From an optimization exercise on the open Yosys and OpenROAD flow, aimed at small area; shortcuts taken in it are not production practice. The RTL was checked by simulation tests, not by an equivalence proof against the original design. The series may have gaps, and a smaller design here may also do less where the tests do not look. No activity file was given, so power comes from the tool's default toggle rates.

==> flow/design.v <==
`timescale 1ns / 1ps
module debounce(
    input wire clk,
    input wire rst,
    input wire i_btn,
    output reg o_state,
    output wire o_ondn,
    output wire o_onup
    );
    reg sync_0, sync_1;
    always @(posedge clk) sync_0 <= rst ? 1'b0 : i_btn;
    always @(posedge clk) sync_1 <= rst ? 1'b0 : sync_0;
    reg [18:0] counter;
    wire idle = (o_state == sync_1);
    wire max = &counter;
    always @(posedge clk)
    if (rst)
    begin
        counter <= 0;
        o_state <= 1'b0;
    end
    else
    begin
        if (idle)
            counter <= 0;
        else
        begin
            counter <= counter + 1;
            if (max)
                o_state <= ~o_state;
        end
    end
    assign o_ondn = ~idle & max & ~o_state;
    assign o_onup = ~idle & max & o_state;
endmodule
`timescale 1ns / 1ps
module rocket
#(
    P_WIDTH=5,      
    P_HEIGHT=10,      
    IX=160,          
    IY=480,          
    IX_DIR=0,        
    D_WIDTH=640,     
    D_HEIGHT=480     
    )
    (
    input wire endgame,        
    input wire i_clk,          
    input wire rst,            
    input wire i_ani_stb,      
    input wire i_animate,      
    input wire [7:0] keycode,      
    output reg [11:0] o_x1,   
    output reg [11:0] o_x2,   
    output reg [11:0] o_y1,   
    output reg [11:0] o_y2,    
    output wire active,      
    output wire [7:0] com,   
    output reg [8:0] lives,
    output reg [2:0] hold 
    );
    assign com = keycode;  
    assign active = 1'b0;  
    wire [8:0] L = 5;
    reg [11:0] x;    
    reg [11:0] y;    
    reg[2:0] btnPress;
    reg[1:0] movement; 
    always @ (posedge i_clk)
    if (rst)
    begin
        x <= IX;
        y <= IY;
        btnPress <= 0;
        movement <= 0;
    end
    else
    begin
        if (endgame)   
        begin
            x <= IX;  
            y <= IY;  
        end
        if (i_animate & i_ani_stb & !endgame) begin
            if (keycode == 8'h1B & o_y2<=D_HEIGHT) begin 
                btnPress <= 1;
                movement <= 1;
            end
            else if (keycode == 8'h1D & o_y1>=10) begin 
                btnPress <= 2;
                movement <= 2;
            end
            else if (keycode == 8'h1C & o_y1>=10) begin 
                btnPress <= 3;
                movement <= 0;
            end
            else if (keycode == 8'h23 & o_y1>=10) begin 
                btnPress <= 4;
            end
           else
                btnPress <= 5;
            end 
        else
        btnPress <= 0;
    if(btnPress) begin
    if (movement == 1 && o_y2<=D_HEIGHT-5) begin
            y <= y + 10;  
    end
    else if (movement == 2 && o_y1>=10) begin
            y <= y - 10;  
    end
    end
    end
    always @(*)
    begin
        o_x1 = x - P_WIDTH;   
        o_x2 = x + P_WIDTH;   
        o_y1 = y - P_HEIGHT;   
        o_y2 = y + P_HEIGHT;   
        hold = btnPress;
        lives = L;
    end
endmodule
`timescale 1ns / 1ps
module rocket2
#(
    P_WIDTH=5,      
    P_HEIGHT=10,      
    IX=160,          
    IY=480,          
    IX_DIR=0,        
    D_WIDTH=640,     
    D_HEIGHT=480     
    )
    (
    input wire endgame,        
    input wire i_clk,          
    input wire rst,            
    input wire i_ani_stb,      
    input wire i_animate,      
    input wire [7:0] keycode,      
    output reg [11:0] o_x1,   
    output reg [11:0] o_x2,   
    output reg [11:0] o_y1,   
    output reg [11:0] o_y2,    
    output wire active,      
    output wire [7:0] com,   
    output reg [8:0] lives
    );
    assign com = keycode;  
    assign active = 1'b0;  
    wire [8:0] L = 5;
    reg [11:0] x;    
    reg [11:0] y;    
    reg[2:0] btnPress;
    reg[1:0] movement; 
     always @ (posedge i_clk)
    if (rst)
    begin
        x <= IX;
        y <= IY;
        btnPress <= 0;
        movement <= 0;
    end
    else
    begin
        if (endgame)   
        begin
            x <= IX;  
            y <= IY;  
        end
        if (i_animate & i_ani_stb & !endgame) begin
            if (keycode == 8'h72 & o_y2<=D_HEIGHT) begin 
                btnPress <= 1;
                movement <= 1;
            end
            else if (keycode == 8'h75 & o_y1>=10) begin 
                btnPress <= 2;
                movement <= 2;
            end
            else if (keycode == 8'h6B & o_y1>=10) begin 
                btnPress <= 3;
                movement <= 0;
            end
           else if (keycode == 8'h74 & o_y1>=10) begin 
                btnPress <= 4;
            end
           else
                btnPress <= 5;
            end 
        else
        btnPress <= 0;
    if(btnPress) begin
    if (movement == 1 && o_y2<=D_HEIGHT-5) begin
            y <= y + 10;  
    end
    else if (movement == 2 && o_y1>=10) begin
            y <= y - 10;  
    end
    end
    end
    always @(*)
    begin
        o_x1 = x - P_WIDTH;   
        o_x2 = x + P_WIDTH;   
        o_y1 = y - P_HEIGHT;   
        o_y2 = y + P_HEIGHT;   
        lives = L;
    end
endmodule
`timescale 1ns / 1ps
module square_4 #(
    RY=10,           
    RH=10,           
    H_SIZE=80,       
    IX=320,          
    IY=240,          
    IY_DIR=0,        
    D_WIDTH=640,     
    D_HEIGHT=480     
    )
    (
    input wire toggle,
    input wire [1:0] com,
    input wire [1:0] mode,         
    input wire start,        
    input wire [11:0] i_x1,  
    input wire [11:0] i_x2,  
    input wire [11:0] i_y1,
    input wire [11:0] i_y2,
    input wire [11:0] t_x1,
    input wire [11:0] t_x2,
    input wire [11:0] t_y1,
    input wire [11:0] t_y2,
    input wire i_clk,          
    input wire rst,            
    input wire i_ani_stb,      
    input wire i_animate,      
    output wire [11:0] o_x1,   
    output wire [11:0] o_x2,   
    output wire [11:0] o_y1,   
    output wire [11:0] o_y2,    
    output reg endgame,
    output reg [8:0] lives1,     
    output reg [8:0] lives2      
    );
    reg [8:0] s;
    reg [2:0] wall1, wall2;  
    reg [8:0] L1;    
    reg [8:0] L2;    
    reg [11:0] x;    
    reg [11:0] y;    
    reg y_dir;   
    reg x_dir;            
    reg [3:0] incx, incy;  
    assign o_x1 = x - H_SIZE;   
    assign o_x2 = x + H_SIZE;   
    assign o_y1 = y - H_SIZE;   
    assign o_y2 = y + H_SIZE;   
    reg [28:0] ctr;  
    wire y_state, y_dn, y_up;
    debounce detecty(.clk(i_clk), .rst(rst), .i_btn(y_dir), .o_state(y_state), .o_ondn(y_dn), .o_onup(y_up));  
    wire x_state, x_dn, x_up;
    debounce detectx(.clk(i_clk), .rst(rst), .i_btn(x_dir), .o_state(x_state), .o_ondn(x_dn), .o_onup(x_up));  
    always @ (posedge i_clk)
    if (rst)
    begin
        ctr = 0;
        endgame <= 0;
        L1 = 5;
        L2 = 5;
        x <= IX;
        y <= IY;
        x_dir <= 0;
        y_dir <= IY_DIR;
        incx <= 1;
        incy <= 1;
    end
    else
    begin
        ctr = ctr + 1;  
        if (ctr ==  500000000) begin  
            ctr = 0;  
        end
        if (start & endgame) begin
            endgame <= 0;
            x <= IX;  
            y <= IY;  
            x_dir <= ctr;  
            y_dir <= IY_DIR;  
            incx <= 1;  
            incy <= 1;  
        end
        if (x <= H_SIZE + 1 && toggle)   
        begin
            L2 = L2 - 1;        
                if (L2==0)
            begin
               endgame <= 1;  
            end
            x <= IX;  
            y <= IY;  
            x_dir <= ctr;  
            y_dir <= IY_DIR;  
            incx <= 1;  
            incy <= 1;  
        end
       if (x >= D_WIDTH- H_SIZE - 1 && toggle)   
        begin
            L1 = L1 - 1;     
             if (L1==0)
             begin
               endgame <= 1;  
             end
            x <= IX;  
            y <= IY;  
            x_dir <= ctr;  
            y_dir <= IY_DIR;  
            incx <= 1;  
            incy <= 1;  
        end
        if (x_up & incx !=3) begin  
            incx <= incx + 1;  
        end
        if (y_up & incy !=3) begin  
                incy <= incy + 1;  
                if ((com[0] | com[1]) & incx != 3) begin  
                    incx <= incx + 1;  
                end
        end
        if (!mode) begin  
            x <= IX;  
            y <= IY;  
            x_dir <= ctr;  
            y_dir <= IY_DIR;  
            incx <= 1;  
            incy <= 1;  
        end
        if (i_animate && i_ani_stb && !endgame && mode)
        begin;
            x <= (x_dir) ? x + incx : x - incx;   
            y <= (y_dir) ? y + incy : y - incy;   
            if (y <= H_SIZE + 1) begin  
                y_dir <= 1;   
            end
            if (y >= (D_HEIGHT - H_SIZE - 1)) begin  
                y_dir <= 0;   
            end
            if ((i_x2+1>=o_x1) && ((i_y1<=o_y1 && o_y1<=i_y2) || (i_y1<=o_y2 && o_y2<=i_y2)))
              begin
                x_dir <= 1;
          end
          if ((t_x1+1<=o_x2) && ((t_y1<=o_y1 && o_y1<=t_y2) || (t_y1<=o_y2 && o_y2<=t_y2)))
              begin
                x_dir <=0;
            end
       end
    end
    always @(*)
    begin
        lives1 = L1;
        lives2 = L2;
    end    
endmodule
`timescale 1ns / 1ps
module square1 #(
    RY=10,           
    RH=10,           
    H_SIZE=80,       
    IX=320,          
    IY=240,          
    IY_DIR=0,        
    D_WIDTH=640,     
    D_HEIGHT=480,     
    wall_l = 310
    )
    (
    input wire toggle,
    input wire [1:0] com,
    input wire [1:0] mode,         
    input wire start,        
    input wire [11:0] i_x1,  
    input wire [11:0] i_x2,  
    input wire [11:0] i_y1,
    input wire [11:0] i_y2,
    input wire [11:0] t_x1,
    input wire [11:0] t_x2,
    input wire [11:0] t_y1,
    input wire [11:0] t_y2,
    input wire i_clk,          
    input wire rst,            
    input wire i_ani_stb,      
    input wire i_animate,      
    output wire [11:0] o_x1,   
    output wire [11:0] o_x2,   
    output wire [11:0] o_y1,   
    output wire [11:0] o_y2,    
    output reg endgame,
    output reg [8:0] lives1
    );
    reg [8:0] s;
    reg [2:0] wall1, wall2;  
    reg [8:0] L1;  
    reg [11:0] x;    
    reg [11:0] y;    
    reg y_dir;   
    reg x_dir;            
    reg [3:0] incx, incy;  
    assign o_x1 = x - H_SIZE;   
    assign o_x2 = x + H_SIZE;   
    assign o_y1 = y - H_SIZE;   
    assign o_y2 = y + H_SIZE;   
    reg [28:0] ctr;  
    wire y_state, y_dn, y_up;
    debounce detecty(.clk(i_clk), .rst(rst), .i_btn(y_dir), .o_state(y_state), .o_ondn(y_dn), .o_onup(y_up));  
    wire x_state, x_dn, x_up;
    debounce detectx(.clk(i_clk), .rst(rst), .i_btn(x_dir), .o_state(x_state), .o_ondn(x_dn), .o_onup(x_up));  
    always @ (posedge i_clk)
    if (rst)
    begin
        ctr = 0;
        endgame <= 0;
        L1 = 5;
        x <= IX;
        y <= IY;
        x_dir <= 0;
        y_dir <= IY_DIR;
        incx <= 1;
        incy <= 1;
        wall2 <= 0;
    end
    else
    begin
        ctr = ctr + 1;  
        if (ctr ==  500000000) begin  
            ctr = 0;  
        end
        if (start & endgame) begin
            endgame <= 0;
            x <= IX;  
            y <= IY;  
            x_dir <= ctr;  
            y_dir <= IY_DIR;  
            incx <= 1;  
            incy <= 1;  
        end
        if (x <= H_SIZE + 1 && toggle)   
        begin
              L1 = L1 - 1; 
             if (L1==0)
                 begin
                   endgame <= 1;  
                 end
            x <= IX;  
            y <= IY;  
            x_dir <= ctr;  
            y_dir <= IY_DIR;  
            incx <= 1;  
            incy <= 1;  
        end
       if (x >= wall_l- H_SIZE - 1 && toggle)   
        begin
            x_dir <=0;
            if (wall2>=5)
              wall2 <=0;
        end
        if (x_up & incx !=3) begin  
            incx <= incx + 1;  
        end
        if (y_up & incy !=3) begin  
                incy <= incy + 1;  
                if ((com[0] | com[1]) & incx != 3) begin  
                    incx <= incx + 1;  
                end
        end
        if (!mode) begin  
            x <= IX;  
            y <= IY;  
            x_dir <= ctr;  
            y_dir <= IY_DIR;  
            incx <= 1;  
            incy <= 1;  
        end
        if (i_animate && i_ani_stb && !endgame && mode && toggle)
        begin;
            x <= (x_dir) ? x + incx : x - incx;   
            y <= (y_dir) ? y + incy : y - incy;   
            if (y <= H_SIZE + 1) begin  
                y_dir <= 1;   
            end
            if (y >= (D_HEIGHT - H_SIZE - 1)) begin  
                y_dir <= 0;   
            end
            if ((i_x2+1>=o_x1) && ((i_y1<=o_y1 && o_y1<=i_y2) || (i_y1<=o_y2 && o_y2<=i_y2)))
              begin
                x_dir <= 1;
          end
       end
    end
    always @(*)
    begin
            lives1 = L1;
    end    
endmodule
`timescale 1ns / 1ps
module square2 #(
    RY=10,           
    RH=10,           
    H_SIZE=80,       
    IX=320,          
    IY=240,          
    IY_DIR=0,        
    D_WIDTH=640,     
    D_HEIGHT=480,     
    wall_r = 330
    )
    (
    input wire toggle,
    input wire [1:0] com,
    input wire [1:0] mode,         
    input wire start,        
    input wire [11:0] i_x1,  
    input wire [11:0] i_x2,  
    input wire [11:0] i_y1,
    input wire [11:0] i_y2,
    input wire [11:0] t_x1,
    input wire [11:0] t_x2,
    input wire [11:0] t_y1,
    input wire [11:0] t_y2,
    input wire i_clk,          
    input wire rst,            
    input wire i_ani_stb,      
    input wire i_animate,      
    output wire [11:0] o_x1,   
    output wire [11:0] o_x2,   
    output wire [11:0] o_y1,   
    output wire [11:0] o_y2,    
    output reg endgame,
    output reg [8:0] lives2
    );
    reg [8:0] s;
    reg [2:0] wall1, wall2;  
    reg [8:0] L2;  
    reg [11:0] x;    
    reg [11:0] y;    
    reg y_dir;   
    reg x_dir;            
    reg [3:0] incx, incy;  
    assign o_x1 = x - H_SIZE;   
    assign o_x2 = x + H_SIZE;   
    assign o_y1 = y - H_SIZE;   
    assign o_y2 = y + H_SIZE;   
    reg [28:0] ctr;  
    wire y_state, y_dn, y_up;
    debounce detecty(.clk(i_clk), .rst(rst), .i_btn(y_dir), .o_state(y_state), .o_ondn(y_dn), .o_onup(y_up));  
    wire x_state, x_dn, x_up;
    debounce detectx(.clk(i_clk), .rst(rst), .i_btn(x_dir), .o_state(x_state), .o_ondn(x_dn), .o_onup(x_up));  
    always @ (posedge i_clk)
    if (rst)
    begin
        ctr = 0;
        endgame <= 0;
        L2 = 5;
        x <= IX;
        y <= IY;
        x_dir <= 0;
        y_dir <= IY_DIR;
        incx <= 1;
        incy <= 1;
        wall1 <= 0;
        wall2 <= 0;
    end
    else
    begin
        ctr = ctr + 1;  
        if (ctr ==  500000000) begin  
            ctr = 0;  
        end
        if (start & endgame) begin
            endgame <= 0;
            x <= IX;  
            y <= IY;  
            x_dir <= ctr;  
            y_dir <= IY_DIR;  
            incx <= 1;  
            incy <= 1;  
        end
        if (x <= wall_r + (H_SIZE + 1) && toggle)   
        begin
            wall1 <= wall1 + 1;
            if (wall1>=5)
               wall1 <=0;
               x_dir <=1;
        end
       if (x >= D_WIDTH- H_SIZE - 1 && toggle)   
        begin
            L2 = L2 - 1;
            if (L2==0)
            begin
               endgame <= 1;  
            end
            if (wall2>=5)
              wall2 <=0;
            x <= IX;  
            y <= IY;  
            x_dir <= ctr;  
            y_dir <= IY_DIR;  
            incx <= 1;  
            incy <= 1;  
        end
        if (x_up & incx !=3) begin  
            incx <= incx + 1;  
        end
        if (y_up & incy !=3) begin  
                incy <= incy + 1;  
                if ((com[0] | com[1]) & incx != 3) begin  
                    incx <= incx + 1;  
                end
        end
        if (!mode) begin  
            x <= IX;  
            y <= IY;  
            x_dir <= ctr;  
            y_dir <= IY_DIR;  
            incx <= 1;  
            incy <= 1;  
        end
        if (i_animate && i_ani_stb && !endgame && mode && toggle)
        begin;
            x <= (x_dir) ? x + incx : x - incx;   
            y <= (y_dir) ? y + incy : y - incy;   
            if (y <= H_SIZE + 1) begin  
                y_dir <= 1;   
            end
            if (y >= (D_HEIGHT - H_SIZE - 1)) begin  
                y_dir <= 0;   
            end
           if ((i_x1+1<=o_x2) && ((i_y1<=o_y1 && o_y1<=i_y2) || (i_y1<=o_y2 && o_y2<=i_y2)))
              begin
                x_dir <=0;
            end
       end
    end
    always @(*)
    begin
         lives2 = L2;
    end    
endmodule
`timescale 1ns / 1ps
module game(
    input wire [1:0] mode,
    input wire CLK,  
    input wire rst,  
    input wire [7:0] keycode,  
    input wire switch,
    input wire animate,  
    input wire [9:0] x,  
    input wire [8:0] y,  
    output reg [3:0] VGA_R,  
    output reg [3:0] VGA_G,  
    output reg [3:0] VGA_B,  
    output wire [2:0] endgame,  
    output wire [8:0] lives1,lives2
    );    
    wire lives1A,lives2A,lives10,lives20;
    localparam RW = 10;  
    localparam RH = 30;  
    localparam RY = 440 - RH;  
    localparam RX1 = 640-RW;  
    localparam RX = 0 + RW;  
    localparam RX3 = 320 - RW;  
    localparam IX = 300;  
    localparam IY = 470 -RH - RH - 30;  
    localparam IX2= 340;
    localparam B_SIZE = 10;  
    localparam wall_l = 310;
    localparam wall_r = 330;
    localparam height = 477;
    wire collide;  
    reg sq_a, sq_b, sq_c,sq_d,sq_e,sq_f;  
    wire [11:0] sq_a_x1, sq_a_x2, sq_a_y1, sq_a_y2;  
    wire [11:0] sq_b_x1, sq_b_x2, sq_b_y1, sq_b_y2;  
    wire [11:0] sq_c_x1, sq_c_x2, sq_c_y1, sq_c_y2;  
    wire [11:0] sq_d_x1, sq_d_x2, sq_d_y1, sq_d_y2;  
    wire [11:0] sq_e_x1, sq_e_x2, sq_e_y1, sq_e_y2;  
    wire [11:0] sq_f_x1, sq_f_x2, sq_f_y1, sq_f_y2;  
    wire active1;
    wire active;  
    wire active2;
    wire [1:0] com;  
    wire [1:0] com1;  
    wire [1:0] com2;  
    wire [7:0] keycode1;
    wire [7:0] keycode2;
    assign keycode1 = keycode;
    assign keycode2 = keycode;
    wire player1, player2;
    wire pix_stb = 1'b1;  
    rocket #(.P_WIDTH(RW), .P_HEIGHT(RH), .IX(RX), .IY(RY)) R1(
        .endgame(endgame|!mode),
        .i_clk(CLK), 
        .rst(rst),
        .i_ani_stb(pix_stb),
        .i_animate(animate),
        .keycode(keycode),
        .o_x1(sq_b_x1),
        .o_x2(sq_b_x2),
        .o_y1(sq_b_y1),
        .o_y2(sq_b_y2),
        .active(active),
        .com(com)
        );  
      rocket2 #(.P_WIDTH(RW), .P_HEIGHT(RH), .IX(RX1), .IY(RY)) R2(
        .endgame(endgame | !mode),
        .i_clk(CLK), 
        .rst(rst),
        .i_ani_stb(pix_stb),
        .i_animate(animate),
        .keycode(keycode1),
        .o_x1(sq_c_x1),
        .o_x2(sq_c_x2),
        .o_y1(sq_c_y1),
        .o_y2(sq_c_y2),
        .active(active1),
        .com(com1)
        );  
    square_4 #(.RY(RY), .RH(RH), .IX(IX), .IY(IY), .H_SIZE(B_SIZE)) b0 (
        .toggle(1 && switch == 1'b0),
        .com(com),
        .mode(mode),
        .start(1'b0),
        .i_x1(sq_b_x1),
        .i_x2(sq_b_x2),
        .i_y1(sq_b_y1),
        .i_y2(sq_b_y2),
        .t_x1(sq_c_x1),
        .t_x2(sq_c_x2),
        .t_y1(sq_c_y1),
        .t_y2(sq_c_y2),
        .i_clk(CLK), 
        .rst(rst),
        .i_ani_stb(pix_stb),
        .i_animate(animate),
        .o_x1(sq_a_x1),
        .o_x2(sq_a_x2),
        .o_y1(sq_a_y1),
        .o_y2(sq_a_y2),
        .endgame(endgame[0]),
        .lives1(lives1),
        .lives2(lives2)
    );  
    square1 #(.RY(RY), .RH(RH), .IX(IX), .IY(IY), .H_SIZE(B_SIZE),.wall_l(wall_l)) b1 (
        .toggle(1 && switch == 1'b1),
        .com(com),
        .mode(mode),
        .start(1'b0),
        .i_x1(sq_b_x1),
        .i_x2(sq_b_x2),
        .i_y1(sq_b_y1),
        .i_y2(sq_b_y2),
        .t_x1(sq_c_x1),
        .t_x2(sq_c_x2),
        .t_y1(sq_c_y1),
        .t_y2(sq_c_y2),
        .i_clk(CLK), 
        .rst(rst),
        .i_ani_stb(pix_stb),
        .i_animate(animate),
        .o_x1(sq_e_x1),
        .o_x2(sq_e_x2),
        .o_y1(sq_e_y1),
        .o_y2(sq_e_y2),
        .endgame(endgame[1]),
        .lives1(lives1A)
    );  
        square2 #(.RY(RY), .RH(RH), .IX(IX2), .IY(IY), .H_SIZE(B_SIZE),.wall_r(wall_r)) b2 (
        .toggle(1 && switch == 1'b1),
        .com(com),
        .mode(mode),
        .start(1'b0),
        .i_x1(sq_c_x1),
        .i_x2(sq_c_x2),
        .i_y1(sq_c_y1),
        .i_y2(sq_c_y2),
        .t_x1(sq_b_x1),
        .t_x2(sq_b_x2),
        .t_y1(sq_b_y1),
        .t_y2(sq_b_y2),
        .i_clk(CLK), 
        .rst(rst),
        .i_ani_stb(pix_stb),
        .i_animate(animate),
        .o_x1(sq_f_x1),
        .o_x2(sq_f_x2),
        .o_y1(sq_f_y1),
        .o_y2(sq_f_y2),
        .endgame(endgame[2]),
        .lives2(lives2A)
    ); 
    always @ (*)
    begin
          sq_a = ((((x > sq_a_x1) & (y > sq_a_y1) & (x < sq_a_x2) & (y < sq_a_y2)))&& switch == 1'b0) ? 1 : 0;  
            sq_b = ((x > sq_b_x1) & (y > sq_b_y1) & (x < sq_b_x2) & (y < sq_b_y2)) ? 1 : 0;  
            sq_c = ((x > sq_c_x1) & (y > sq_c_y1) & (x < sq_c_x2) & (y < sq_c_y2)) ? 1 : 0;  
            sq_d = ((x > 310) & (y > 0) & (x < 330) & (y < 480)) ? 1 : 0;  
            sq_e = (((x > sq_e_x1) & (y > sq_e_y1) & (x < sq_e_x2) & (y < sq_e_y2)) && switch == 1'b1) ? 1 : 0;  
            sq_f = (((x > sq_f_x1) & (y > sq_f_y1) & (x < sq_f_x2) & (y < sq_f_y2)) && switch == 1'b1) ? 1 : 0;  
    end
    always @(posedge CLK)
    if (rst)
        {VGA_R, VGA_G, VGA_B} <= 12'd0;
    else
    begin
          VGA_R[3] <= ((sq_a | sq_b | sq_c | (sq_d && switch == 1'b1) | sq_e | sq_f ) && (mode == 2'b00));
          VGA_G[3] <= ((sq_a| sq_b | sq_c | (sq_d && switch == 1'b1) | sq_e | sq_f) && (mode == 2'b01)) ;
          VGA_B[3] <= (( sq_a| sq_b | sq_c | (sq_d && switch == 1'b1)| sq_e | sq_f ) && (mode == 2'b10)) ;
          VGA_R[2] <= (( sq_a |sq_b | sq_c| (sq_d && switch == 1'b1) | sq_e | sq_f) && (mode == 2'b00)) ; 
          VGA_G[2] <= (( sq_a | sq_b | sq_c |( sq_d && switch == 1'b1)| sq_e | sq_f) && (mode == 2'b01));
          VGA_B[2] <= (( sq_a| sq_b | sq_c | (sq_d && switch == 1'b1)| sq_e | sq_f) && (mode == 2'b10)) ;   
          VGA_R[1] <= (( sq_a|  sq_b | sq_c | (sq_d&& switch == 1'b1)| sq_e | sq_f) && (mode == 2'b00)) ;
          VGA_G[1] <= (( sq_a| sq_b | sq_c | (sq_d && switch == 1'b1)| sq_e | sq_f) && (mode == 2'b01)) ;
          VGA_B[1] <= (( sq_a| sq_b | sq_c | (sq_d&&switch == 1'b1)| sq_e | sq_f) && (mode == 2'b10)) ;      
          VGA_R[0] <= (( sq_a| sq_b | sq_c | (sq_d&&switch == 1'b1)| sq_e | sq_f) && (mode == 2'b00));   
          VGA_G[0] <= (( sq_a| sq_b | sq_c | (sq_d&&switch == 1'b1)| sq_e | sq_f) && (mode == 2'b01)) ;    
          VGA_B[0] <= (( sq_a| sq_b | sq_c | (sq_d && switch == 1'b1)| sq_e | sq_f) && (mode == 2'b10)) ;
    end
endmodule
==> flow/run.sh <==
#!/bin/bash
# synth_recipe.tcl (not shown) runs the flow's synth.tcl, then flattens the netlist and writes it again
# the make line also repeats each setting of config.mk as NAME=value (left out here)
make -C /OpenROAD-flow-scripts/flow DESIGN_CONFIG=/design/flow/config.mk WORK_HOME=/design/flow/orfs CLKGATE_MAP_FILE= SYNTH_SCRIPT=/design/flow/synth_recipe.tcl finish
==> flow/config.mk <==
export PLATFORM = sky130hd
export DESIGN_NAME = game
export DESIGN_NICKNAME = game
export VERILOG_FILES = /design/flow/design.v
export SDC_FILE = /design/flow/constraint.sdc
export NUM_CORES = 4
export LEC_CHECK = 0
export CAP_MARGIN = 20
export CORE_MARGIN = 2
export CORE_UTILIZATION = 40
export SLEW_MARGIN = 20
==> flow/constraint.sdc <==
create_clock -name core_clock -period 10.0 [get_ports {CLK}]
set_input_delay 2.0000 -clock core_clock [delete_from_list [all_inputs] [get_ports {CLK}]]
set_output_delay 2.0000 -clock core_clock [all_outputs]
set_load 0.01 [all_outputs]
Run 1, IR drop map:
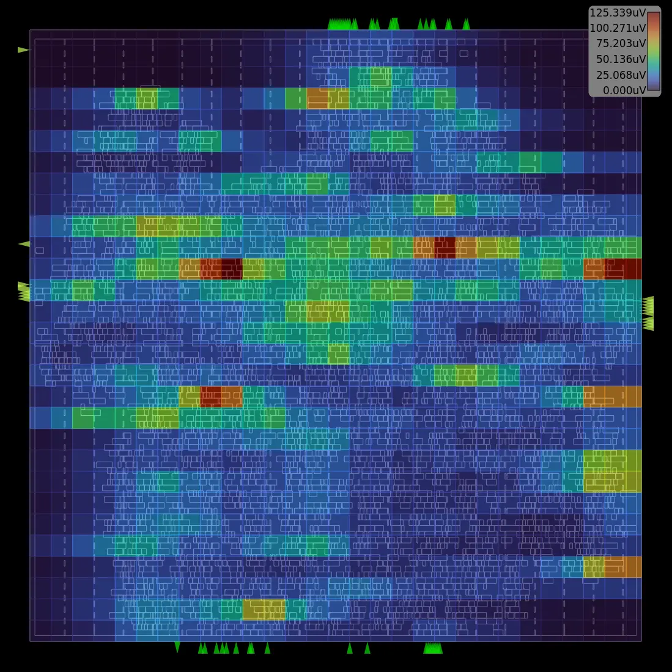
Pint: 3.333 mW
Pwr per Cell Area: 142.5 nW/um2
P_sw: 1.679 mW

Run 1, I/O pins on the die edge:
Pins as bars across the die edge, other pins in gray.
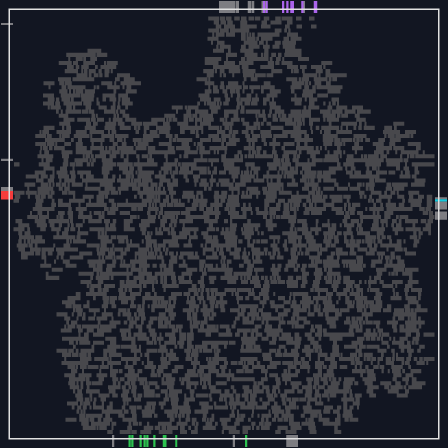
`x` -> green  # pins 10, direction input, edge bottom
`lives2` -> purple  # pins 9, direction output, edge top
`VGA_B` -> red  # pins 4, direction output, edge left
`animate` -> cyan  # pins 1, direction input, edge right

==> results.sh, run 1 <==
export IMPL_status="complete, no violations"
export IMPL_drt_first_pass_iters=5
export IMPL_fin_skew_ns=0.02169
export IMPL_post_cts_resized_instances=0
export IMPL_layout_commonest_cell="nor2_1"
export IMPL_tap_cells=1050
export IMPL_ys_seq_area_share_pct=24.78
export IMPL_fmax_mhz=201.9
export IMPL_buffers=92
export IMPL_cp_cell_sequence="clkdlybuf4s50_1, ha_1, o21a_1, o21a_1, o211ai_1, a31oi_1, or3_1, nor4b_1, o21ai_1, and4_1, nor4b_1"
export IMPL_max_slew_margin_pct=25.32
export IMPL_layout_nonclk_buf_share_pct=2.418
export IMPL_port_buffers=65
export IMPL_pre_cts_ws_ns=4.414
export IMPL_finalSetupViolations=0
export IMPL_hp_start="b0.detecty.sync_0"
export IMPL_finalSetupTns_ns=0
export IMPL_grt_pass1_wl_um=144600
export IMPL_path_class="in -> reg"
export IMPL_cp_arrival_ns=5.45
export IMPL_seq_area_um2=7948
export IMPL_rsz0062_at_grt="no"
export IMPL_cap_violations=0
export IMPL_clockRootBuffer="clkbuf_16"
export IMPL_ff2ff_path_depth=17
export IMPL_syn_area_per_cell_um2=7.935
export IMPL_nNetsFinal=4472
export IMPL_worst_pin_slew_ns=1.112
export IMPL_ctsLongestPathBuffers=3
export IMPL_drt_iter0_drc=2044
export IMPL_wl_per_cell_um=17.73
export IMPL_worstPathRequired_ns=10.50
export IMPL_nClkBuffers=68
export IMPL_multi_input_area_um2=22610
export IMPL_synth_edf_count=0
export IMPL_min_period_ns=4.954
export IMPL_die_w_um=287.2
export IMPL_h_tree_depth=2
export IMPL_synth_top_cells_by_area="dfxtp_1 25%, ha_1 16%, xor2_1 5.6%"
export IMPL_clk_latency_ns=0.61
export IMPL_synth_flop_cell="dfxtp_1"
export IMPL_top_area_cell_class="multi-input combinational cells"
export IMPL_vias_per_cell=5.562
export IMPL_io_pins=66
export IMPL_row_count=103
export IMPL_hold_depth=1
export IMPL_coreArea_um2=79130
export IMPL_track_usage_pct=21.56
export IMPL_die_h_um=287.2
export IMPL_synth_ff_latch_count=397
export IMPL_multi_input_area_share_pct=64.26
export IMPL_yosys_area_top_type="dfxtp_1"
export IMPL_postCtsSetupRepairBufs=0
export IMPL_nMultiInputCombCells=3279
export IMPL_final_cell_mix="461 x nor2_1, 416 x ha_1, 397 x dfxtp_1"
export IMPL_fillers=7952
export IMPL_timing_final_crit_share_pct=49.54
export IMPL_slowest_delay_ns=1.03
export IMPL_startpoint_type="primary input"
export IMPL_grt_max_degree=59
export IMPL_start_util_pct=40.53
export IMPL_nNonClkInverters=199
export IMPL_cts_buffers=48
export IMPL_async_reset_ff_share_pct=0
export IMPL_overflow=0
export IMPL_path_max_fanout=14
export IMPL_dpl_hpwl_um=67980
export IMPL_rr_startpoint="b0.y[1]"
export IMPL_clkSinkCount=397
export IMPL_worst_setup_path_end_kind="flop"
export IMPL_yosysTopAreaCellShare_pct=24.78
export IMPL_synth_area_um2=32070
export IMPL_rrSetupSlack_ns=5.53
export IMPL_die_area_um2=82460
export IMPL_syn_instance_count=4042
export IMPL_holdPathEnd="b0.detecty.sync_1"
export IMPL_drive_above_1_share_pct=4.610
export IMPL_slowest_stage="clkdlybuf4s50_1"
export IMPL_cts_tree="built"
export IMPL_worst_slack_ns=5.046
export IMPL_hold_path_class="reg -> reg"
export IMPL_gp_congestion=0.9456
export IMPL_ant_nets=0
export IMPL_antenna_found_initial=0
export IMPL_ir_drop_mv=0.1173
export IMPL_drcViolationCount=0
export IMPL_clk_share_pct=4.876
export IMPL_clk_pin_slew_worst_paths_ns=0.06
export IMPL_r2r_end="b0.x_dir"
export IMPL_slew_viol_final=0
export IMPL_syn_nets=4497
export IMPL_synth_distinct_cells=99
export IMPL_hold_viol=0
export IMPL_areaGrowthSynthToFinish_pct=9.702
export IMPL_cellLeakagePower_nw=14.10
export IMPL_n_sequential_cell=397
export IMPL_ys_warn_count=13
export IMPL_antenna_cells=0
export IMPL_holdBufCountCts=0
export IMPL_grt_pass1_vias=26104
export IMPL_seq_share_pct=22.59
Run 1, track usage over the die:
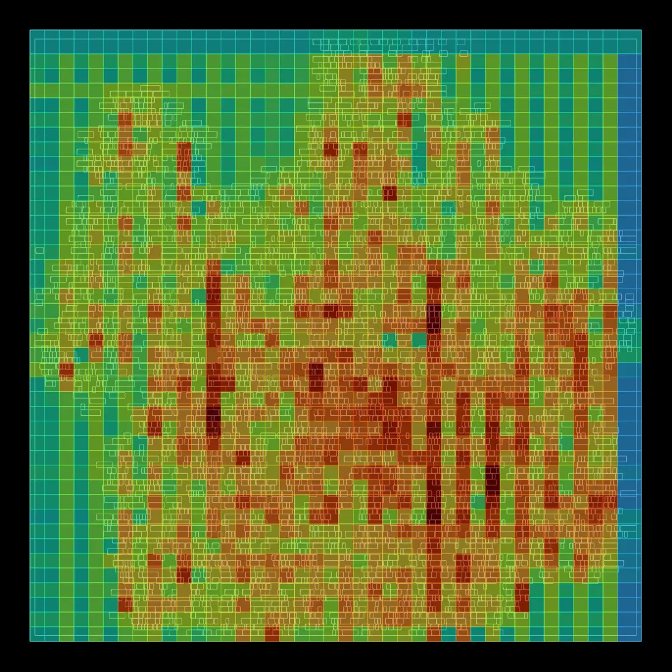
Final Core Density: 44.46%
M2 GR Usage: 34.46%
met3 global-route usage: 2.357%

Run 1, the metal 2 layer:
Cells faint in the background.
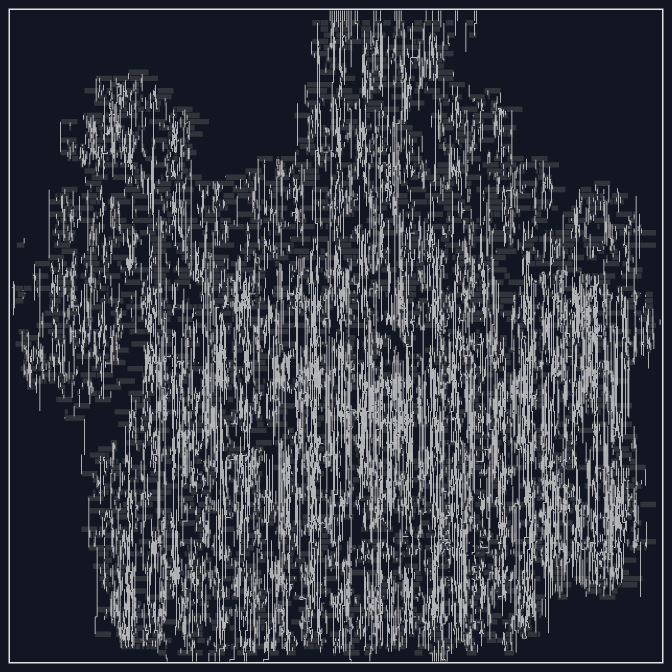
main direction = vertical
share of all routed wire = 44%
longest straight run = 89.1 um
total wire length: 90550 um
Vias: 28398

-- run 1: worst max path at each step --
stage / end / startpoint / slack, ns
2_1_floorplan: VGA_B[0] / y[1] / 5.85
3_3_place_gp: VGA_G[0] / y[6] / 4.48
3_5_place_dp: VGA_G[0] / y[6] / 4.41
4_1_cts: VGA_G[0] / y[6] / 5.05
5_1_grt: VGA_G[0] / y[7] / 4.76
6_report: VGA_G[0] / y[6] / 5.05
-- run 1: critical path, delay by kind of cell --
family	cells	cell delay, ns
simple gates	4	1.34
buf+inv	1	1.03
fa+ha+maj	1	0.36
compound gates	5	0.71
-- run 1: Yosys cell counts, drive strengths merged (15+ instances only) --
library cell    n
nand2         269
and3           94
mux2           16
or4            15
or2            21
nand3b         16
nor2b          67
nor4           39
a211oi         32
o211ai         16
ha            416
dfxtp         397
o21a           35
nor3b          19
xor2          204
or3            46
xnor2         198
a31oi          39
a21o           85
nand3         174
and2           30
o22ai          15
nor2          463
nand4          77
buf            61
mux2i          21
nor3          122
nand2b         47
a21oi         246
clkbuf        106
inv           199
o21ai         237
-- run 1: through the flow --
| step | std cells | hold WS (ns) | total power, mW | cell area [um2] |
|---|---|---|---|---|
| after global placement | 5017 | 0.4158 | 3.133 | 33460 |
| after CTS | 5106 | 0.4429 | 5.048 | 35180 |
| after floorplan | 4042 | 0.4138 | 2.749 | 32070 |
| after global routing | 5106 | 0.4576 | 5.304 | 35180 |
| after detailed placement | 5017 | 0.4220 | 3.142 | 33460 |
| final | 5106 | 0.4398 | 5.012 | 35180 |
-- run 1: kinds of logic after synthesis --
family / synth area share [%]
and+or+nand+nor: 24.34
adders and majority gates: 16.92
buffers and inverters: 4.748
xor gates and xnor gates: 11.05
muxes: 1.217
AOI/OAI and AO/OA: 16.95
DFF: 24.78
-- run 1: report_power, final --
| group | leakage (nW) | internal (mW) | switching [mW] |
|---|---|---|---|
| registers | 3.21 | 1.63 | 0.129 |
| logic | 10.0 | 0.576 | 0.802 |
| clock network | 0.847 | 1.13 | 0.748 |
-- run 1: metal layers --
metal  part of all wire, %  wire [um]  GRT usage [%]  vias up
met1                    48      43430          30.36    13282
met2                    44      40070          34.46      617
li1                      -          -              -    14356
met5                     0          0              0        -
met4                   3.0       2727          6.576        0
met3                   4.8       4319          2.357      143
--- run 2 (changed files replaced; the others as in run 1) ---
==> flow/design.v <==
module debounce(
    input wire clk,
    input wire rst,
    input wire i_btn,
    output reg o_state,
    output wire o_ondn,
    output wire o_onup
    );
    reg sync_0, sync_1;
    always @(posedge clk) sync_0 <= rst ? 1'b0 : i_btn;
    always @(posedge clk) sync_1 <= rst ? 1'b0 : sync_0;
    reg [18:0] counter;
    wire idle = (o_state == sync_1);
    wire low0 = ~|counter[17:0];
    wire max  = counter[18] & low0;
    wire fb   = counter[18] ^ counter[4] ^ counter[1] ^ counter[0] ^ low0;
    always @(posedge clk)
    if (rst)
    begin
        counter <= 0;
        o_state <= 1'b0;
    end
    else
    begin
        if (idle)
            counter <= 0;
        else
        begin
            counter <= {counter[17:0], fb};
            if (max)
                o_state <= ~o_state;
        end
    end
    assign o_ondn = ~idle & max & ~o_state;
    assign o_onup = ~idle & max & o_state;
endmodule
module rocket
#(
    parameter [7:0] K_DOWN = 8'h1B,
    parameter [7:0] K_UP   = 8'h1D,
    parameter [7:0] K_STOP = 8'h1C,
    parameter IY = 410
    )
    (
    input wire i_clk,
    input wire rst,
    input wire hold,           
    input wire strobe,         
    input wire moved,          
    input wire [7:0] keycode,
    output reg [8:0] y
    );
    reg [1:0] movement;
    wire [11:0] Y = y;
    wire [11:0] o_y1 = Y - 30;
    wire [11:0] o_y2 = Y + 30;
    always @(posedge i_clk)
    if (rst)
    begin
        y <= IY;
        movement <= 0;
    end
    else
    begin
        if (hold)
            y <= IY;
        if (strobe) begin
            if (keycode == K_DOWN & o_y2 <= 480)
                movement <= 1;
            else if (keycode == K_UP & o_y1 >= 10)
                movement <= 2;
            else if (keycode == K_STOP & o_y1 >= 10)
                movement <= 0;
        end
        if (moved) begin
            if (movement == 1 && o_y2 <= 475)
                y <= y + 10;
            else if (movement == 2 && o_y1 >= 10)
                y <= y - 10;
        end
    end
endmodule
module ball #(
    parameter KIND = 0,
    parameter IX = 300,
    parameter IY = 380,
    parameter XW = 12          
    )
    (
    input wire i_clk,
    input wire rst,
    input wire toggle,         
    input wire mode_nz,        
    input wire animate,
    input wire com,            
    input wire par,            
    input wire [8:0] p1y,      
    input wire [8:0] p2y,      
    output reg [XW-1:0] x,
    output reg [8:0] y,
    output reg endgame,
    output wire [8:0] livesA,  
    output wire [8:0] livesB   
    );
    reg [2:0] LA, LB;
    assign livesA = {{6{LA[2] & LA[1]}}, LA};
    assign livesB = {{6{LB[2] & LB[1]}}, LB};
    reg x_dir, y_dir;
    reg [1:0] incx, incy;
    wire [11:0] X = x;
    wire [11:0] Y = y;
    wire [11:0] o_x1 = X - 10;
    wire [11:0] o_x2 = X + 10;
    wire [11:0] o_y1 = Y - 10;
    wire [11:0] o_y2 = Y + 10;
    wire [11:0] P1 = p1y;
    wire [11:0] P2 = p2y;
    wire [11:0] p1_y1 = P1 - 30, p1_y2 = P1 + 30;
    wire [11:0] p2_y1 = P2 - 30, p2_y2 = P2 + 30;
    wire hit1 = (12'd21 >= o_x1) &&
                ((p1_y1 <= o_y1 && o_y1 <= p1_y2) || (p1_y1 <= o_y2 && o_y2 <= p1_y2));
    wire hit2_0 = (12'd621 <= o_x2) &&
                ((p2_y1 <= o_y1 && o_y1 <= p2_y2) || (p2_y1 <= o_y2 && o_y2 <= p2_y2));
    wire x_up, y_up;
    wire x_st, x_dn, y_st, y_dn;
    debounce detecty(.clk(i_clk), .rst(rst), .i_btn(y_dir), .o_state(y_st), .o_ondn(y_dn), .o_onup(y_up));
    debounce detectx(.clk(i_clk), .rst(rst), .i_btn(x_dir), .o_state(x_st), .o_ondn(x_dn), .o_onup(x_up));
    wire edgeL = (KIND == 2) ? (X <= 341) : (X <= 11);
    wire edgeR = (KIND == 1) ? (X >= 299) : (X >= 629);
    always @(posedge i_clk)
    if (rst)
    begin
        endgame <= 0;
        LA <= 5;
        LB <= 5;
        x <= IX;
        y <= IY;
        x_dir <= 0;
        y_dir <= 0;
        incx <= 1;
        incy <= 1;
    end
    else
    begin
        if (edgeL && toggle)
        begin
            if (KIND == 2)
                x_dir <= 1;
            else
            begin
                if (KIND == 0) begin
                    LB <= LB - 1;
                    if (LB == 1) endgame <= 1;
                end else begin
                    LA <= LA - 1;
                    if (LA == 1) endgame <= 1;
                end
                x <= IX;
                y <= IY;
                x_dir <= ~par;
                y_dir <= 0;
                incx <= 1;
                incy <= 1;
            end
        end
        if (edgeR && toggle)
        begin
            if (KIND == 1)
                x_dir <= 0;
            else
            begin
                LA <= LA - 1;
                if (LA == 1) endgame <= 1;
                x <= IX;
                y <= IY;
                x_dir <= ~par;
                y_dir <= 0;
                incx <= 1;
                incy <= 1;
            end
        end
        if (x_up & incx != 3)
            incx <= incx + 1;
        if (y_up & incy != 3) begin
            incy <= incy + 1;
            if (com & incx != 3)
                incx <= incx + 1;
        end
        if (!mode_nz) begin
            x <= IX;
            y <= IY;
            x_dir <= ~par;
            y_dir <= 0;
            incx <= 1;
            incy <= 1;
        end
        if (animate && !endgame && mode_nz && (KIND == 0 || toggle))
        begin
            x <= x_dir ? X + incx : X - incx;
            y <= y_dir ? Y + incy : Y - incy;
            if (Y <= 11)
                y_dir <= 1;
            if (Y >= 469)
                y_dir <= 0;
            if (KIND != 2 && hit1)
                x_dir <= 1;
            if (KIND == 0 && hit2_0)
                x_dir <= 0;
            if (KIND == 2 && hit2_0)
                x_dir <= 0;
        end
    end
endmodule
`timescale 1ns / 1ps
module game(
    input wire [1:0] mode,
    input wire CLK,  
    input wire rst,  
    input wire [7:0] keycode,  
    input wire switch,
    input wire animate,  
    input wire [9:0] x,  
    input wire [8:0] y,  
    output reg [3:0] VGA_R,  
    output reg [3:0] VGA_G,  
    output reg [3:0] VGA_B,  
    output wire [2:0] endgame,  
    output wire [8:0] lives1,lives2
    );
    wire mode_nz = |mode;
    reg par;
    always @(posedge CLK) par <= rst ? 1'b0 : ~par;
    wire hold = endgame[0] | ~mode_nz;
    wire strobe = animate & ~hold;
    reg moved;
    always @(posedge CLK) moved <= rst ? 1'b0 : strobe;
    wire [8:0] p1y, p2y;
    rocket #(.K_DOWN(8'h1B), .K_UP(8'h1D), .K_STOP(8'h1C)) R1(
        .i_clk(CLK), .rst(rst), .hold(hold), .strobe(strobe), .moved(moved),
        .keycode(keycode), .y(p1y));
    rocket #(.K_DOWN(8'h72), .K_UP(8'h75), .K_STOP(8'h6B)) R2(
        .i_clk(CLK), .rst(rst), .hold(hold), .strobe(strobe), .moved(moved),
        .keycode(keycode), .y(p2y));
    wire com = keycode[1] | keycode[0];
    wire [11:0] b0x, b1x;
    wire [9:0] b2x;
    wire [8:0] b0y, b1y, b2y;
    wire [8:0] l1A, l2A, unusedB1, unusedB2;
    ball #(.KIND(0), .IX(300), .XW(12)) b0(
        .i_clk(CLK), .rst(rst), .toggle(~switch), .mode_nz(mode_nz), .animate(animate),
        .com(com), .par(par), .p1y(p1y), .p2y(p2y),
        .x(b0x), .y(b0y), .endgame(endgame[0]), .livesA(lives1), .livesB(lives2));
    ball #(.KIND(1), .IX(300), .XW(12)) b1(
        .i_clk(CLK), .rst(rst), .toggle(switch), .mode_nz(mode_nz), .animate(animate),
        .com(com), .par(par), .p1y(p1y), .p2y(p2y),
        .x(b1x), .y(b1y), .endgame(endgame[1]), .livesA(l1A), .livesB(unusedB1));
    ball #(.KIND(2), .IX(340), .XW(10)) b2(
        .i_clk(CLK), .rst(rst), .toggle(switch), .mode_nz(mode_nz), .animate(animate),
        .com(com), .par(par), .p1y(p1y), .p2y(p2y),
        .x(b2x), .y(b2y), .endgame(endgame[2]), .livesA(l2A), .livesB(unusedB2));
    wire [11:0] PX = x, PY = y;
    function automatic in_box(input [11:0] px, input [11:0] py,
                              input [11:0] x1, input [11:0] x2,
                              input [11:0] y1, input [11:0] y2);
        in_box = (px > x1) & (py > y1) & (px < x2) & (py < y2);
    endfunction
    wire [11:0] B0X = b0x, B1X = b1x, B2X = b2x;
    wire [11:0] B0Y = b0y, B1Y = b1y, B2Y = b2y;
    wire [11:0] P1 = p1y, P2 = p2y;
    wire sq_a = in_box(PX, PY, B0X - 10, B0X + 10, B0Y - 10, B0Y + 10) & ~switch;
    wire sq_b = in_box(PX, PY, 12'd0, 12'd20, P1 - 30, P1 + 30);
    wire sq_c = in_box(PX, PY, 12'd620, 12'd640, P2 - 30, P2 + 30);
    wire sq_d = (PX > 310) & (PY > 0) & (PX < 330) & (PY < 480);
    wire sq_e = in_box(PX, PY, B1X - 10, B1X + 10, B1Y - 10, B1Y + 10) & switch;
    wire sq_f = in_box(PX, PY, B2X - 10, B2X + 10, B2Y - 10, B2Y + 10) & switch;
    wire draw = sq_a | sq_b | sq_c | (sq_d & switch) | sq_e | sq_f;
    always @(posedge CLK)
    if (rst)
        {VGA_R, VGA_G, VGA_B} <= 12'd0;
    else
    begin
        VGA_R <= {4{draw & (mode == 2'b00)}};
        VGA_G <= {4{draw & (mode == 2'b01)}};
        VGA_B <= {4{draw & (mode == 2'b10)}};
    end
endmodule
Run 2, I/O pins on the die edge:
Pins as bars across the die edge, other pins in gray.
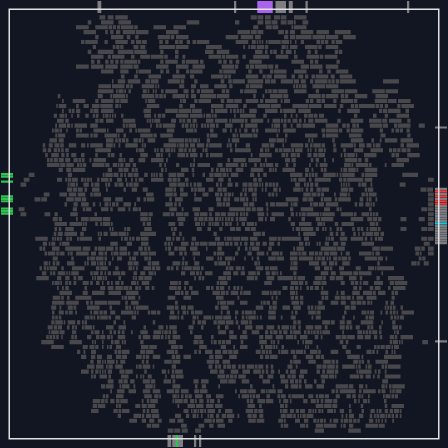
`x` -> green  # pins 10, direction input, edge 9 left, 1 bottom
`animate` -> cyan  # pins 1, direction input, edge right
`VGA_B` -> red  # pins 4, direction output, edge right
`lives2` -> purple  # pins 9, direction output, edge top
all pins by edge = 25 right, 22 top, 10 bottom, 9 left

==> run 2 against run 1 <==
Still clean; clock-buffer cell count is 26 lower; sequential cell count is 144 lower; die area is 32% lower; combinational power is 27% lower; largest cell class unchanged; highest routed layer unchanged.
==> results.sh, run 2 <==
export IMPL_status="complete, no violations"
export IMPL_grt_pass1_vias=18919
export IMPL_top_usage_layer="met2"
export IMPL_drcViolationCount=0
export IMPL_overflow=0
export IMPL_yosys_area_top_type="dfxtp_1"
export IMPL_crit_family="compound AO/OA/AOI/OAI gates"
export IMPL_cts_buffers=30
export IMPL_yosysMostFrequentCell="ha_1"
export IMPL_slew_viol_final=0
export IMPL_p_int_mw=2.078
export IMPL_yosysTopAreaCellShare_pct=23.39
export IMPL_hold_path_class="reg -> reg"
export IMPL_holdBufCountCts=0
export IMPL_coreArea_um2=53710
export IMPL_drive_above_1_share_pct=4.304
export IMPL_postCtsSetupRepairBufs=0
export IMPL_syn_instance_count=2649
export IMPL_worst_pin_slew_ns=1.135
export IMPL_worst_setup_path_end_kind="flop"
export IMPL_power_density_nw_per_um2=136.3
export IMPL_grt_use_met2_pct=37.24
export IMPL_drt_first_pass_iters=6
export IMPL_cp_num_buf_inv=1
export IMPL_power_top_group="sequential cells"
export IMPL_rsz0062_at_grt="no"
export IMPL_fin_skew_ns=0.02148
export IMPL_synth_flop_cell="dfxtp_1"
export IMPL_path_class="in -> reg"
export IMPL_syn_area_per_cell_um2=8.174
export IMPL_clock_power_mw=1.08
export IMPL_layout_commonest_cell="ha_1"
export IMPL_antenna_found_initial=1
export IMPL_slowest_delay_ns=0.81
export IMPL_timing_final_crit_share_pct=49.49
export IMPL_vias_per_cell=5.866
export IMPL_io_pins=66
export IMPL_ctsLongestPathBuffers=3
export IMPL_clkSinkCount=253
export IMPL_cellLeakagePower_nw=10.13
export IMPL_die_h_um=236.7
export IMPL_clockRootBuffer="clkbuf_16"
export IMPL_ant_nets=0
export IMPL_grt_pass1_wl_um=103900
export IMPL_syn_nets=3053
export IMPL_dpl_hpwl_um=49470
export IMPL_ys_top_cells_by_count="365 x ha_1, 253 x dfxtp_1, 195 x nor2_1, 161 x a21oi_1, 161 x inv_1"
export IMPL_finalSetupViolations=0
export IMPL_post_cts_resized_instances=0
export IMPL_drt_total_wl_um=65420
export IMPL_startpoint_type="primary input"
export IMPL_areaGrowthSynthToFinish_pct=9.228
export IMPL_synth_ff_latch_count=253
export IMPL_p_total_mw=3.224
export IMPL_pg_comb_mw=1.01
export IMPL_fmax_mhz=202.1
export IMPL_synth_distinct_cells=90
export IMPL_track_usage_pct=22.88
export IMPL_num_vias=19627
export IMPL_gp_congestion=0.9318
export IMPL_synth_top_cells_by_area="dfxtp_1 23%, ha_1 21%, xnor2_1 5.1%"
export IMPL_netSwitchingFraction_pct=35.56
export IMPL_drt_iter0_drc=1401
export IMPL_slowest_stage="a2111oi_0"
export IMPL_nNetsFinal=3029
export IMPL_power_clock_fraction_pct=33.4
export IMPL_p_sw_mw=1.146
export IMPL_hold_viol=0
export IMPL_p_seq_share_pct=35.2
export IMPL_grt_max_degree=88
export IMPL_wl_per_cell_um=19.55
export IMPL_use_met3_pct=2.716
export IMPL_min_period_ns=4.949
export IMPL_die_w_um=236.7
export IMPL_ys_seq_area_share_pct=23.39
export IMPL_start_util_pct=40.32
Run 2, wire density map:
The die is cut into 24 by 24 equal tiles; dark blue is low, red is high, scaled to the fullest tile. Values are wire area over tile area, all layers added.
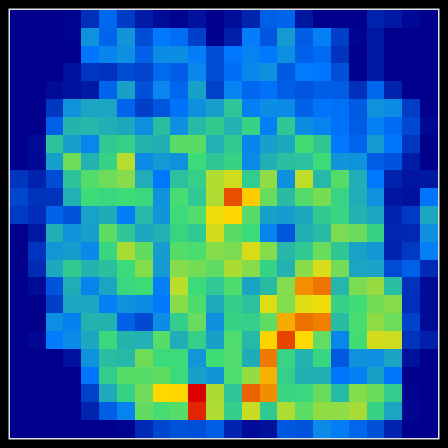
mean over tiles = 0.19
tiles over half the peak = 20%
fullest tile = 0.61
emptiest ninth of the die = top right

[run 2: cell types whose count changed after synthesis, moves of 37 or more]
cell	before	now
inv_1	199	161
a21oi_1	245	161
a21o_1	85	45
nand3_1	174	72
o21ai_0	234	155
nor2_1	461	195
ha_1	416	365
xor2_1	204	55
xnor2_1	195	127
and2_1	28	65
dfxtp_1	397	253
nand2_1	267	122
[run 2: cell families (layout without fill, tap and decap cells)]
group                    Yosys count  count (layout)  synth area share [%]
AND/OR/NAND/NOR                  896             896                 21.98
AO/OA/AOI/OAI                    628             628                 18.84
adder cells (fa/ha/maj)          374             374                 21.78
buffers and inverters            300             300                 5.784
flip-flops                       253             253                 23.39
XOR/XNOR                         184             184                 7.541
multiplexers                      14              14                0.6877
other                              0               1                     0
[run 2: per-stage QoR]
| stage | area (um2) | setup WS, ns | util, % | hold WS, ns | std cells |
|---|---|---|---|---|---|
| after global placement | 22650 | 4.473 | 42.17 | 0.4183 | 3289 |
| after detailed placement | 22650 | 4.436 | 42.17 | 0.4226 | 3289 |
| after global routing | 23650 | 4.976 | 44.04 | 0.4454 | 3346 |
| after floorplan | 21650 | 5.997 | - | 0.4138 | 2649 |
| after CTS | 23630 | 5.043 | 43.99 | 0.4369 | 3345 |
| final | 23650 | 5.051 | 44.04 | 0.4345 | 3346 |
[run 2: path summary, 6_finish.rpt]
| path | from | to | slack [ns] | depth (start not counted) |
|---|---|---|---|---|
| worst min-delay path | b1.detecty.sync_0 | b1.detecty.sync_1 | 0.43 | 1 |
| worst max-delay path | x[1] | VGA_G[0] | 5.05 | 11 |
| worst max register to register | R1.y[1] | b0.x_dir | 5.25 | 13 |
| worst min register to register | b1.detecty.sync_0 | b1.detecty.sync_1 | 0.43 | 1 |
[run 2: layout make-up]
class / count / area (um2)
inverter: 164 / 616.8
clock buffer: 42 / 855.8
tap: 696 / 870.8
timing repair buffer: 80 / 760.7
fill: 5291 / 30060
clock inverter: 14 / 121.4
multi-input combinational: 2096 / 15360
antenna: 1 / 2.502
sequential: 253 / 5065
[run 2: metal layers]
metal | wire length [um] | share of wire [%]
met2 | 29290 | 45
met4 | 2027 | 3.1
met5 | 0 | 0
met3 | 3483 | 5.3
met1 | 30620 | 47
==> run 3: a larger rewrite; changed files in full <==
==> flow/design.v <==
module debounce #(
    parameter N = 19,
    parameter [N-1:0] TAPS = 19'b000_0000_0000_0001_0011
    )
    (
    input wire clk,
    input wire rst,
    input wire i_btn,
    output reg o_state,
    output wire o_ondn,
    output wire o_onup
    );
    reg sync_0, sync_1;
    always @(posedge clk) sync_0 <= rst ? 1'b0 : i_btn;
    always @(posedge clk) sync_1 <= rst ? 1'b0 : sync_0;
    reg [N-1:0] stage;
    wire [N-1:0] INV;
    genvar g;
    generate for (g = 0; g < N; g = g + 1) begin : pol
        assign INV[g] = g % 2;
    end endgenerate
    wire [N-1:0] counter = stage ^ INV;
    wire idle = (o_state == sync_1);
    wire clr  = rst | idle;
    wire low0 = ~|counter[N-2:0];
    wire max  = counter[N-1] & low0;
    wire fb   = counter[N-1] ^ (^(counter & TAPS)) ^ low0;
    wire [N-1:0] next = {counter[N-2:0], fb} & {N{~clr}};
    always @(posedge clk)
        stage <= next ^ INV;
    always @(posedge clk)
    if (rst)
        o_state <= 1'b0;
    else if (!idle && max)
        o_state <= ~o_state;
    assign o_ondn = ~idle & max & ~o_state;
    assign o_onup = ~idle & max & o_state;
endmodule
module rocket
#(
    parameter [7:0] K_DOWN = 8'h1B,
    parameter [7:0] K_UP   = 8'h1D,
    parameter [7:0] K_STOP = 8'h1C,
    parameter [7:0] IH = 205           
    )
    (
    input wire i_clk,
    input wire rst,
    input wire hold,           
    input wire strobe,         
    input wire moved,          
    input wire [7:0] keycode,
    output reg [7:0] h
    );
    reg [1:0] movement;
    wire lo_ok  = ~lt12(h, 12'd20);
    wire hi_ok  = ~lt12(12'd222, h);
    function automatic lt12(input [11:0] a, input [11:0] b);
        integer i; reg r;
        begin
            r = 1'b0;
            for (i = 0; i < 12; i = i + 1)
                r = (~a[i] & b[i]) | (~(a[i] & ~b[i]) & r);
            lt12 = r;
        end
    endfunction
    function automatic [7:0] step5(input [7:0] a, input up);
        integer i; reg k; reg [7:0] z, c;
        begin
            z = a ^ {8{~up}};
            c = 8'd5;
            k = 1'b0;
            for (i = 0; i < 8; i = i + 1) begin
                step5[i] = a[i] ^ c[i] ^ k;
                k = (z[i] & c[i]) | (k & (z[i] | c[i]));
            end
        end
    endfunction
    always @(posedge i_clk)
    if (rst)
    begin
        h <= IH;
        movement <= 0;
    end
    else
    begin
        if (hold)
            h <= IH;
        if (strobe) begin
            if (keycode == K_DOWN)
                movement <= 1;
            else if (keycode == K_UP & lo_ok)
                movement <= 2;
            else if (keycode == K_STOP & lo_ok)
                movement <= 0;
        end
        if (moved) begin
            if (movement == 1 && hi_ok)
                h <= step5(h, 1'b1);
            else if (movement == 2 && lo_ok)
                h <= step5(h, 1'b0);
        end
    end
endmodule
module ball #(
    parameter KIND = 0,
    parameter IX = 300,
    parameter IY = 380,
    parameter XW = 12          
    )
    (
    input wire i_clk,
    input wire rst,
    input wire toggle,         
    input wire mode_nz,        
    input wire animate,
    input wire com,            
    input wire par,            
    input wire [7:0] p1lo,     
    input wire [7:0] p1hi,     
    input wire p1neg,          
    input wire [7:0] p2lo,
    input wire [7:0] p2hi,
    input wire p2neg,
    output reg [XW-1:0] x,
    output reg [8:0] y,
    output reg endgame,
    output wire [8:0] livesA,  
    output wire [8:0] livesB   
    );
    function automatic lt12(input [11:0] a, input [11:0] b);
        integer i; reg r;
        begin
            r = 1'b0;
            for (i = 0; i < 12; i = i + 1)
                r = (~a[i] & b[i]) | (~(a[i] & ~b[i]) & r);
            lt12 = r;
        end
    endfunction
    function automatic [11:0] step12(input [11:0] a, input [1:0] c, input up);
        integer i; reg k; reg [11:0] z, cc;
        begin
            z = a ^ {12{~up}};
            cc = {10'd0, c};
            k = 1'b0;
            for (i = 0; i < 12; i = i + 1) begin
                step12[i] = a[i] ^ cc[i] ^ k;
                k = (z[i] & cc[i]) | (k & (z[i] | cc[i]));
            end
        end
    endfunction
    reg [2:0] LA, LB;
    assign livesA = {{6{LA[2] & LA[1]}}, LA};
    assign livesB = {{6{LB[2] & LB[1]}}, LB};
    wire [2:0] LAm1 = {LA[2] ^ ~(LA[1] | LA[0]), LA[1] ^ ~LA[0], ~LA[0]};
    wire [2:0] LBm1 = {LB[2] ^ ~(LB[1] | LB[0]), LB[1] ^ ~LB[0], ~LB[0]};
    wire LAis1 = LA == 3'd1;
    wire LBis1 = LB == 3'd1;
    reg x_dir, y_dir;
    reg [1:0] incx, incy;
    wire [1:0] incx1 = {incx[1] ^ incx[0], ~incx[0]};
    wire [1:0] incy1 = {incy[1] ^ incy[0], ~incy[0]};
    wire [11:0] X = x;
    wire [11:0] Y = y;
    wire [11:0] YH = y[8:1];
    wire hy1 = (p1neg | ~lt12(YH, p1lo)) & ~lt12({p1hi, 1'b0}, Y);
    wire hy2 = (p2neg | ~lt12(YH, p2lo)) & ~lt12({p2hi, 1'b0}, Y);
    wire hit1 = ~lt12(X, 12'd10) & ~lt12(12'd31, X) & hy1;         
    wire hit2 = ~lt12(X, 12'd611) & ~lt12(12'd4085, X) & hy2;      
    wire x_up, y_up;
    wire x_st, x_dn, y_st, y_dn;
    debounce detecty(.clk(i_clk), .rst(rst), .i_btn(y_dir), .o_state(y_st), .o_ondn(y_dn), .o_onup(y_up));
    debounce detectx(.clk(i_clk), .rst(rst), .i_btn(x_dir), .o_state(x_st), .o_ondn(x_dn), .o_onup(x_up));
    wire edgeL = (KIND == 2) ? lt12(X, 12'd342) : lt12(X, 12'd12);
    wire edgeR = (KIND == 1) ? ~lt12(X, 12'd299) : ~lt12(X, 12'd629);
    always @(posedge i_clk)
    if (rst)
    begin
        endgame <= 0;
        LA <= 5;
        LB <= 5;
        x <= IX;
        y <= IY;
        x_dir <= 0;
        y_dir <= 0;
        incx <= 1;
        incy <= 1;
    end
    else
    begin
        if (edgeL && toggle)
        begin
            if (KIND == 2)
                x_dir <= 1;
            else
            begin
                if (KIND == 0) begin
                    LB <= LBm1;
                    if (LBis1) endgame <= 1;
                end else begin
                    LA <= LAm1;
                    if (LAis1) endgame <= 1;
                end
                x <= IX;
                y <= IY;
                x_dir <= ~par;
                y_dir <= 0;
                incx <= 1;
                incy <= 1;
            end
        end
        if (edgeR && toggle)
        begin
            if (KIND == 1)
                x_dir <= 0;
            else
            begin
                LA <= LAm1;
                if (LAis1) endgame <= 1;
                x <= IX;
                y <= IY;
                x_dir <= ~par;
                y_dir <= 0;
                incx <= 1;
                incy <= 1;
            end
        end
        if (x_up & incx != 3)
            incx <= incx1;
        if (y_up & incy != 3) begin
            incy <= incy1;
            if (com & incx != 3)
                incx <= incx1;
        end
        if (!mode_nz) begin
            x <= IX;
            y <= IY;
            x_dir <= ~par;
            y_dir <= 0;
            incx <= 1;
            incy <= 1;
        end
        if (animate && !endgame && mode_nz && (KIND == 0 || toggle))
        begin
            x <= step12(X, incx, x_dir);
            y <= step12(Y, incy, y_dir);
            if (lt12(Y, 12'd12))
                y_dir <= 1;
            if (~lt12(Y, 12'd469))
                y_dir <= 0;
            if (KIND != 2 && hit1)
                x_dir <= 1;
            if (KIND != 1 && hit2)
                x_dir <= 0;
        end
    end
endmodule
`timescale 1ns / 1ps
module game(
    input wire [1:0] mode,
    input wire CLK,  
    input wire rst,  
    input wire [7:0] keycode,  
    input wire switch,
    input wire animate,  
    input wire [9:0] x,  
    input wire [8:0] y,  
    output reg [3:0] VGA_R,  
    output reg [3:0] VGA_G,  
    output reg [3:0] VGA_B,  
    output wire [2:0] endgame,  
    output wire [8:0] lives1,lives2
    );
    function automatic lt12(input [11:0] a, input [11:0] b);
        integer i; reg r;
        begin
            r = 1'b0;
            for (i = 0; i < 12; i = i + 1)
                r = (~a[i] & b[i]) | (~(a[i] & ~b[i]) & r);
            lt12 = r;
        end
    endfunction
    function automatic [11:0] addsub12(input [11:0] a, input [11:0] c, input up);
        integer i; reg k; reg [11:0] z;
        begin
            z = a ^ {12{~up}};
            k = 1'b0;
            for (i = 0; i < 12; i = i + 1) begin
                addsub12[i] = a[i] ^ c[i] ^ k;
                k = (z[i] & c[i]) | (k & (z[i] | c[i]));
            end
        end
    endfunction
    wire mode_nz = |mode;
    reg par;
    always @(posedge CLK) par <= rst ? 1'b0 : ~par;
    wire hold = endgame[0] | ~mode_nz;
    wire strobe = animate & ~hold;
    reg moved;
    always @(posedge CLK) moved <= rst ? 1'b0 : strobe;
    wire [7:0] h1, h2;       
    rocket #(.K_DOWN(8'h1B), .K_UP(8'h1D), .K_STOP(8'h1C)) R1(
        .i_clk(CLK), .rst(rst), .hold(hold), .strobe(strobe), .moved(moved),
        .keycode(keycode), .h(h1));
    rocket #(.K_DOWN(8'h72), .K_UP(8'h75), .K_STOP(8'h6B)) R2(
        .i_clk(CLK), .rst(rst), .hold(hold), .strobe(strobe), .moved(moved),
        .keycode(keycode), .h(h2));
    wire [11:0] p1lo = addsub12(h1, 12'd20, 1'b0), p1hi = addsub12(h1, 12'd20, 1'b1);
    wire [11:0] p2lo = addsub12(h2, 12'd20, 1'b0), p2hi = addsub12(h2, 12'd20, 1'b1);
    wire p1neg = lt12(h1, 12'd20), p2neg = lt12(h2, 12'd20);
    wire com = keycode[1] | keycode[0];
    wire [11:0] b0x, b1x;
    wire [9:0] b2x;
    wire [8:0] b0y, b1y, b2y;
    wire [8:0] l1A, l2A, unusedB1, unusedB2;
    ball #(.KIND(0), .IX(300), .XW(12)) b0(
        .i_clk(CLK), .rst(rst), .toggle(~switch), .mode_nz(mode_nz), .animate(animate),
        .com(com), .par(par), .p1lo(p1lo[7:0]), .p1hi(p1hi[7:0]), .p1neg(p1neg),
        .p2lo(p2lo[7:0]), .p2hi(p2hi[7:0]), .p2neg(p2neg),
        .x(b0x), .y(b0y), .endgame(endgame[0]), .livesA(lives1), .livesB(lives2));
    ball #(.KIND(1), .IX(300), .XW(12)) b1(
        .i_clk(CLK), .rst(rst), .toggle(switch), .mode_nz(mode_nz), .animate(animate),
        .com(com), .par(par), .p1lo(p1lo[7:0]), .p1hi(p1hi[7:0]), .p1neg(p1neg),
        .p2lo(p2lo[7:0]), .p2hi(p2hi[7:0]), .p2neg(p2neg),
        .x(b1x), .y(b1y), .endgame(endgame[1]), .livesA(l1A), .livesB(unusedB1));
    ball #(.KIND(2), .IX(340), .XW(10)) b2(
        .i_clk(CLK), .rst(rst), .toggle(switch), .mode_nz(mode_nz), .animate(animate),
        .com(com), .par(par), .p1lo(p1lo[7:0]), .p1hi(p1hi[7:0]), .p1neg(p1neg),
        .p2lo(p2lo[7:0]), .p2hi(p2hi[7:0]), .p2neg(p2neg),
        .x(b2x), .y(b2y), .endgame(endgame[2]), .livesA(l2A), .livesB(unusedB2));
    wire [11:0] PX = x, PY = y;
    wire [11:0] pxp9 = addsub12(PX, 12'd9, 1'b1), pxm9 = addsub12(PX, 12'd9, 1'b0);
    wire [11:0] pyp9 = addsub12(PY, 12'd9, 1'b1), pym9 = addsub12(PY, 12'd9, 1'b0);
    wire px_lt9 = lt12(PX, 12'd9), py_lt9 = lt12(PY, 12'd9);
    function automatic ball_at(input [11:0] bx, input [11:0] by,
                               input [11:0] xp, input [11:0] xm, input xlt,
                               input [11:0] yp, input [11:0] ym, input ylt);
        ball_at = ~lt12(bx, 12'd10) & ~lt12(xp, bx) & (xlt | ~lt12(bx, xm)) &
                  ~lt12(by, 12'd10) & ~lt12(yp, by) & (ylt | ~lt12(by, ym));
    endfunction
    wire [11:0] pya = addsub12(PY, 12'd29, 1'b1) >> 1;    
    wire [11:0] pyb = addsub12(PY, 12'd28, 1'b0) >> 1;    
    wire py_lt28 = lt12(PY, 12'd28);
    wire pad1_y = ~lt12(pya, h1) & (py_lt28 | ~lt12(h1, pyb));
    wire pad2_y = ~lt12(pya, h2) & (py_lt28 | ~lt12(h2, pyb));
    wire sq_a = ball_at(b0x, b0y, pxp9, pxm9, px_lt9, pyp9, pym9, py_lt9) & ~switch;
    wire sq_b = ~lt12(PX, 12'd1) & lt12(PX, 12'd20) & pad1_y;
    wire sq_c = ~lt12(PX, 12'd621) & lt12(PX, 12'd640) & pad2_y;
    wire sq_d = ~lt12(PX, 12'd311) & lt12(PX, 12'd330) & ~lt12(PY, 12'd1) & lt12(PY, 12'd480);
    wire sq_e = ball_at(b1x, b1y, pxp9, pxm9, px_lt9, pyp9, pym9, py_lt9) & switch;
    wire sq_f = ball_at(b2x, b2y, pxp9, pxm9, px_lt9, pyp9, pym9, py_lt9) & switch;
    wire draw = sq_a | sq_b | sq_c | (sq_d & switch) | sq_e | sq_f;
    always @(posedge CLK)
    if (rst)
        {VGA_R, VGA_G, VGA_B} <= 12'd0;
    else
    begin
        VGA_R <= {4{draw & (mode == 2'b00)}};
        VGA_G <= {4{draw & (mode == 2'b01)}};
        VGA_B <= {4{draw & (mode == 2'b10)}};
    end
endmodule
==> flow/config.mk <==
export PLATFORM = sky130hd
export DESIGN_NAME = game
export DESIGN_NICKNAME = game
export VERILOG_FILES = /design/flow/design.v
export SDC_FILE = /design/flow/constraint.sdc
export NUM_CORES = 4
export LEC_CHECK = 0
export ABC_AREA = 1
export CAP_MARGIN = 20
export CORE_MARGIN = 2
export CORE_UTILIZATION = 40
export SLEW_MARGIN = 20
Run 3, wire density map:
The die is cut into 40 by 40 equal tiles; dark blue is low, red is high, scaled to the fullest tile. Values are wire area over tile area, all layers added.
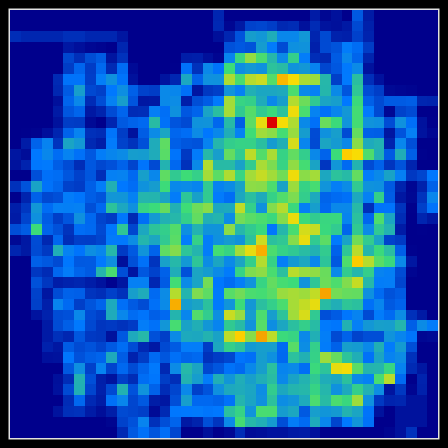
mean over tiles = 0.18
densest ninth of the die = middle
nearly empty tiles = 19%
emptiest ninth of the die = top left
fullest tile = 0.77

==> run 3 against run 2 <==
First-iteration DRC count down 17%; clock skew up 0.013 ns; critical path type unchanged; still clean; highest routed layer unchanged; non-clock buffer count shrank 12; sequential cell count fell by 2; largest cell class unchanged.
==> results.sh, run 3 <==
export IMPL_status="complete, no violations"
export IMPL_dp_cells=2741
export IMPL_cp_cell_sequence="clkdlybuf4s50_1, inv_1, ha_1, ha_1, inv_1, ha_1, inv_1, ha_1, ha_1, ha_1, ha_1, ha_1, ha_1, inv_1, a22oi_1, nand2_1, nand2_1, nand3_1, nand2_1, nor2_1, nand3_1, nand2_1, inv_1"
export IMPL_finalSetupTns_ns=0
export IMPL_cts_tree="built"
export IMPL_worst_slack_ns=5.097
export IMPL_ys_seq_area_share_pct=32.85
export IMPL_ys_top_cells_by_count="532 x nand2_1, 337 x inv_1, 251 x dfxtp_1, 189 x nor2_1, 146 x a21oi_1"
export IMPL_num_vias=14533
export IMPL_port_buffers=65
export IMPL_vias_per_cell=5.207
export IMPL_crit_family="adder cells"
export IMPL_rsz0062_at_grt="no"
export IMPL_holdBufCountCts=0
export IMPL_cp_num_buf_inv=6
export IMPL_final_cell_mix="532 x nand2_1, 337 x inv_1, 251 x dfxtp_1"
export IMPL_cts_buffers=28
export IMPL_path_max_fanout=7
export IMPL_clkSinkCount=251
export IMPL_coreArea_um2=37670
export IMPL_clockRootBuffer="clkbuf_16"
export IMPL_min_period_ns=4.903
export IMPL_clk_latency_ns=0.58
export IMPL_areaGrowthSynthToFinish_pct=12.60
export IMPL_die_w_um=199.6
export IMPL_synth_edf_count=0
export IMPL_cp_common_cell="ha_1"
export IMPL_synth_area_um2=15300
export IMPL_ys_warn_count=7
export IMPL_drt_iter0_drc=1167
export IMPL_final_cell_count_no_fill=2791
export IMPL_postCtsSetupRepairBufs=0
export IMPL_timing_final_crit_share_pct=49.03
export IMPL_slew_viol_final=0
export IMPL_ctsLongestPathBuffers=3
export IMPL_synth_top_cells_by_area="dfxtp_1 33%, nand2_1 13%, ha_1 8.9%"
export IMPL_track_usage_pct=22.64
export IMPL_dpl_hpwl_um=34040
export IMPL_finalSetupViolations=0
export IMPL_slowest_delay_ns=0.62
export IMPL_clk_pin_slew_worst_paths_ns=0.06
export IMPL_hold_viol=0
export IMPL_ant_nets=0
export IMPL_grt_pass1_vias=13617
export IMPL_hold_depth=1
export IMPL_wl_per_cell_um=15.91
export IMPL_synth_distinct_cells=61
export IMPL_die_h_um=199.6
export IMPL_max_slew_margin_pct=42.56
export IMPL_worst_pin_slew_ns=0.8603
export IMPL_utilization_pct=45.73
export IMPL_syn_area_per_cell_um2=6.833
export IMPL_synth_ff_latch_count=251
export IMPL_placed_area_um2=16210
export IMPL_grt_pass1_wl_um=71850
export IMPL_post_cts_resized_instances=0
export IMPL_antenna_found_initial=0
export IMPL_path_class="in -> reg"
export IMPL_fin_hold_ws_ns=0.3739
export IMPL_drt_total_wl_um=44410
export IMPL_startpoint_type="primary input"
export IMPL_overflow=0
export IMPL_pre_cts_ws_ns=4.533
export IMPL_yosys_area_top_type="dfxtp_1"
export IMPL_row_count=71
export IMPL_fin_skew_ns=0.03420
export IMPL_cp_arrival_ns=5.35
export IMPL_async_reset_ff_share_pct=0
export IMPL_die_area_um2=39830
export IMPL_drcViolationCount=0
export IMPL_ff2ff_path_depth=14
export IMPL_layout_commonest_cell="nand2_1"
export IMPL_cellLeakagePower_nw=8.010
export IMPL_yosysTopAreaCellShare_pct=32.85
export IMPL_final_design_area_no_fill_um2=17230
export IMPL_h_tree_depth=1
export IMPL_worst_setup_path_end_kind="flop"
export IMPL_cap_violations=0
export IMPL_antenna_cells=0
export IMPL_grt_max_degree=51
export IMPL_synth_flop_cell="dfxtp_1"
export IMPL_worstPathRequired_ns=10.45
export IMPL_drive_above_1_share_pct=4.868
export IMPL_yosysMostFrequentCell="nand2_1"
export IMPL_worst_path_stages=23
export IMPL_nNetsFinal=2402
export IMPL_io_pins=66
export IMPL_drt_first_pass_iters=6
export IMPL_fmax_mhz=203.9
export IMPL_hold_path_class="reg -> reg"
export IMPL_syn_nets=2381
export IMPL_ir_drop_mv=0.1519
export IMPL_slowest_stage="clkdlybuf4s50_1"
export IMPL_rrSetupSlack_ns=6.38
export IMPL_start_util_pct=40.62
export IMPL_gp_congestion=0.8830
export IMPL_syn_instance_count=2239
Run 3, IR drop map:
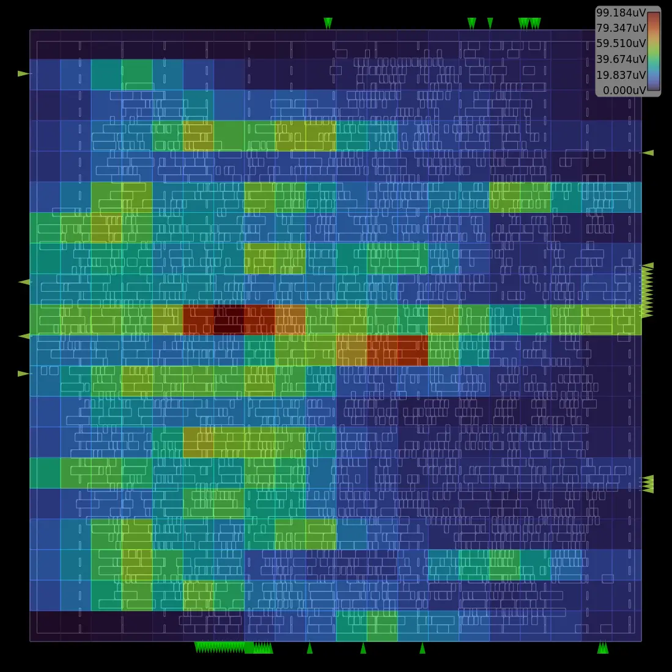
Total Power: 2.449 mW
Pwr per Cell Area: 142.1 nW/um2
Pint: 1.798 mW
P_sw: 0.6505 mW

## run 3: where the power goes
| part | leakage, nW | switching [mW] | internal, mW |
|---|---|---|---|
| logic | 5.49 | 0.184 | 0.103 |
| registers | 2.03 | 0.0322 | 1.01 |
| clock network | 0.493 | 0.434 | 0.683 |
## run 3: metal layers
layer / global-route usage, % / vias to the layer above / part of all wire, %
li1: - / 7307 / -
met3: 2.987 / 81 / 6.5
met2: 36.55 / 464 / 44
met5: 0 / - / 0
met4: 8.011 / 0 / 3.6
met1: 30.91 / 6681 / 46
## run 3: path summary, 6_finish.rpt
| path | startpoint | endpoint |
|---|---|---|
| max | x[0] | VGA_B[0] |
| min | b2.detectx.stage[12] | b2.detectx.stage[13] |
| max reg2reg | R2.h[2] | R2.h[7] |
| min reg2reg | b2.detectx.stage[12] | b2.detectx.stage[13] |
## run 3: final cells by class
class                      instances  area [um2]
sequential                       251        5025
timing repair buffer              68       668.1
clock buffer                      40       835.8
clock inverter                    10       180.2
tap                              511       639.4
multi-input combinational       1546        8502
inverter                         365        1376
fill                            3928       20440
## run 3: logic make-up after synthesis
| family | after synthesis | synth area share [%] |
|---|---|---|
| buffers and inverters | 442 | 11.62 |
| muxes | 2 | 0.1309 |
| xor gates and xnor gates | 55 | 3.149 |
| adders and majority gates | 113 | 9.176 |
| AOI/OAI and AO/OA | 438 | 16.55 |
| DFF | 251 | 32.85 |
| and+or+nand+nor | 938 | 26.52 |
==> run 3 -> run 4 <==
--- a/flow/design.v
+++ b/flow/design.v
@@ -344,11 +344,12 @@
     wire pad1_y = ~lt12(pya, h1) & (py_lt28 | ~lt12(h1, pyb));
     wire pad2_y = ~lt12(pya, h2) & (py_lt28 | ~lt12(h2, pyb));
-    wire sq_a = ball_at(b0x, b0y, pxp9, pxm9, px_lt9, pyp9, pym9, py_lt9) & ~switch;
+    wire [11:0] bax = switch ? b1x : b0x;
+    wire [8:0]  bay = switch ? b1y : b0y;
+    wire sq_ae = ball_at(bax, bay, pxp9, pxm9, px_lt9, pyp9, pym9, py_lt9);
     wire sq_b = ~lt12(PX, 12'd1) & lt12(PX, 12'd20) & pad1_y;
     wire sq_c = ~lt12(PX, 12'd621) & lt12(PX, 12'd640) & pad2_y;
     wire sq_d = ~lt12(PX, 12'd311) & lt12(PX, 12'd330) & ~lt12(PY, 12'd1) & lt12(PY, 12'd480);
-    wire sq_e = ball_at(b1x, b1y, pxp9, pxm9, px_lt9, pyp9, pym9, py_lt9) & switch;
     wire sq_f = ball_at(b2x, b2y, pxp9, pxm9, px_lt9, pyp9, pym9, py_lt9) & switch;
-    wire draw = sq_a | sq_b | sq_c | (sq_d & switch) | sq_e | sq_f;
+    wire draw = sq_ae | sq_b | sq_c | (sq_d & switch) | sq_f;
     always @(posedge CLK)
     if (rst)
Run 4, I/O pins on the die edge:
Pins as bars across the die edge, other pins in gray.
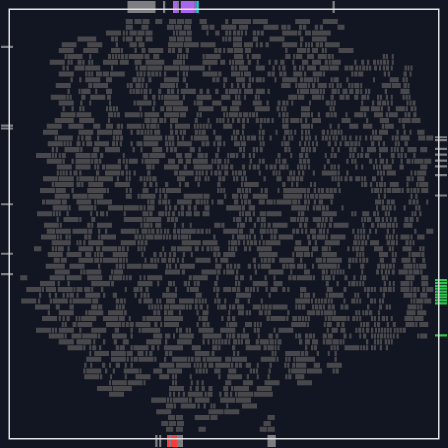
`VGA_B` -> red  # pins 4, direction output, edge bottom
`lives2` -> purple  # pins 9, direction output, edge top
`x` -> green  # pins 10, direction input, edge right
`animate` -> cyan  # pins 1, direction input, edge top
all pins by edge = 28 top, 18 right, 14 bottom, 6 left
die width: 199.8 um
chip height: 199.8 um
port bufs: 65

==> run 4 against run 3 <==
Still clean on timing, DRC and antenna; clock skew shrank 0.023 ns; first-iteration DRC count shrank 12%; sequential cell count is the same; total power shrank 4.7%; combinational power shrank 2%; register-to-register slack lost 0.07 ns; critical path type unchanged.
==> results.sh, run 4 <==
export IMPL_status="complete, no violations"
export IMPL_syn_nets=2369
export IMPL_syn_area_per_cell_um2=6.888
export IMPL_synth_flop_cell="dfxtp_1"
export IMPL_slowest_stage="clkdlybuf4s50_1"
export IMPL_async_reset_ff_share_pct=0
export IMPL_grt_pass1_vias=13426
export IMPL_dpl_hpwl_um=32440
export IMPL_r2r_end="R1.h[7]"
export IMPL_row_count=71
export IMPL_yosysTopAreaCellShare_pct=32.76
export IMPL_min_period_ns=5.030
export IMPL_coreArea_um2=37760
export IMPL_cp_common_cell="ha_1"
export IMPL_drt_total_wl_um=42170
export IMPL_crit_family="adder cells"
export IMPL_cp_arrival_ns=5.49
export IMPL_areaGrowthSynthToFinish_pct=11.72
export IMPL_path_max_fanout=4
export IMPL_layout_commonest_cell="nand2_1"
export IMPL_fin_hold_ws_ns=0.3771
export IMPL_met1Wirelength_um=19830
export IMPL_cp_cell_sequence="clkdlybuf4s50_1, inv_1, ha_1, ha_1, inv_1, ha_1, inv_1, ha_1, ha_1, ha_1, ha_1, ha_1, ha_1, a2111oi_0, nand2_1, nand2_1, inv_1, nand3_1, nand3_2, nand2_1, inv_1"
export IMPL_fin_skew_ns=0.01168
export IMPL_ff2ff_path_depth=14
export IMPL_overflow=0
export IMPL_timing_final_crit_share_pct=50.30
export IMPL_antenna_cells=0
export IMPL_ys_warn_count=7
export IMPL_synth_distinct_cells=70
export IMPL_hold_path_class="reg -> reg"
export IMPL_worstPathRequired_ns=10.46
export IMPL_slew_viol_final=0
export IMPL_hold_viol=0
export IMPL_ys_seq_area_share_pct=32.76
export IMPL_synth_edf_count=0
export IMPL_vias_per_cell=5.122
export IMPL_wl_met3_um=2358
export IMPL_num_vias=14244
export IMPL_worst_pin_slew_ns=1.152
export IMPL_placed_area_um2=16230
export IMPL_cp_endpoint="VGA_B[0]"
export IMPL_finalSetupTns_ns=0
export IMPL_worst_setup_path_end_kind="flop"
export IMPL_fillers=3896
export IMPL_worst_path_stages=21
export IMPL_path_class="in -> reg"
export IMPL_max_slew_margin_pct=21.21
export IMPL_slowest_delay_ns=0.54
export IMPL_grt_max_degree=53
export IMPL_rr_startpoint="R1.h[2]"
export IMPL_top_layer="met4"
export IMPL_nNetsFinal=2393
export IMPL_rrSetupSlack_ns=6.31
export IMPL_holdBufCountCts=0
export IMPL_drt_first_pass_iters=5
export IMPL_yosysMostFrequentCell="nand2_1"
export IMPL_drive_above_1_share_pct=5.947
export IMPL_clkSinkCount=251
export IMPL_syn_instance_count=2227
export IMPL_startpoint="x[0]"
export IMPL_drt_iter0_drc=1024
export IMPL_final_design_area_no_fill_um2=17140
export IMPL_cts_buffers=27
export IMPL_drcViolationCount=0
export IMPL_yosys_area_top_type="dfxtp_1"
export IMPL_worst_slack_ns=4.970
export IMPL_synth_top_cells_by_area="dfxtp_1 33%, nand2_1 13%, ha_1 8.9%"
export IMPL_cts_tree="built"
export IMPL_gp_congestion=0.9079
export IMPL_postCtsSetupRepairBufs=0
export IMPL_h_tree_depth=1
export IMPL_clk_latency_ns=0.56
export IMPL_wl_per_cell_um=15.16
export IMPL_post_cts_resized_instances=0
Run 4, IR drop map:
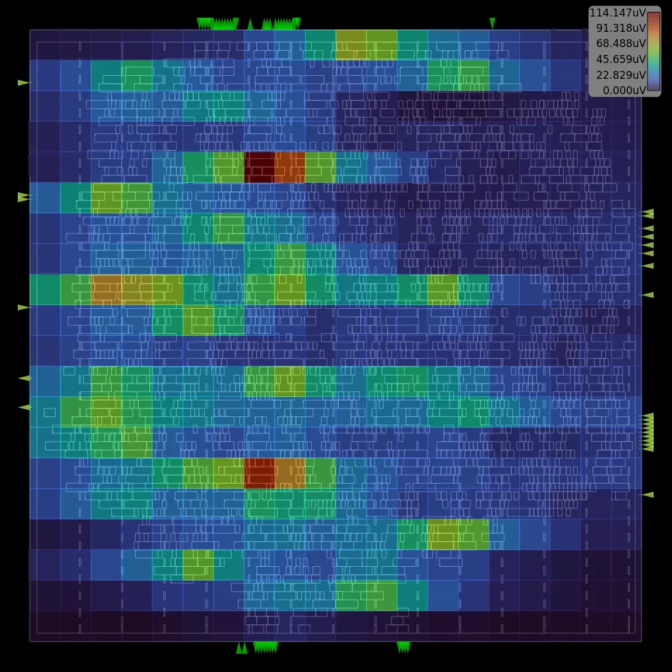
Pint: 1.702 mW
P_sw: 0.6322 mW

run 4: changes by cell type after synthesis, moves of 8 or more:
| cell | previous run | this run |
|---|---|---|
| nand3_1 | 104 | 117 |
| xor2_1 | 23 | 31 |
| o21ai_1 | 20 | 31 |
| o22ai_1 | 50 | 36 |
| inv_1 | 337 | 328 |
| a22oi_1 | 17 | 6 |
| clkbuf_1 | 34 | 19 |
| a21oi_1 | 146 | 104 |
| nand2_1 | 532 | 523 |
| nor2_1 | 189 | 205 |
run 4: cells by family after synthesis:
kind of cell,share of synthesized area (%)
AOI/OAI and AO/OA,15.03
xor gates and xnor gates,3.483
adders and majority gates,8.956
buffers and inverters,11.55
DFF,32.76
muxes,0.1305
and+or+nand+nor,28.09
run 4: metrics by stage:
stage | utilization (%) | std cells
global route | 45.39 | 2781
detailed placement | 42.98 | 2733
CTS | 45.39 | 2781
global placement | 42.98 | 2733
finish | 45.39 | 2781
floorplan | - | 2227
run 4: cell type report:
| type | count | area share (%) |
|---|---|---|
| well taps | 511 | 3.731 |
| inverters | 358 | 7.885 |
| clock inverters | 11 | 0.6279 |
| multi-input cells | 1545 | 49.85 |
| clock buffers | 37 | 4.687 |
| repair buffers | 68 | 3.899 |
| flip-flops and latches | 251 | 29.32 |
run 4: power breakdown:
| group | total, mW | switching [mW] | internal, mW |
|---|---|---|---|
| Sequential | 1.04 | 0.0267 | 1.01 |
| Clock | 1.02 | 0.425 | 0.590 |
| Combinational | 0.280 | 0.180 | 0.0998 |
| Total | 2.33 | 0.632 | 1.70 |
run 4: metal layers:
metal | vias to the layer above | GRT usage, %
met1 | 6587 | 28.31
li1 | 7271 | -
met4 | 0 | 5.075
met2 | 335 | 35.52
met5 | - | 0
met3 | 51 | 2.907
run 4: worst min-delay path by stage:
stage	from	endpoint	cells after the start
after CTS	b2.detectx.stage[6]	b2.detectx.stage[7]	1
after detailed placement	b2.detectx.stage[2]	b2.detectx.stage[3]	1
after global placement	b1.detectx.stage[12]	b1.detectx.stage[13]	1
after floorplan	b2.detectx.stage[14]	b2.detectx.stage[15]	1
final	b2.detectx.stage[6]	b2.detectx.stage[7]	1
after global routing	b2.detectx.stage[2]	b2.detectx.stage[3]	1
==> run 4 -> run 5 <==
--- a/flow/config.mk
+++ b/flow/config.mk
@@ -10,3 +10,6 @@
 export CORE_MARGIN = 2
 export CORE_UTILIZATION = 40
+export CTS_BUF_LIST = sky130_fd_sc_hd__clkbuf_8
+export CTS_CLUSTER_DIAMETER = 80
+export CTS_CLUSTER_SIZE = 16
 export SLEW_MARGIN = 20
Run 5, the metal 2 layer:
Cells faint in the background.
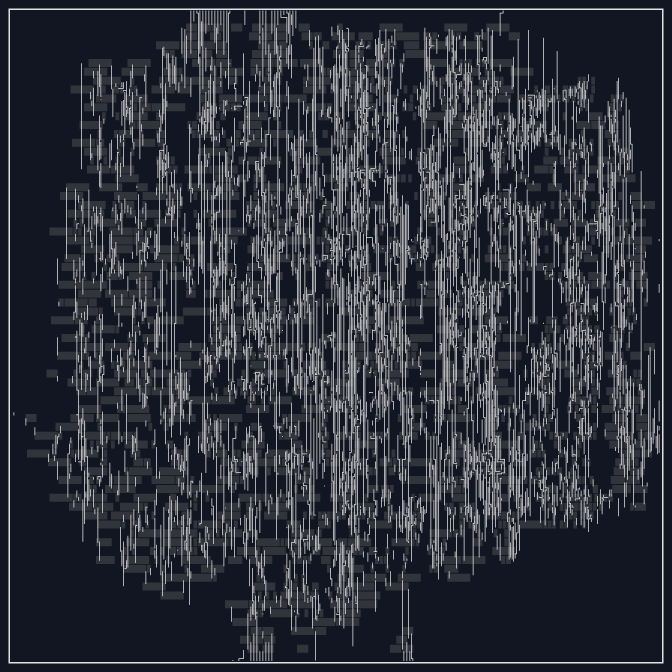
nets with wire on the layer = 1895
main direction = vertical

==> run 5 against run 4 <==
Synthesized cell count stayed put; synthesized area stayed put; maximum frequency hardly changed; critical path type unchanged; critical endpoint unchanged.
==> results.sh, run 5 <==
export IMPL_status="complete, no violations"
export IMPL_ys_top_cells_by_count="523 x nand2_1, 328 x inv_1, 251 x dfxtp_1, 205 x nor2_1, 130 x o21ai_0"
export IMPL_cap_violations=0
export IMPL_postCtsSetupRepairBufs=0
export IMPL_drt_iter0_drc=1019
export IMPL_synth_top_cells_by_area="dfxtp_1 33%, nand2_1 13%, ha_1 8.9%"
export IMPL_fmax_mhz=198.8
export IMPL_p_total_mw=1.848
export IMPL_gp_congestion=0.9079
export IMPL_track_usage_pct=20.87
export IMPL_path_max_fanout=4
export IMPL_holdBufCountCts=0
export IMPL_overflow=0
export IMPL_num_vias=14152
export IMPL_grt_pass1_vias=13358
export IMPL_slowest_stage="clkdlybuf4s50_1"
export IMPL_async_reset_ff_share_pct=0
export IMPL_rsz0062_at_grt="no"
export IMPL_ys_warn_count=7
export IMPL_row_count=71
export IMPL_worst_slack_ns=4.970
export IMPL_multi_input_area_um2=8543
export IMPL_ir_drop_mv=0.07319
export IMPL_hp_start="b0.detecty.stage[16]"
export IMPL_yosysTopAreaCellShare_pct=32.76
export IMPL_drcViolationCount=0
export IMPL_die_area_um2=39930
export IMPL_clk_latency_ns=0.56
export IMPL_r2r_end="R1.h[7]"
export IMPL_syn_nets=2369
export IMPL_rrSetupSlack_ns=6.30
export IMPL_p_comb_share_pct=15.2
export IMPL_max_slew_margin_pct=21.62
export IMPL_cp_num_buf_inv=6
export IMPL_grt_max_degree=53
export IMPL_synth_area_um2=15340
export IMPL_worst_pin_slew_ns=1.146
export IMPL_syn_area_per_cell_um2=6.888
export IMPL_synth_ff_latch_count=251
export IMPL_p_seq_share_pct=56.2
export IMPL_final_cell_mix="523 x nand2_1, 328 x inv_1, 251 x dfxtp_1"
export IMPL_yosys_area_top_type="dfxtp_1"
export IMPL_drive_above_1_share_pct=4.944
export IMPL_synth_edf_count=0
export IMPL_seq_area_um2=5025
export IMPL_pre_cts_ws_ns=4.395
export IMPL_worstPathRequired_ns=10.46
export IMPL_power_density_nw_per_um2=111.8
export IMPL_clkSinkCount=251
export IMPL_coreArea_um2=37760
export IMPL_clk_pin_slew_worst_paths_ns=0.10
export IMPL_yosysMostFrequentCell="nand2_1"
export IMPL_netSwitchingFraction_pct=29.64
export IMPL_synth_flop_cell="dfxtp_1"
export IMPL_p_int_mw=1.300
export IMPL_worst_path_stages=21
export IMPL_start_util_pct=40.63
export IMPL_antenna_cells=0
export IMPL_ff2ff_path_depth=14
export IMPL_die_w_um=199.8
export IMPL_clockRootBuffer="clkbuf_8"
export IMPL_finalSetupTns_ns=0
export IMPL_ctsLongestPathBuffers=3
export IMPL_dpl_hpwl_um=32440
export IMPL_wl_per_cell_um=15.22
export IMPL_crit_family="adder cells"
export IMPL_drt_first_pass_iters=5
export IMPL_cellLeakagePower_nw=7.746
export IMPL_slew_viol_final=0
export IMPL_timing_final_crit_share_pct=50.30
Run 5, I/O pins on the die edge:
Pins as bars across the die edge, other pins in gray.
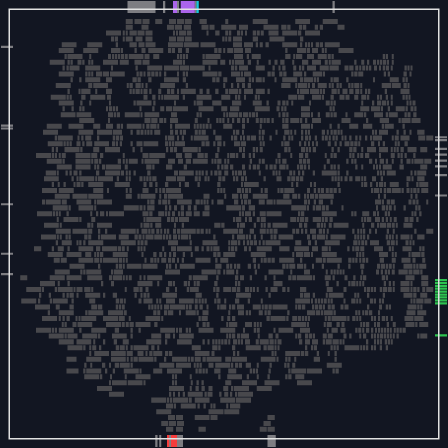
`lives2` -> purple  # pins 9, direction output, edge top
`animate` -> cyan  # pins 1, direction input, edge top
`VGA_B` -> red  # pins 4, direction output, edge bottom
`x` -> green  # pins 10, direction input, edge right

==> run 5: cell counts after synthesis <==
No cell type changed its count.
==> run 5: power groups by stage <==
stage | clock network (mW) | registers (mW) | logic (mW)
3_3_place_gp | 0 | 1.06 | 0.275
4_1_cts | 0.552 | 1.04 | 0.279
2_1_floorplan | 0 | 1.04 | 0.214
6_report | 0.530 | 1.04 | 0.280
3_5_place_dp | 0 | 1.06 | 0.277
5_1_grt | 0.585 | 1.04 | 0.319
==> run 5: cell families (layout without fill, tap and decap cells) <==
| kind of cell | Yosys count | in the layout | share of synthesized area (%) |
|---|---|---|---|
| muxes | 2 | 2 | 0.1305 |
| AOI/OAI and AO/OA | 394 | 394 | 15.03 |
| buffers and inverters | 431 | 449 | 11.55 |
| adders and majority gates | 110 | 110 | 8.956 |
| DFF | 251 | 251 | 32.76 |
| and+or+nand+nor | 978 | 978 | 28.09 |
| xor gates and xnor gates | 61 | 61 | 3.483 |
==> run 5: layout make-up <==
type | count | area share [%]
Multi-Input combinational cell | 1545 | 51.66
Sequential cell | 251 | 30.39
Inverter | 358 | 8.172
Timing Repair Buffer | 68 | 4.041
Tap cell | 511 | 3.867
Clock buffer | 20 | 1.665
Clock inverter | 3 | 0.2043
==> run 5: how the worst min path moves through the flow <==
stage | cells past startpoint | endpoint | slack (ns)
5_1_grt | 1 | b0.detecty.stage[9] | 0.41
6_report | 1 | b0.detecty.stage[17] | 0.39
4_1_cts | 1 | b2.detectx.stage[3] | 0.40
3_5_place_dp | 1 | b2.detectx.stage[3] | 0.37
3_3_place_gp | 1 | b1.detectx.stage[13] | 0.37
2_1_floorplan | 1 | b2.detectx.stage[15] | 0.37
==> run 5: routing by layer <==
layer  share of wire [%]  vias to the layer above  GRT usage [%]
li1                    -                     7228              -
met1                  47                     6514          28.40
met2                  45                      367          35.40
met3                 6.2                       43          2.722
met4                 1.6                        0          4.280
met5                   0                        -              0
==> run 5: stage by stage <==
stage / hold WS, ns / utilization [%] / instances / area (um2)
finish: 0.3913 / 43.80 / 2756 / 16540
global route: 0.4094 / 43.80 / 2756 / 16540
CTS: 0.3961 / 43.80 / 2756 / 16540
detailed placement: 0.3718 / 42.98 / 2733 / 16230
global placement: 0.3697 / 42.98 / 2733 / 16230
floorplan: 0.3663 / - / 2227 / 15340
==> run 5 -> run 6 <==
==> flow/flow/run.sh (new file) <==
#!/bin/bash
# Own layout flow: the standard flow (standard.sh) with a different ABC
# script in synthesis; every later step is the standard one.
set -euo pipefail
W=$(pwd)
sed "s|SYNTH_SCRIPT=[^ ]*|SYNTH_SCRIPT=$W/flow/synth.tcl|" standard.sh > own_standard.sh
grep -q "SYNTH_SCRIPT=$W/flow/synth.tcl" own_standard.sh
export FLOW_ABC_SCRIPT=$W/flow/abc.script
export BUFFER_PORTS_ARGS="-buffer_cell sky130_fd_sc_hd__buf_1"
bash own_standard.sh > flow_make.log 2>&1
==> flow/flow/abc.script (new file) <==
strash
&get -n
&deepsyn -T 60
&dch -f
&nf -a
&put
==> flow/flow/synth.tcl (new file) <==
# The standard synthesis script (synth_recipe.tcl), with one change: every
# ABC call uses the area-oriented script named by FLOW_ABC_SCRIPT instead of
# ORFS's, which upsizes and buffers for a 10 ps delay target.  Registers are
# untouched by ABC, so their number, names and cells stay the standard ones.
proc synth {args} { yosys synth -nofsm -noshare {*}$args }
proc abc {args} {
  set i [lsearch -exact $args -script]
  if {$i >= 0} { lset args [expr {$i + 1}] $::env(FLOW_ABC_SCRIPT) }
  yosys abc {*}$args
}
source $::env(SCRIPTS_DIR)/synth.tcl
# left out here: clear keep_hierarchy, flatten, clean up, hide names made inside functions, write 1_2_yosys.v
==> flow/standard.sh (new file) <==
#!/bin/bash
# synth_recipe.tcl (not shown) runs the flow's synth.tcl, then flattens the netlist and writes it again
# the make line also repeats each setting of config.mk as NAME=value (left out here)
make -C /OpenROAD-flow-scripts/flow DESIGN_CONFIG=/design/flow/config.mk WORK_HOME=/design/flow/orfs CLKGATE_MAP_FILE= SYNTH_SCRIPT=/design/flow/synth_recipe.tcl "${@:-finish}"
removed: flow/run.sh
Run 6, IR drop map:
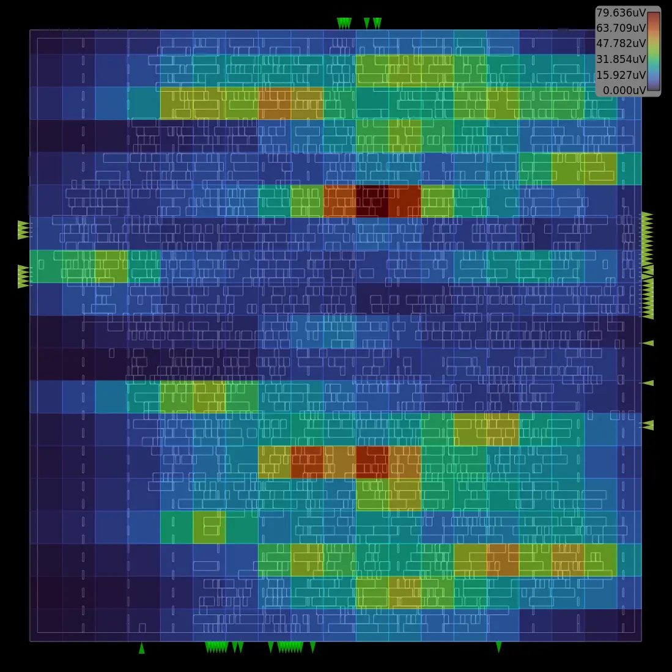
Pwr per Cell Area: 124.4 nW/um2
P_sw: 0.5063 mW
Total Power: 1.802 mW

==> run 6 against run 5 <==
Still clean; synthesized cell count fell by 28%; sequential power barely moved; non-clock buffer count rose by 3; hold slack got worse by 0.010 ns; clock power rose by 4%; combinational power fell by 24%; total power fell by 2.5%; wire length fell by 11%; cell area fell by 12%; sequential share of layout area rose by 4.3 points; sequential cell count did not move; critical path depth fell by 2; largest power group unchanged.
==> results.sh, run 6 <==
export IMPL_status="complete, no violations"
export IMPL_synth_top_family_by_area="compound AO/OA/AOI/OAI gates"
export IMPL_wl_per_cell_um=17.48
export IMPL_hold_viol=0
export IMPL_cp_cell_sequence="buf_1, clkinv_1, ha_1, ha_1, clkinv_1, ha_1, clkinv_1, ha_1, ha_1, ha_1, ha_1, ha_1, ha_1, o21ai_0, a21oi_1, o211ai_1, a211oi_1, o21ai_0, a311oi_1"
export IMPL_final_cell_mix="251 x dfxtp_1, 183 x nor2_1, 169 x nand2_1"
export IMPL_cp_arrival_ns=5.38
export IMPL_antenna_cells=0
export IMPL_drt_first_pass_iters=8
export IMPL_layout_commonest_cell="dfxtp_1"
export IMPL_coreArea_um2=33360
export IMPL_vias_per_cell=5.572
export IMPL_slew_viol_final=0
export IMPL_h_tree_depth=1
export IMPL_die_w_um=187.5
export IMPL_min_period_ns=4.899
export IMPL_overflow=0
export IMPL_worst_pin_slew_ns=1.106
export IMPL_ff2ff_path_depth=14
export IMPL_worstPathRequired_ns=10.48
export IMPL_ir_drop_mv=0.08067
export IMPL_synth_edf_count=0
export IMPL_synth_ff_latch_count=251
export IMPL_synth_compound_area_share_pct=19.71
export IMPL_ys_warn_count=7
export IMPL_synthAdderAreaFrac_pct=10.42
export IMPL_grt_pass1_wl_um=59440
export IMPL_finalSetupTns_ns=0
export IMPL_async_reset_ff_share_pct=0
export IMPL_placed_area_um2=14150
export IMPL_cts_tree="built"
export IMPL_startpoint="x[0]"
export IMPL_ctsLongestPathBuffers=3
export IMPL_path_max_fanout=6
export IMPL_cellLeakagePower_nw=5.398
export IMPL_syn_area_per_cell_um2=8.406
export IMPL_slowest_delay_ns=0.33
export IMPL_clk_latency_ns=0.57
export IMPL_finalSetupViolations=0
export IMPL_worst_setup_path_end_kind="flop"
export IMPL_slowest_stage="a311oi_1"
export IMPL_nNetsFinal=1816
export IMPL_cp_num_buf_inv=4
export IMPL_io_pins=66
export IMPL_rr_startpoint="R2.h[2]"
export IMPL_fmax_mhz=204.1
export IMPL_die_area_um2=35150
export IMPL_yosys_area_top_type="dfxtp_1"
export IMPL_clockRootBuffer="clkbuf_8"
export IMPL_hold_depth=1
export IMPL_grt_pass1_vias=11071
export IMPL_crit_family="adder cells"
export IMPL_port_buffers=65
export IMPL_drive_above_1_share_pct=2.027
export IMPL_postCtsSetupRepairBufs=0
export IMPL_holdBufCountCts=0
export IMPL_path_class="in -> reg"
export IMPL_die_h_um=187.5
export IMPL_hold_path_class="reg -> reg"
export IMPL_row_count=67
export IMPL_syn_nets=1744
export IMPL_gp_congestion=0.9053
export IMPL_drt_iter0_drc=1106
export IMPL_yosysMostFrequentCell="dfxtp_1"
export IMPL_startpoint_type="primary input"
export IMPL_syn_instance_count=1602
export IMPL_timing_final_crit_share_pct=48.99
export IMPL_cp_common_cell="ha_1"
export IMPL_yosysTopAreaCellShare_pct=37.31
export IMPL_cts_buffers=21
export IMPL_synth_flop_cell="dfxtp_1"
export IMPL_max_slew_margin_pct=26.25
export IMPL_rsz0062_at_grt="no"
export IMPL_ys_seq_area_share_pct=37.31
export IMPL_synth_distinct_cells=61
export IMPL_worst_path_stages=19
export IMPL_areaGrowthSynthToFinish_pct=7.600
export IMPL_fillers=3381
export IMPL_start_util_pct=40.36
export IMPL_final_design_area_no_fill_um2=14490
export IMPL_track_usage_pct=20.87
export IMPL_ant_nets=0
export IMPL_grt_max_degree=54
export IMPL_clk_pin_slew_worst_paths_ns=0.10
export IMPL_synth_area_mux_share_pct=2.536
export IMPL_post_cts_resized_instances=0
export IMPL_clkSinkCount=251
export IMPL_synth_xor_area_share_pct=5.918
export IMPL_ys_top_cells_by_count="251 x dfxtp_1, 183 x nor2_1, 169 x nand2_1, 127 x clkinv_1, 109 x ha_1"
export IMPL_drcViolationCount=0
export IMPL_synth_area_um2=13470
export IMPL_yosys_area_share_simple_pct=19.33
export IMPL_fin_skew_ns=0.03328
export IMPL_dpl_hpwl_um=28430
export IMPL_cap_violations=0
export IMPL_synth_top_cells_by_area="dfxtp_1 37%, ha_1 10%, nor2_1 5.1%"
export IMPL_hp_start="b1.detecty.stage[16]"
export IMPL_antenna_found_initial=1
Run 6, the metal 2 layer:
Cells faint in the background.
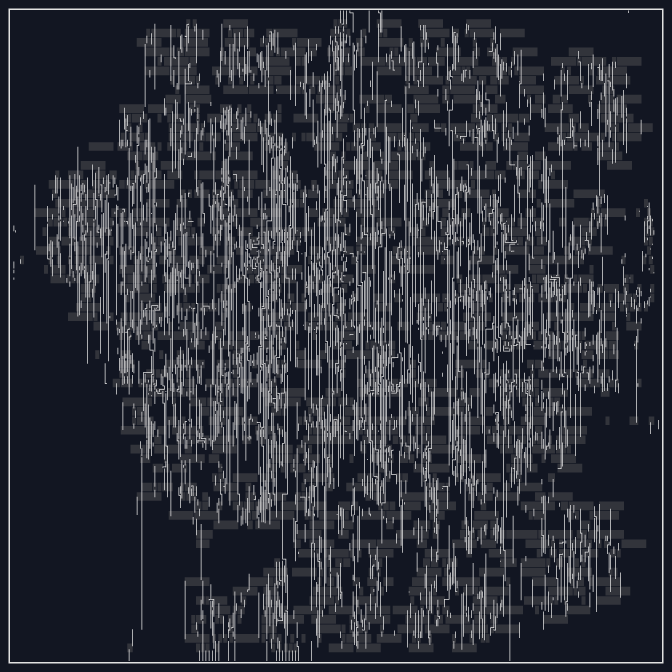
Vias: 11841
total wire length: 37140 um
M2 GR Usage: 32.51%

-- run 6: changes by cell type after synthesis, sizes merged, moves of 19 or more --
| cell | change |
|---|---|
| nand3 | -104 |
| nand2 | -362 |
| inv | -351 |
| o21ai | -67 |
| clkbuf | -21 |
| a22oi | +19 |
| a221oi | +19 |
| mux2i | +22 |
| clkinv | +120 |
| buf | -30 |
| xnor2 | +23 |
| nor2 | -42 |
| nor2b | +24 |
| nand2b | +24 |
-- run 6: logic make-up (layout without fill, tap and decap cells) --
logic type	count (synthesis)	after routing
flip-flops	251	251
adder cells (fa/ha/maj)	113	113
AO/OA/AOI/OAI	406	406
XOR/XNOR	91	91
multiplexers	33	33
AND/OR/NAND/NOR	559	559
buffers and inverters	149	224
-- run 6: per-stage QoR --
step / cells / util, % / setup WS (ns) / hold slack (ns) / power, mW
detailed placement: 2099 / 42.42 / 4.557 / 0.3599 / 1.271
floorplan: 1602 / - / 5.224 / 0.3524 / 1.197
finish: 2125 / 43.43 / 5.101 / 0.3811 / 1.802
CTS: 2125 / 43.43 / 5.130 / 0.3857 / 1.818
global placement: 2099 / 42.42 / 4.675 / 0.3593 / 1.269
global route: 2125 / 43.43 / 4.693 / 0.3981 / 1.879
-- run 6: final timing paths --
path,slack (ns),endpoint
max,5.10,VGA_B[0]
min,0.38,b1.detecty.stage[17]
max reg2reg,6.32,R2.h[1]
min reg2reg,0.38,b1.detecty.stage[17]
-- run 6: power breakdown --
part	switching [mW]	leakage [nW]	internal [mW]
registers	0.0303	2.03	1.01
logic	0.128	3.19	0.0837
clock network	0.348	0.172	0.201
-- run 6: area by class of cell --
type,instances,area (um2),share of cell area [%]
clock buffers,21,289.0,1.995
clock inverters,5,47.55,0.3281
inverters,127,476.7,3.290
multi-input cells,1202,7800,53.83
flip-flops and latches,251,5025,34.68
well taps,448,560.5,3.868
repair buffers,71,291.5,2.012
-- run 6: worst reg2reg max path: cells and delay by family (launching register included) --
family          cells  cell delay (ns)
flops               1             0.58
buf+inv             3             0.39
simple gates        4             1.25
fa+ha+maj           5             1.13
compound gates      2             0.25
-- run 6: per-layer routing --
layer / part of all wire, % / track usage (%) / wire (um) / vias to the layer above
met4: 2.3 / 5.694 / 869 / 4
met5: 0.057 / 0 / 21 / -
met2: 43 / 32.51 / 15920 / 366
met3: 6.0 / 2.570 / 2213 / 58
met1: 49 / 30.39 / 18110 / 5475
li1: - / - / - / 5938
==> run 6 -> run 7 <==
--- a/flow/flow/run.sh
+++ b/flow/flow/run.sh
@@ -7,4 +7,3 @@
 grep -q "SYNTH_SCRIPT=$W/flow/synth.tcl" own_standard.sh
 export FLOW_ABC_SCRIPT=$W/flow/abc.script
-export BUFFER_PORTS_ARGS="-buffer_cell sky130_fd_sc_hd__buf_1"
 bash own_standard.sh > flow_make.log 2>&1
Run 7, IR drop map:
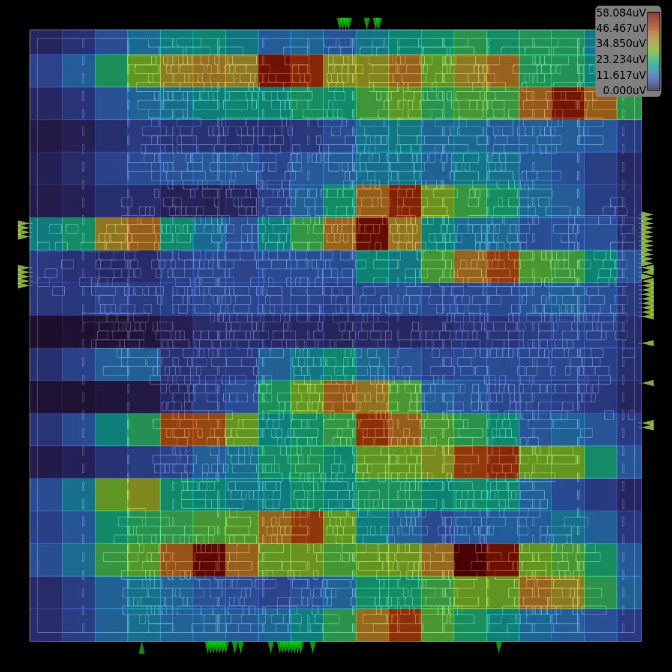
P_sw: 0.4902 mW
Pwr per Cell Area: 120.4 nW/um2
Pint: 1.298 mW

==> run 7 against run 6 <==
Critical path type unchanged; still clean on timing, DRC and antenna; sequential share of layout area is 0.84 points lower; combinational power up 3%; clock power down 4.0%.
==> results.sh, run 7 <==
export IMPL_synth_area_um2=13470
export IMPL_clkSinkCount=251
export IMPL_yosys_area_top_type="dfxtp_1"
export IMPL_post_cts_resized_instances=0
export IMPL_utilization_pct=44.51
export IMPL_drt_iter0_drc=1016
export IMPL_synthAdderAreaFrac_pct=10.42
export IMPL_rrSetupSlack_ns=6.27
export IMPL_grt_use_met2_pct=31.56
export IMPL_finalSetupViolations=0
export IMPL_hold_path_class="reg -> reg"
export IMPL_synth_xor_area_share_pct=5.918
export IMPL_die_w_um=187.5
export IMPL_areaGrowthSynthToFinish_pct=10.27
export IMPL_final_design_area_no_fill_um2=14850
export IMPL_fin_skew_ns=0.02141
export IMPL_start_util_pct=40.36
export IMPL_synth_ff_latch_count=251
export IMPL_cts_tree="built"
export IMPL_syn_instance_count=1602
export IMPL_async_reset_ff_share_pct=0
export IMPL_syn_nets=1744
export IMPL_cp_arrival_ns=5.77
export IMPL_fmax_mhz=188.3
export IMPL_drt_total_wl_um=36940
export IMPL_ys_seq_area_share_pct=37.31
export IMPL_grt_pass1_vias=10914
export IMPL_worst_setup_path_end_kind="flop"
export IMPL_gp_congestion=0.9282
export IMPL_synth_top_family_by_area="compound AO/OA/AOI/OAI gates"
export IMPL_syn_area_per_cell_um2=8.406
export IMPL_h_tree_depth=1
export IMPL_ff2ff_path_depth=14
export IMPL_io_pins=66
export IMPL_rsz0062_at_grt="no"
export IMPL_dpl_hpwl_um=27990
export IMPL_drt_first_pass_iters=6
export IMPL_clk_pin_slew_worst_paths_ns=0.10
export IMPL_yosysTopAreaCellShare_pct=37.31
export IMPL_worst_pin_slew_ns=1.045
export IMPL_r2r_end="R2.h[1]"
export IMPL_slew_viol_final=0
export IMPL_max_slew_margin_pct=30.32
export IMPL_path_class="in -> reg"
export IMPL_ant_nets=0
export IMPL_grt_max_degree=47
export IMPL_min_period_ns=5.309
export IMPL_clockRootBuffer="clkbuf_8"
export IMPL_overflow=0
export IMPL_final_cell_mix="251 x dfxtp_1, 183 x nor2_1, 169 x nand2_1"
export IMPL_netSwitchingFraction_pct=27.42
export IMPL_placed_area_um2=14530
export IMPL_worstPathRequired_ns=10.46
export IMPL_synth_edf_count=0
export IMPL_postCtsSetupRepairBufs=0
export IMPL_synth_flop_cell="dfxtp_1"
export IMPL_cts_buffers=20
export IMPL_cap_violations=0
export IMPL_use_met3_pct=2.946
export IMPL_antenna_found_initial=0
export IMPL_pre_cts_ws_ns=4.208
export IMPL_holdBufCountCts=0
export IMPL_synth_compound_area_share_pct=19.71
export IMPL_cellLeakagePower_nw=5.542
export IMPL_startpoint_type="primary input"
export IMPL_vias_per_cell=5.617
export IMPL_timing_final_crit_share_pct=53.09
export IMPL_status="complete, no violations"
export IMPL_p_seq_share_pct=58.3
export IMPL_fin_hold_ws_ns=0.3713
export IMPL_port_buffers=65
export IMPL_p_total_mw=1.788
export IMPL_row_count=67
export IMPL_p_comb_share_pct=12.2
export IMPL_ir_drop_mv=0.06090
export IMPL_worst_slack_ns=4.691
export IMPL_yosys_area_share_simple_pct=19.33
export IMPL_layout_commonest_cell="dfxtp_1"
export IMPL_grt_pass1_wl_um=58860
export IMPL_die_area_um2=35150
export IMPL_synth_distinct_cells=61
export IMPL_ctsLongestPathBuffers=3
export IMPL_cp_endpoint="VGA_B[0]"
export IMPL_num_vias=11920
export IMPL_finalSetupTns_ns=0
export IMPL_rr_startpoint="R2.h[2]"
export IMPL_drive_above_1_share_pct=1.852
export IMPL_die_h_um=187.5
export IMPL_power_clock_fraction_pct=29.5
export IMPL_top_usage_layer="met2"
export IMPL_synth_top_cells_by_area="dfxtp_1 37%, ha_1 10%, nor2_1 5.1%"
export IMPL_synth_area_mux_share_pct=2.536
export IMPL_path_max_fanout=6
export IMPL_ys_top_cells_by_count="251 x dfxtp_1, 183 x nor2_1, 169 x nand2_1, 127 x clkinv_1, 109 x ha_1"
export IMPL_clk_latency_ns=0.57
export IMPL_startpoint="x[0]"
export IMPL_yosysMostFrequentCell="dfxtp_1"
export IMPL_hold_viol=0
export IMPL_drcViolationCount=0
export IMPL_nNetsFinal=1813
export IMPL_final_cell_count_no_fill=2122
export IMPL_antenna_cells=0
export IMPL_dp_cells=2097
export IMPL_coreArea_um2=33360
export IMPL_ys_warn_count=7
Run 7, track usage over the die:
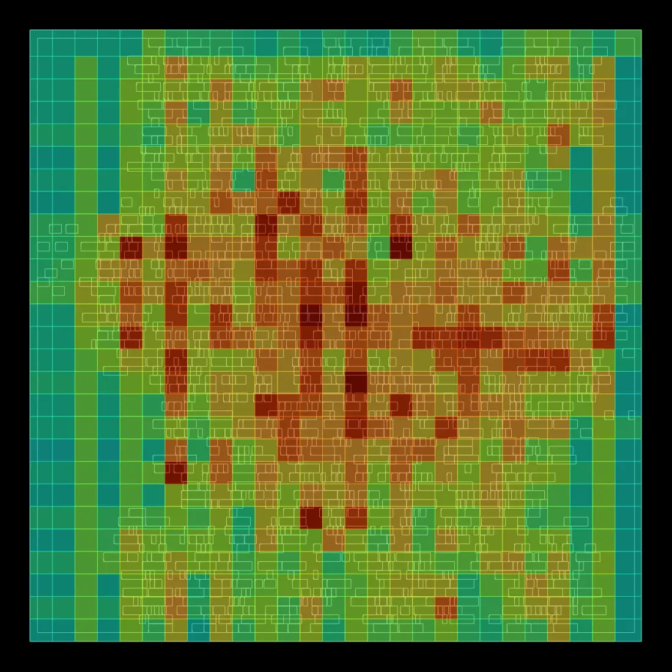
GRT Total Usage: 20.48%
wire per inst: 17.41 um
met1 Use GR: 29.21%

-- run 7: cells by family after synthesis --
logic type	count (synthesis)
compound gates	406
xor+xnor	91
fa+ha+maj	113
buf+inv	149
flops	251
mux	33
simple gates	559
-- run 7: worst min path at each step --
stage	from	endpoint	depth (start not counted)
floorplan	b1.detecty.stage[16]	b1.detecty.stage[17]	1
global placement	b1.detecty.stage[6]	b1.detecty.stage[7]	1
detailed placement	b1.detectx.stage[2]	b1.detectx.stage[3]	1
CTS	b0.detecty.stage[16]	b0.detecty.stage[17]	1
global route	b0.detecty.stage[2]	b0.detecty.stage[3]	1
finish	b0.detecty.stage[16]	b0.detecty.stage[17]	1
-- run 7: layout make-up --
cell class / instances / area (um2)
clock buffer: 21 / 289.0
clock inverter: 4 / 27.53
fill: 3375 / 18520
inverter: 127 / 476.7
multi-input combinational: 1202 / 7800
sequential: 251 / 5025
tap: 448 / 560.5
timing repair buffer: 69 / 670.6
-- run 7: critical path, cell delays in order --
cell and delay, ns:
clkdlybuf4s50_1 0.58, clkinv_1 0.10, ha_1 0.22, ha_1 0.21, clkinv_1 0.05, ha_1 0.14
clkinv_1 0.06, ha_1 0.17, ha_1 0.19, ha_1 0.18, ha_1 0.20, ha_1 0.20
ha_1 0.34, o21ai_0 0.11, a21oi_1 0.17, o211ai_1 0.12, a211oi_1 0.22, o21ai_0 0.17
a311oi_1 0.34
-- run 7: metal layers --
| layer | part of all wire [%] | routed length, um |
|---|---|---|
| met5 | 0 | 0 |
| met4 | 3.2 | 1179 |
| met3 | 5.9 | 2195 |
| met2 | 43 | 15710 |
| met1 | 48 | 17850 |
-- run 7: power groups by stage --
stage               combinational, mW  clock, mW  sequential, mW
floorplan                       0.145          0            1.05
detailed placement              0.213          0            1.07
CTS                             0.215      0.549            1.04
global route                    0.240      0.584            1.04
finish                          0.218      0.527            1.04
global placement                0.212          0            1.07
==> run 7 -> run 8 <==
==> flow/flow/run.sh (replaced) <==
#!/bin/bash
# Own layout flow: the standard flow (standard.sh) with two changes:
# synthesis maps with an area-oriented ABC script (flow/abc.script), and the
# port buffers that global placement inserts on every input and output are
# sky130_fd_sc_hd__buf_1.  Every other step is the standard one.
set -euo pipefail
W=$(pwd)
sed "s|SYNTH_SCRIPT=[^ ]*|SYNTH_SCRIPT=$W/flow/synth.tcl|" standard.sh > own_standard.sh
grep -q "SYNTH_SCRIPT=$W/flow/synth.tcl" own_standard.sh
export FLOW_ABC_SCRIPT=$W/flow/abc.script
export BUFFER_PORTS_ARGS="-buffer_cell sky130_fd_sc_hd__buf_1"
bash own_standard.sh > flow_make.log 2>&1
Run 8, I/O pins on the die edge:
Pins as bars across the die edge, other pins in gray.
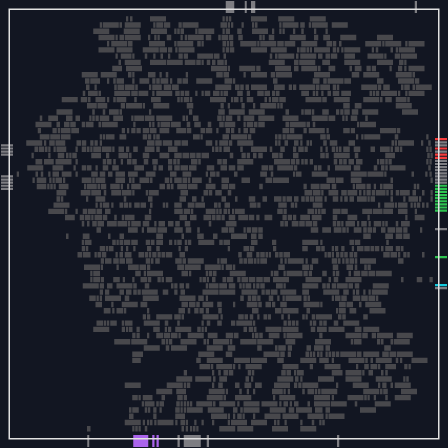
`VGA_B` -> red  # pins 4, direction output, edge right
`x` -> green  # pins 10, direction input, edge right
`animate` -> cyan  # pins 1, direction input, edge right
`lives2` -> purple  # pins 9, direction output, edge bottom
all pins by edge = 28 right, 21 bottom, 9 left, 8 top
die width: 187.5 um
chip height: 187.5 um

==> run 8 against run 7 <==
Still clean; first-iteration DRC count increased by 8.9%; wire length increased by 0.54%; maximum frequency increased by 8.4%; hold slack improved by 0.0098 ns; clock-buffer cell count unchanged; critical path type unchanged; synthesized cell count unchanged; critical path depth unchanged; largest cell class unchanged.
==> results.sh, run 8 <==
export IMPL_status="complete, no violations"
export IMPL_die_area_um2=35150
export IMPL_worstPathRequired_ns=10.48
export IMPL_hold_viol=0
export IMPL_worst_pin_slew_ns=1.106
export IMPL_pg_comb_mw=0.212
export IMPL_h_tree_depth=1
export IMPL_p_sw_mw=0.5063
export IMPL_row_count=67
export IMPL_areaGrowthSynthToFinish_pct=7.600
export IMPL_final_cell_mix="251 x dfxtp_1, 183 x nor2_1, 169 x nand2_1"
export IMPL_final_cell_count_no_fill=2125
export IMPL_start_util_pct=40.36
export IMPL_power_top_group="sequential cells"
export IMPL_grt_use_met2_pct=32.51
export IMPL_finalSetupViolations=0
export IMPL_synth_distinct_cells=61
export IMPL_antenna_cells=0
export IMPL_nNetsFinal=1816
export IMPL_top_usage_layer="met2"
export IMPL_drt_iter0_drc=1106
export IMPL_clockRootBuffer="clkbuf_8"
export IMPL_met1_usage_pct=30.39
export IMPL_ir_drop_mv=0.08067
export IMPL_p_int_mw=1.296
export IMPL_yosysTopAreaCellShare_pct=37.31
export IMPL_synth_top_family_by_area="compound AO/OA/AOI/OAI gates"
export IMPL_holdPathEnd="b1.detecty.stage[17]"
export IMPL_min_period_ns=4.899
export IMPL_post_cts_resized_instances=0
export IMPL_yosys_area_top_type="dfxtp_1"
export IMPL_grt_max_degree=54
export IMPL_dp_cells=2099
export IMPL_io_pins=66
export IMPL_synth_compound_area_share_pct=19.71
export IMPL_netSwitchingFraction_pct=28.09
export IMPL_timing_final_crit_share_pct=48.99
export IMPL_ctsLongestPathBuffers=3
export IMPL_antenna_found_initial=1
export IMPL_grt_pass1_wl_um=59440
export IMPL_yosys_area_share_simple_pct=19.33
export IMPL_synth_edf_count=0
export IMPL_fmax_mhz=204.1
export IMPL_async_reset_ff_share_pct=0
export IMPL_drt_total_wl_um=37140
export IMPL_fin_skew_ns=0.03328
export IMPL_met2_length_um=15920
export IMPL_hold_depth=1
export IMPL_slew_viol_final=0
export IMPL_cap_violations=0
export IMPL_grt_pass1_vias=11071
export IMPL_rrSetupSlack_ns=6.32
export IMPL_drive_above_1_share_pct=2.027
export IMPL_power_density_nw_per_um2=124.4
export IMPL_dpl_hpwl_um=28430
export IMPL_rr_startpoint="R2.h[2]"
export IMPL_synth_flop_cell="dfxtp_1"
export IMPL_path_max_fanout=6
export IMPL_rsz0062_at_grt="no"
export IMPL_startpoint_type="primary input"
export IMPL_path_class="in -> reg"
export IMPL_clk_latency_ns=0.57
export IMPL_clk_pin_slew_worst_paths_ns=0.10
export IMPL_finalSetupTns_ns=0
export IMPL_hold_path_class="reg -> reg"
export IMPL_synth_area_mux_share_pct=2.536
export IMPL_synth_area_um2=13470
export IMPL_port_buffers=65
export IMPL_r2r_end="R2.h[1]"
export IMPL_ant_nets=0
export IMPL_postCtsSetupRepairBufs=0
export IMPL_overflow=0
export IMPL_met1Wirelength_um=18110
export IMPL_p_seq_share_pct=57.8
export IMPL_layout_commonest_cell="dfxtp_1"
export IMPL_ys_top_cells_by_count="251 x dfxtp_1, 183 x nor2_1, 169 x nand2_1, 127 x clkinv_1, 109 x ha_1"
export IMPL_power_clock_fraction_pct=30.5
export IMPL_synthAdderAreaFrac_pct=10.42
export IMPL_use_met3_pct=2.570
export IMPL_clkSinkCount=251
export IMPL_syn_nets=1744
export IMPL_ff2ff_path_depth=14
export IMPL_num_vias=11841
export IMPL_p_comb_share_pct=11.7
export IMPL_syn_instance_count=1602
export IMPL_yosysMostFrequentCell="dfxtp_1"
export IMPL_vias_per_cell=5.572
export IMPL_max_slew_margin_pct=26.25
export IMPL_seq_power_mw=1.04
export IMPL_ys_warn_count=7
export IMPL_hp_start="b1.detecty.stage[16]"
export IMPL_clock_power_mw=0.549
export IMPL_synth_ff_latch_count=251
export IMPL_worst_setup_path_end_kind="flop"
export IMPL_cp_arrival_ns=5.38
export IMPL_top_layer="met5"
export IMPL_cts_tree="built"
export IMPL_syn_area_per_cell_um2=8.406
export IMPL_drt_first_pass_iters=8
export IMPL_synth_top_cells_by_area="dfxtp_1 37%, ha_1 10%, nor2_1 5.1%"
export IMPL_cts_buffers=21
export IMPL_drcViolationCount=0
export IMPL_ys_seq_area_share_pct=37.31
export IMPL_gp_congestion=0.9053
export IMPL_holdBufCountCts=0
export IMPL_wl_met3_um=2213
export IMPL_cellLeakagePower_nw=5.398
export IMPL_synth_xor_area_share_pct=5.918
export IMPL_coreArea_um2=33360
Run 8, wire density map:
The die is cut into 37 by 37 equal tiles; dark blue is low, red is high, scaled to the fullest tile. Values are wire area over tile area, all layers added.
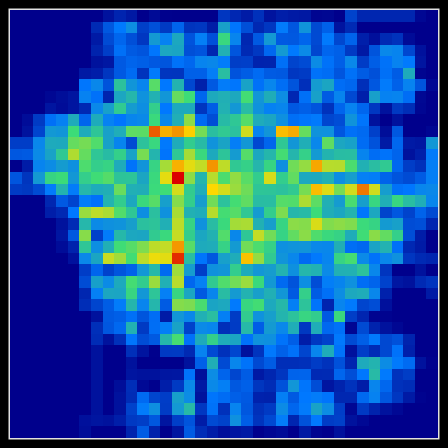
wire per inst: 17.48 um
GRT Total Usage: 20.87%

-- run 8: cell count changes in the layout (fill, tap and decap cells not counted) --
cell | previous run | this run
buf_1 | 0 | 63
buf_4 | 4 | 6
inv_8 | 0 | 2
buf_2 | 2 | 0
clkbuf_2 | 0 | 2
clkinv_2 | 2 | 0
clkinvlp_4 | 0 | 1
clkdlybuf4s50_1 | 63 | 0
-- run 8: kinds of logic (layout without fill, tap and decap cells) --
group / count (synthesis) / after routing
AOI/OAI and AO/OA: 406 / 406
xor gates and xnor gates: 91 / 91
adders and majority gates: 113 / 113
buffers and inverters: 149 / 224
DFF: 251 / 251
muxes: 33 / 33
and+or+nand+nor: 559 / 559
-- run 8: critical path, stage by stage --
cell and delay, ns:
buf_1 0.21, clkinv_1 0.12, ha_1 0.23, ha_1 0.21, clkinv_1 0.06, ha_1 0.14
clkinv_1 0.06, ha_1 0.18, ha_1 0.18, ha_1 0.18, ha_1 0.20, ha_1 0.19
ha_1 0.32, o21ai_0 0.12, a21oi_1 0.16, o211ai_1 0.11, a211oi_1 0.23, o21ai_0 0.17
a311oi_1 0.33
-- run 8: cell type report --
type                       instances  area, um2
inverter                         127      476.7
multi-input combinational       1202       7800
tap                              448      560.5
timing repair buffer              71      291.5
sequential                       251       5025
clock inverter                     5      47.55
clock buffer                      21      289.0
fill                            3381      18870
-- run 8: stage by stage --
step | utilization, % | total power [mW] | area [um2] | hold slack [ns] | worst slack, ns
floorplan | - | 1.197 | 13470 | 0.3524 | 5.224
global placement | 42.42 | 1.269 | 14150 | 0.3593 | 4.675
detailed placement | 42.42 | 1.271 | 14150 | 0.3599 | 4.557
CTS | 43.43 | 1.818 | 14490 | 0.3857 | 5.130
global route | 43.43 | 1.879 | 14490 | 0.3981 | 4.693
finish | 43.43 | 1.802 | 14490 | 0.3811 | 5.101
-- run 8: worst max path at each step --
stage          startpoint        to  slack (ns)
6_report             x[0]  VGA_B[0]        5.10
2_1_floorplan        x[0]  VGA_G[0]        5.22
4_1_cts              x[0]  VGA_R[0]        5.13
3_5_place_dp         x[0]  VGA_B[0]        4.56
5_1_grt              x[0]  VGA_B[0]        4.69
3_3_place_gp         x[0]  VGA_R[0]        4.67

==> layout pictures side by side <==
The metal 2 layer.
Cells faint in the background.
image #1
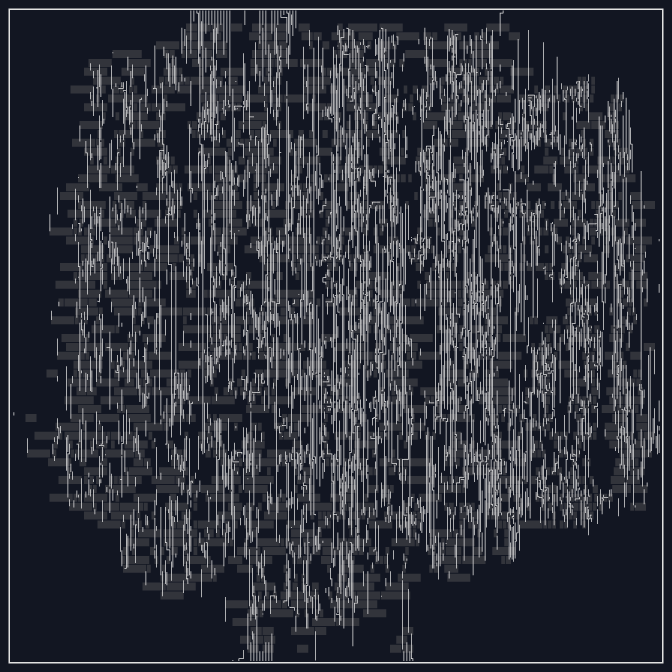
image #2
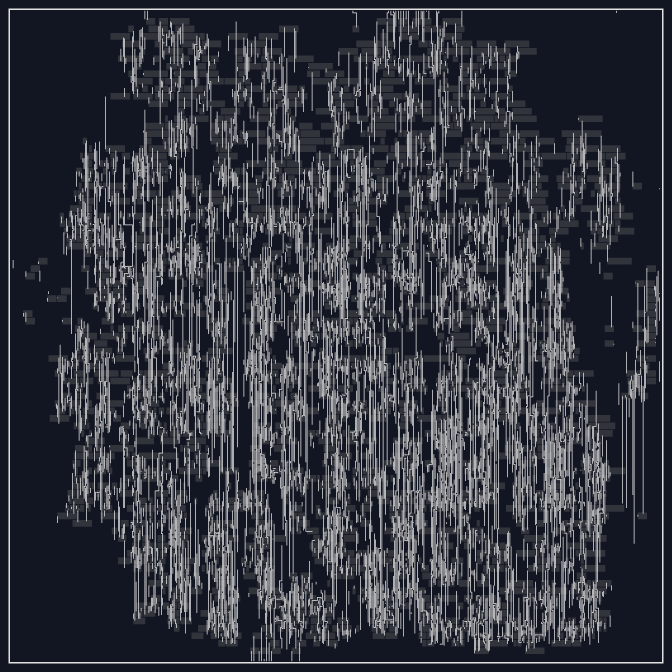
image #3
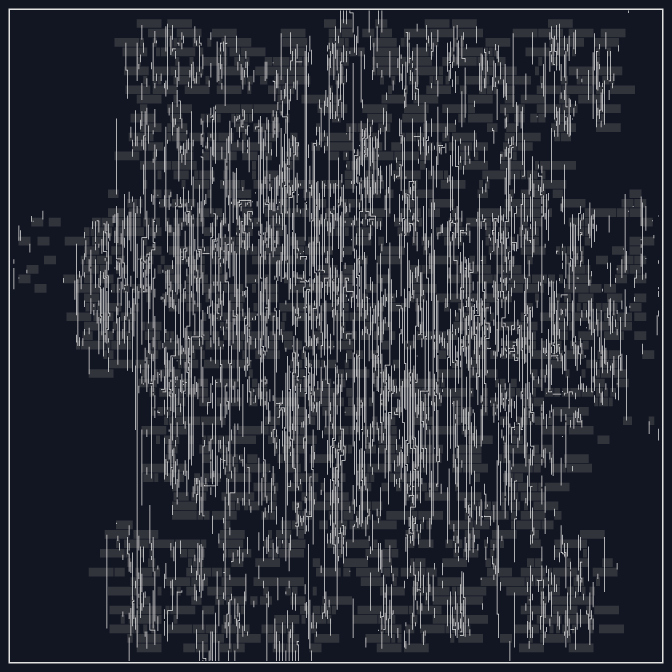
image #4
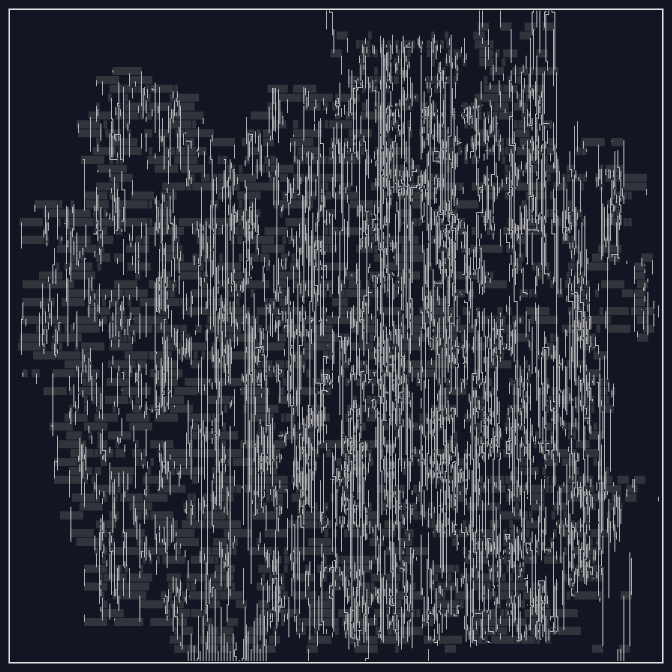
image #2: run 2
image #1: run 4
image #4: run 3
image #3: run 7

Key to image #4:
nets with wire on the layer = 1876
share of all routed wire = 44%

[afterwards: timing with drivers on the ports]
The flow's constraints put no driver on any port. The routed layouts listed below were extracted and timed again, unchanged, in two steps. Step 1 assumes that a clkbuf_16 drives the clock port and a buf_2 every other input. Step 2 also shifts input and output timing later by t, the mid clock arrival at the registers, as if the neighbouring blocks saw the same clock. a / b / c = no drivers / after step 1 / after step 2; a / b = the first two.
run	t, ns	slack for setup (ns)	worst setup path after step 2	slew at the worst register clock pin (ns)	cell pins on the clock port's net
run 1	0.663	5.046 / 5.087 / 4.424	input to register	0.07 / 0.07	1
run 2	0.638	5.051 / 5.081 / 4.443	input to register	0.07 / 0.07	1
run 3	0.613	5.097 / 5.123 / 4.510	input to register	0.07 / 0.07	1
run 4	0.602	4.970 / 4.992 / 4.390	input to register	0.07 / 0.07	1
run 5	0.595	4.970 / 4.990 / 4.395	input to register	0.11 / 0.11	1
run 6	0.597	5.101 / 5.124 / 4.527	input to register	0.11 / 0.11	1
run 7	0.601	4.691 / 4.712 / 4.111	input to register	0.12 / 0.12	1
run 8	0.597	5.101 / 5.124 / 4.527	input to register	0.11 / 0.11	1
After both steps setup and hold are still met in every run listed. For run 1, which loses most, drivers alone change the setup slack by +0.041 ns; drivers and shift together by -0.622 ns.
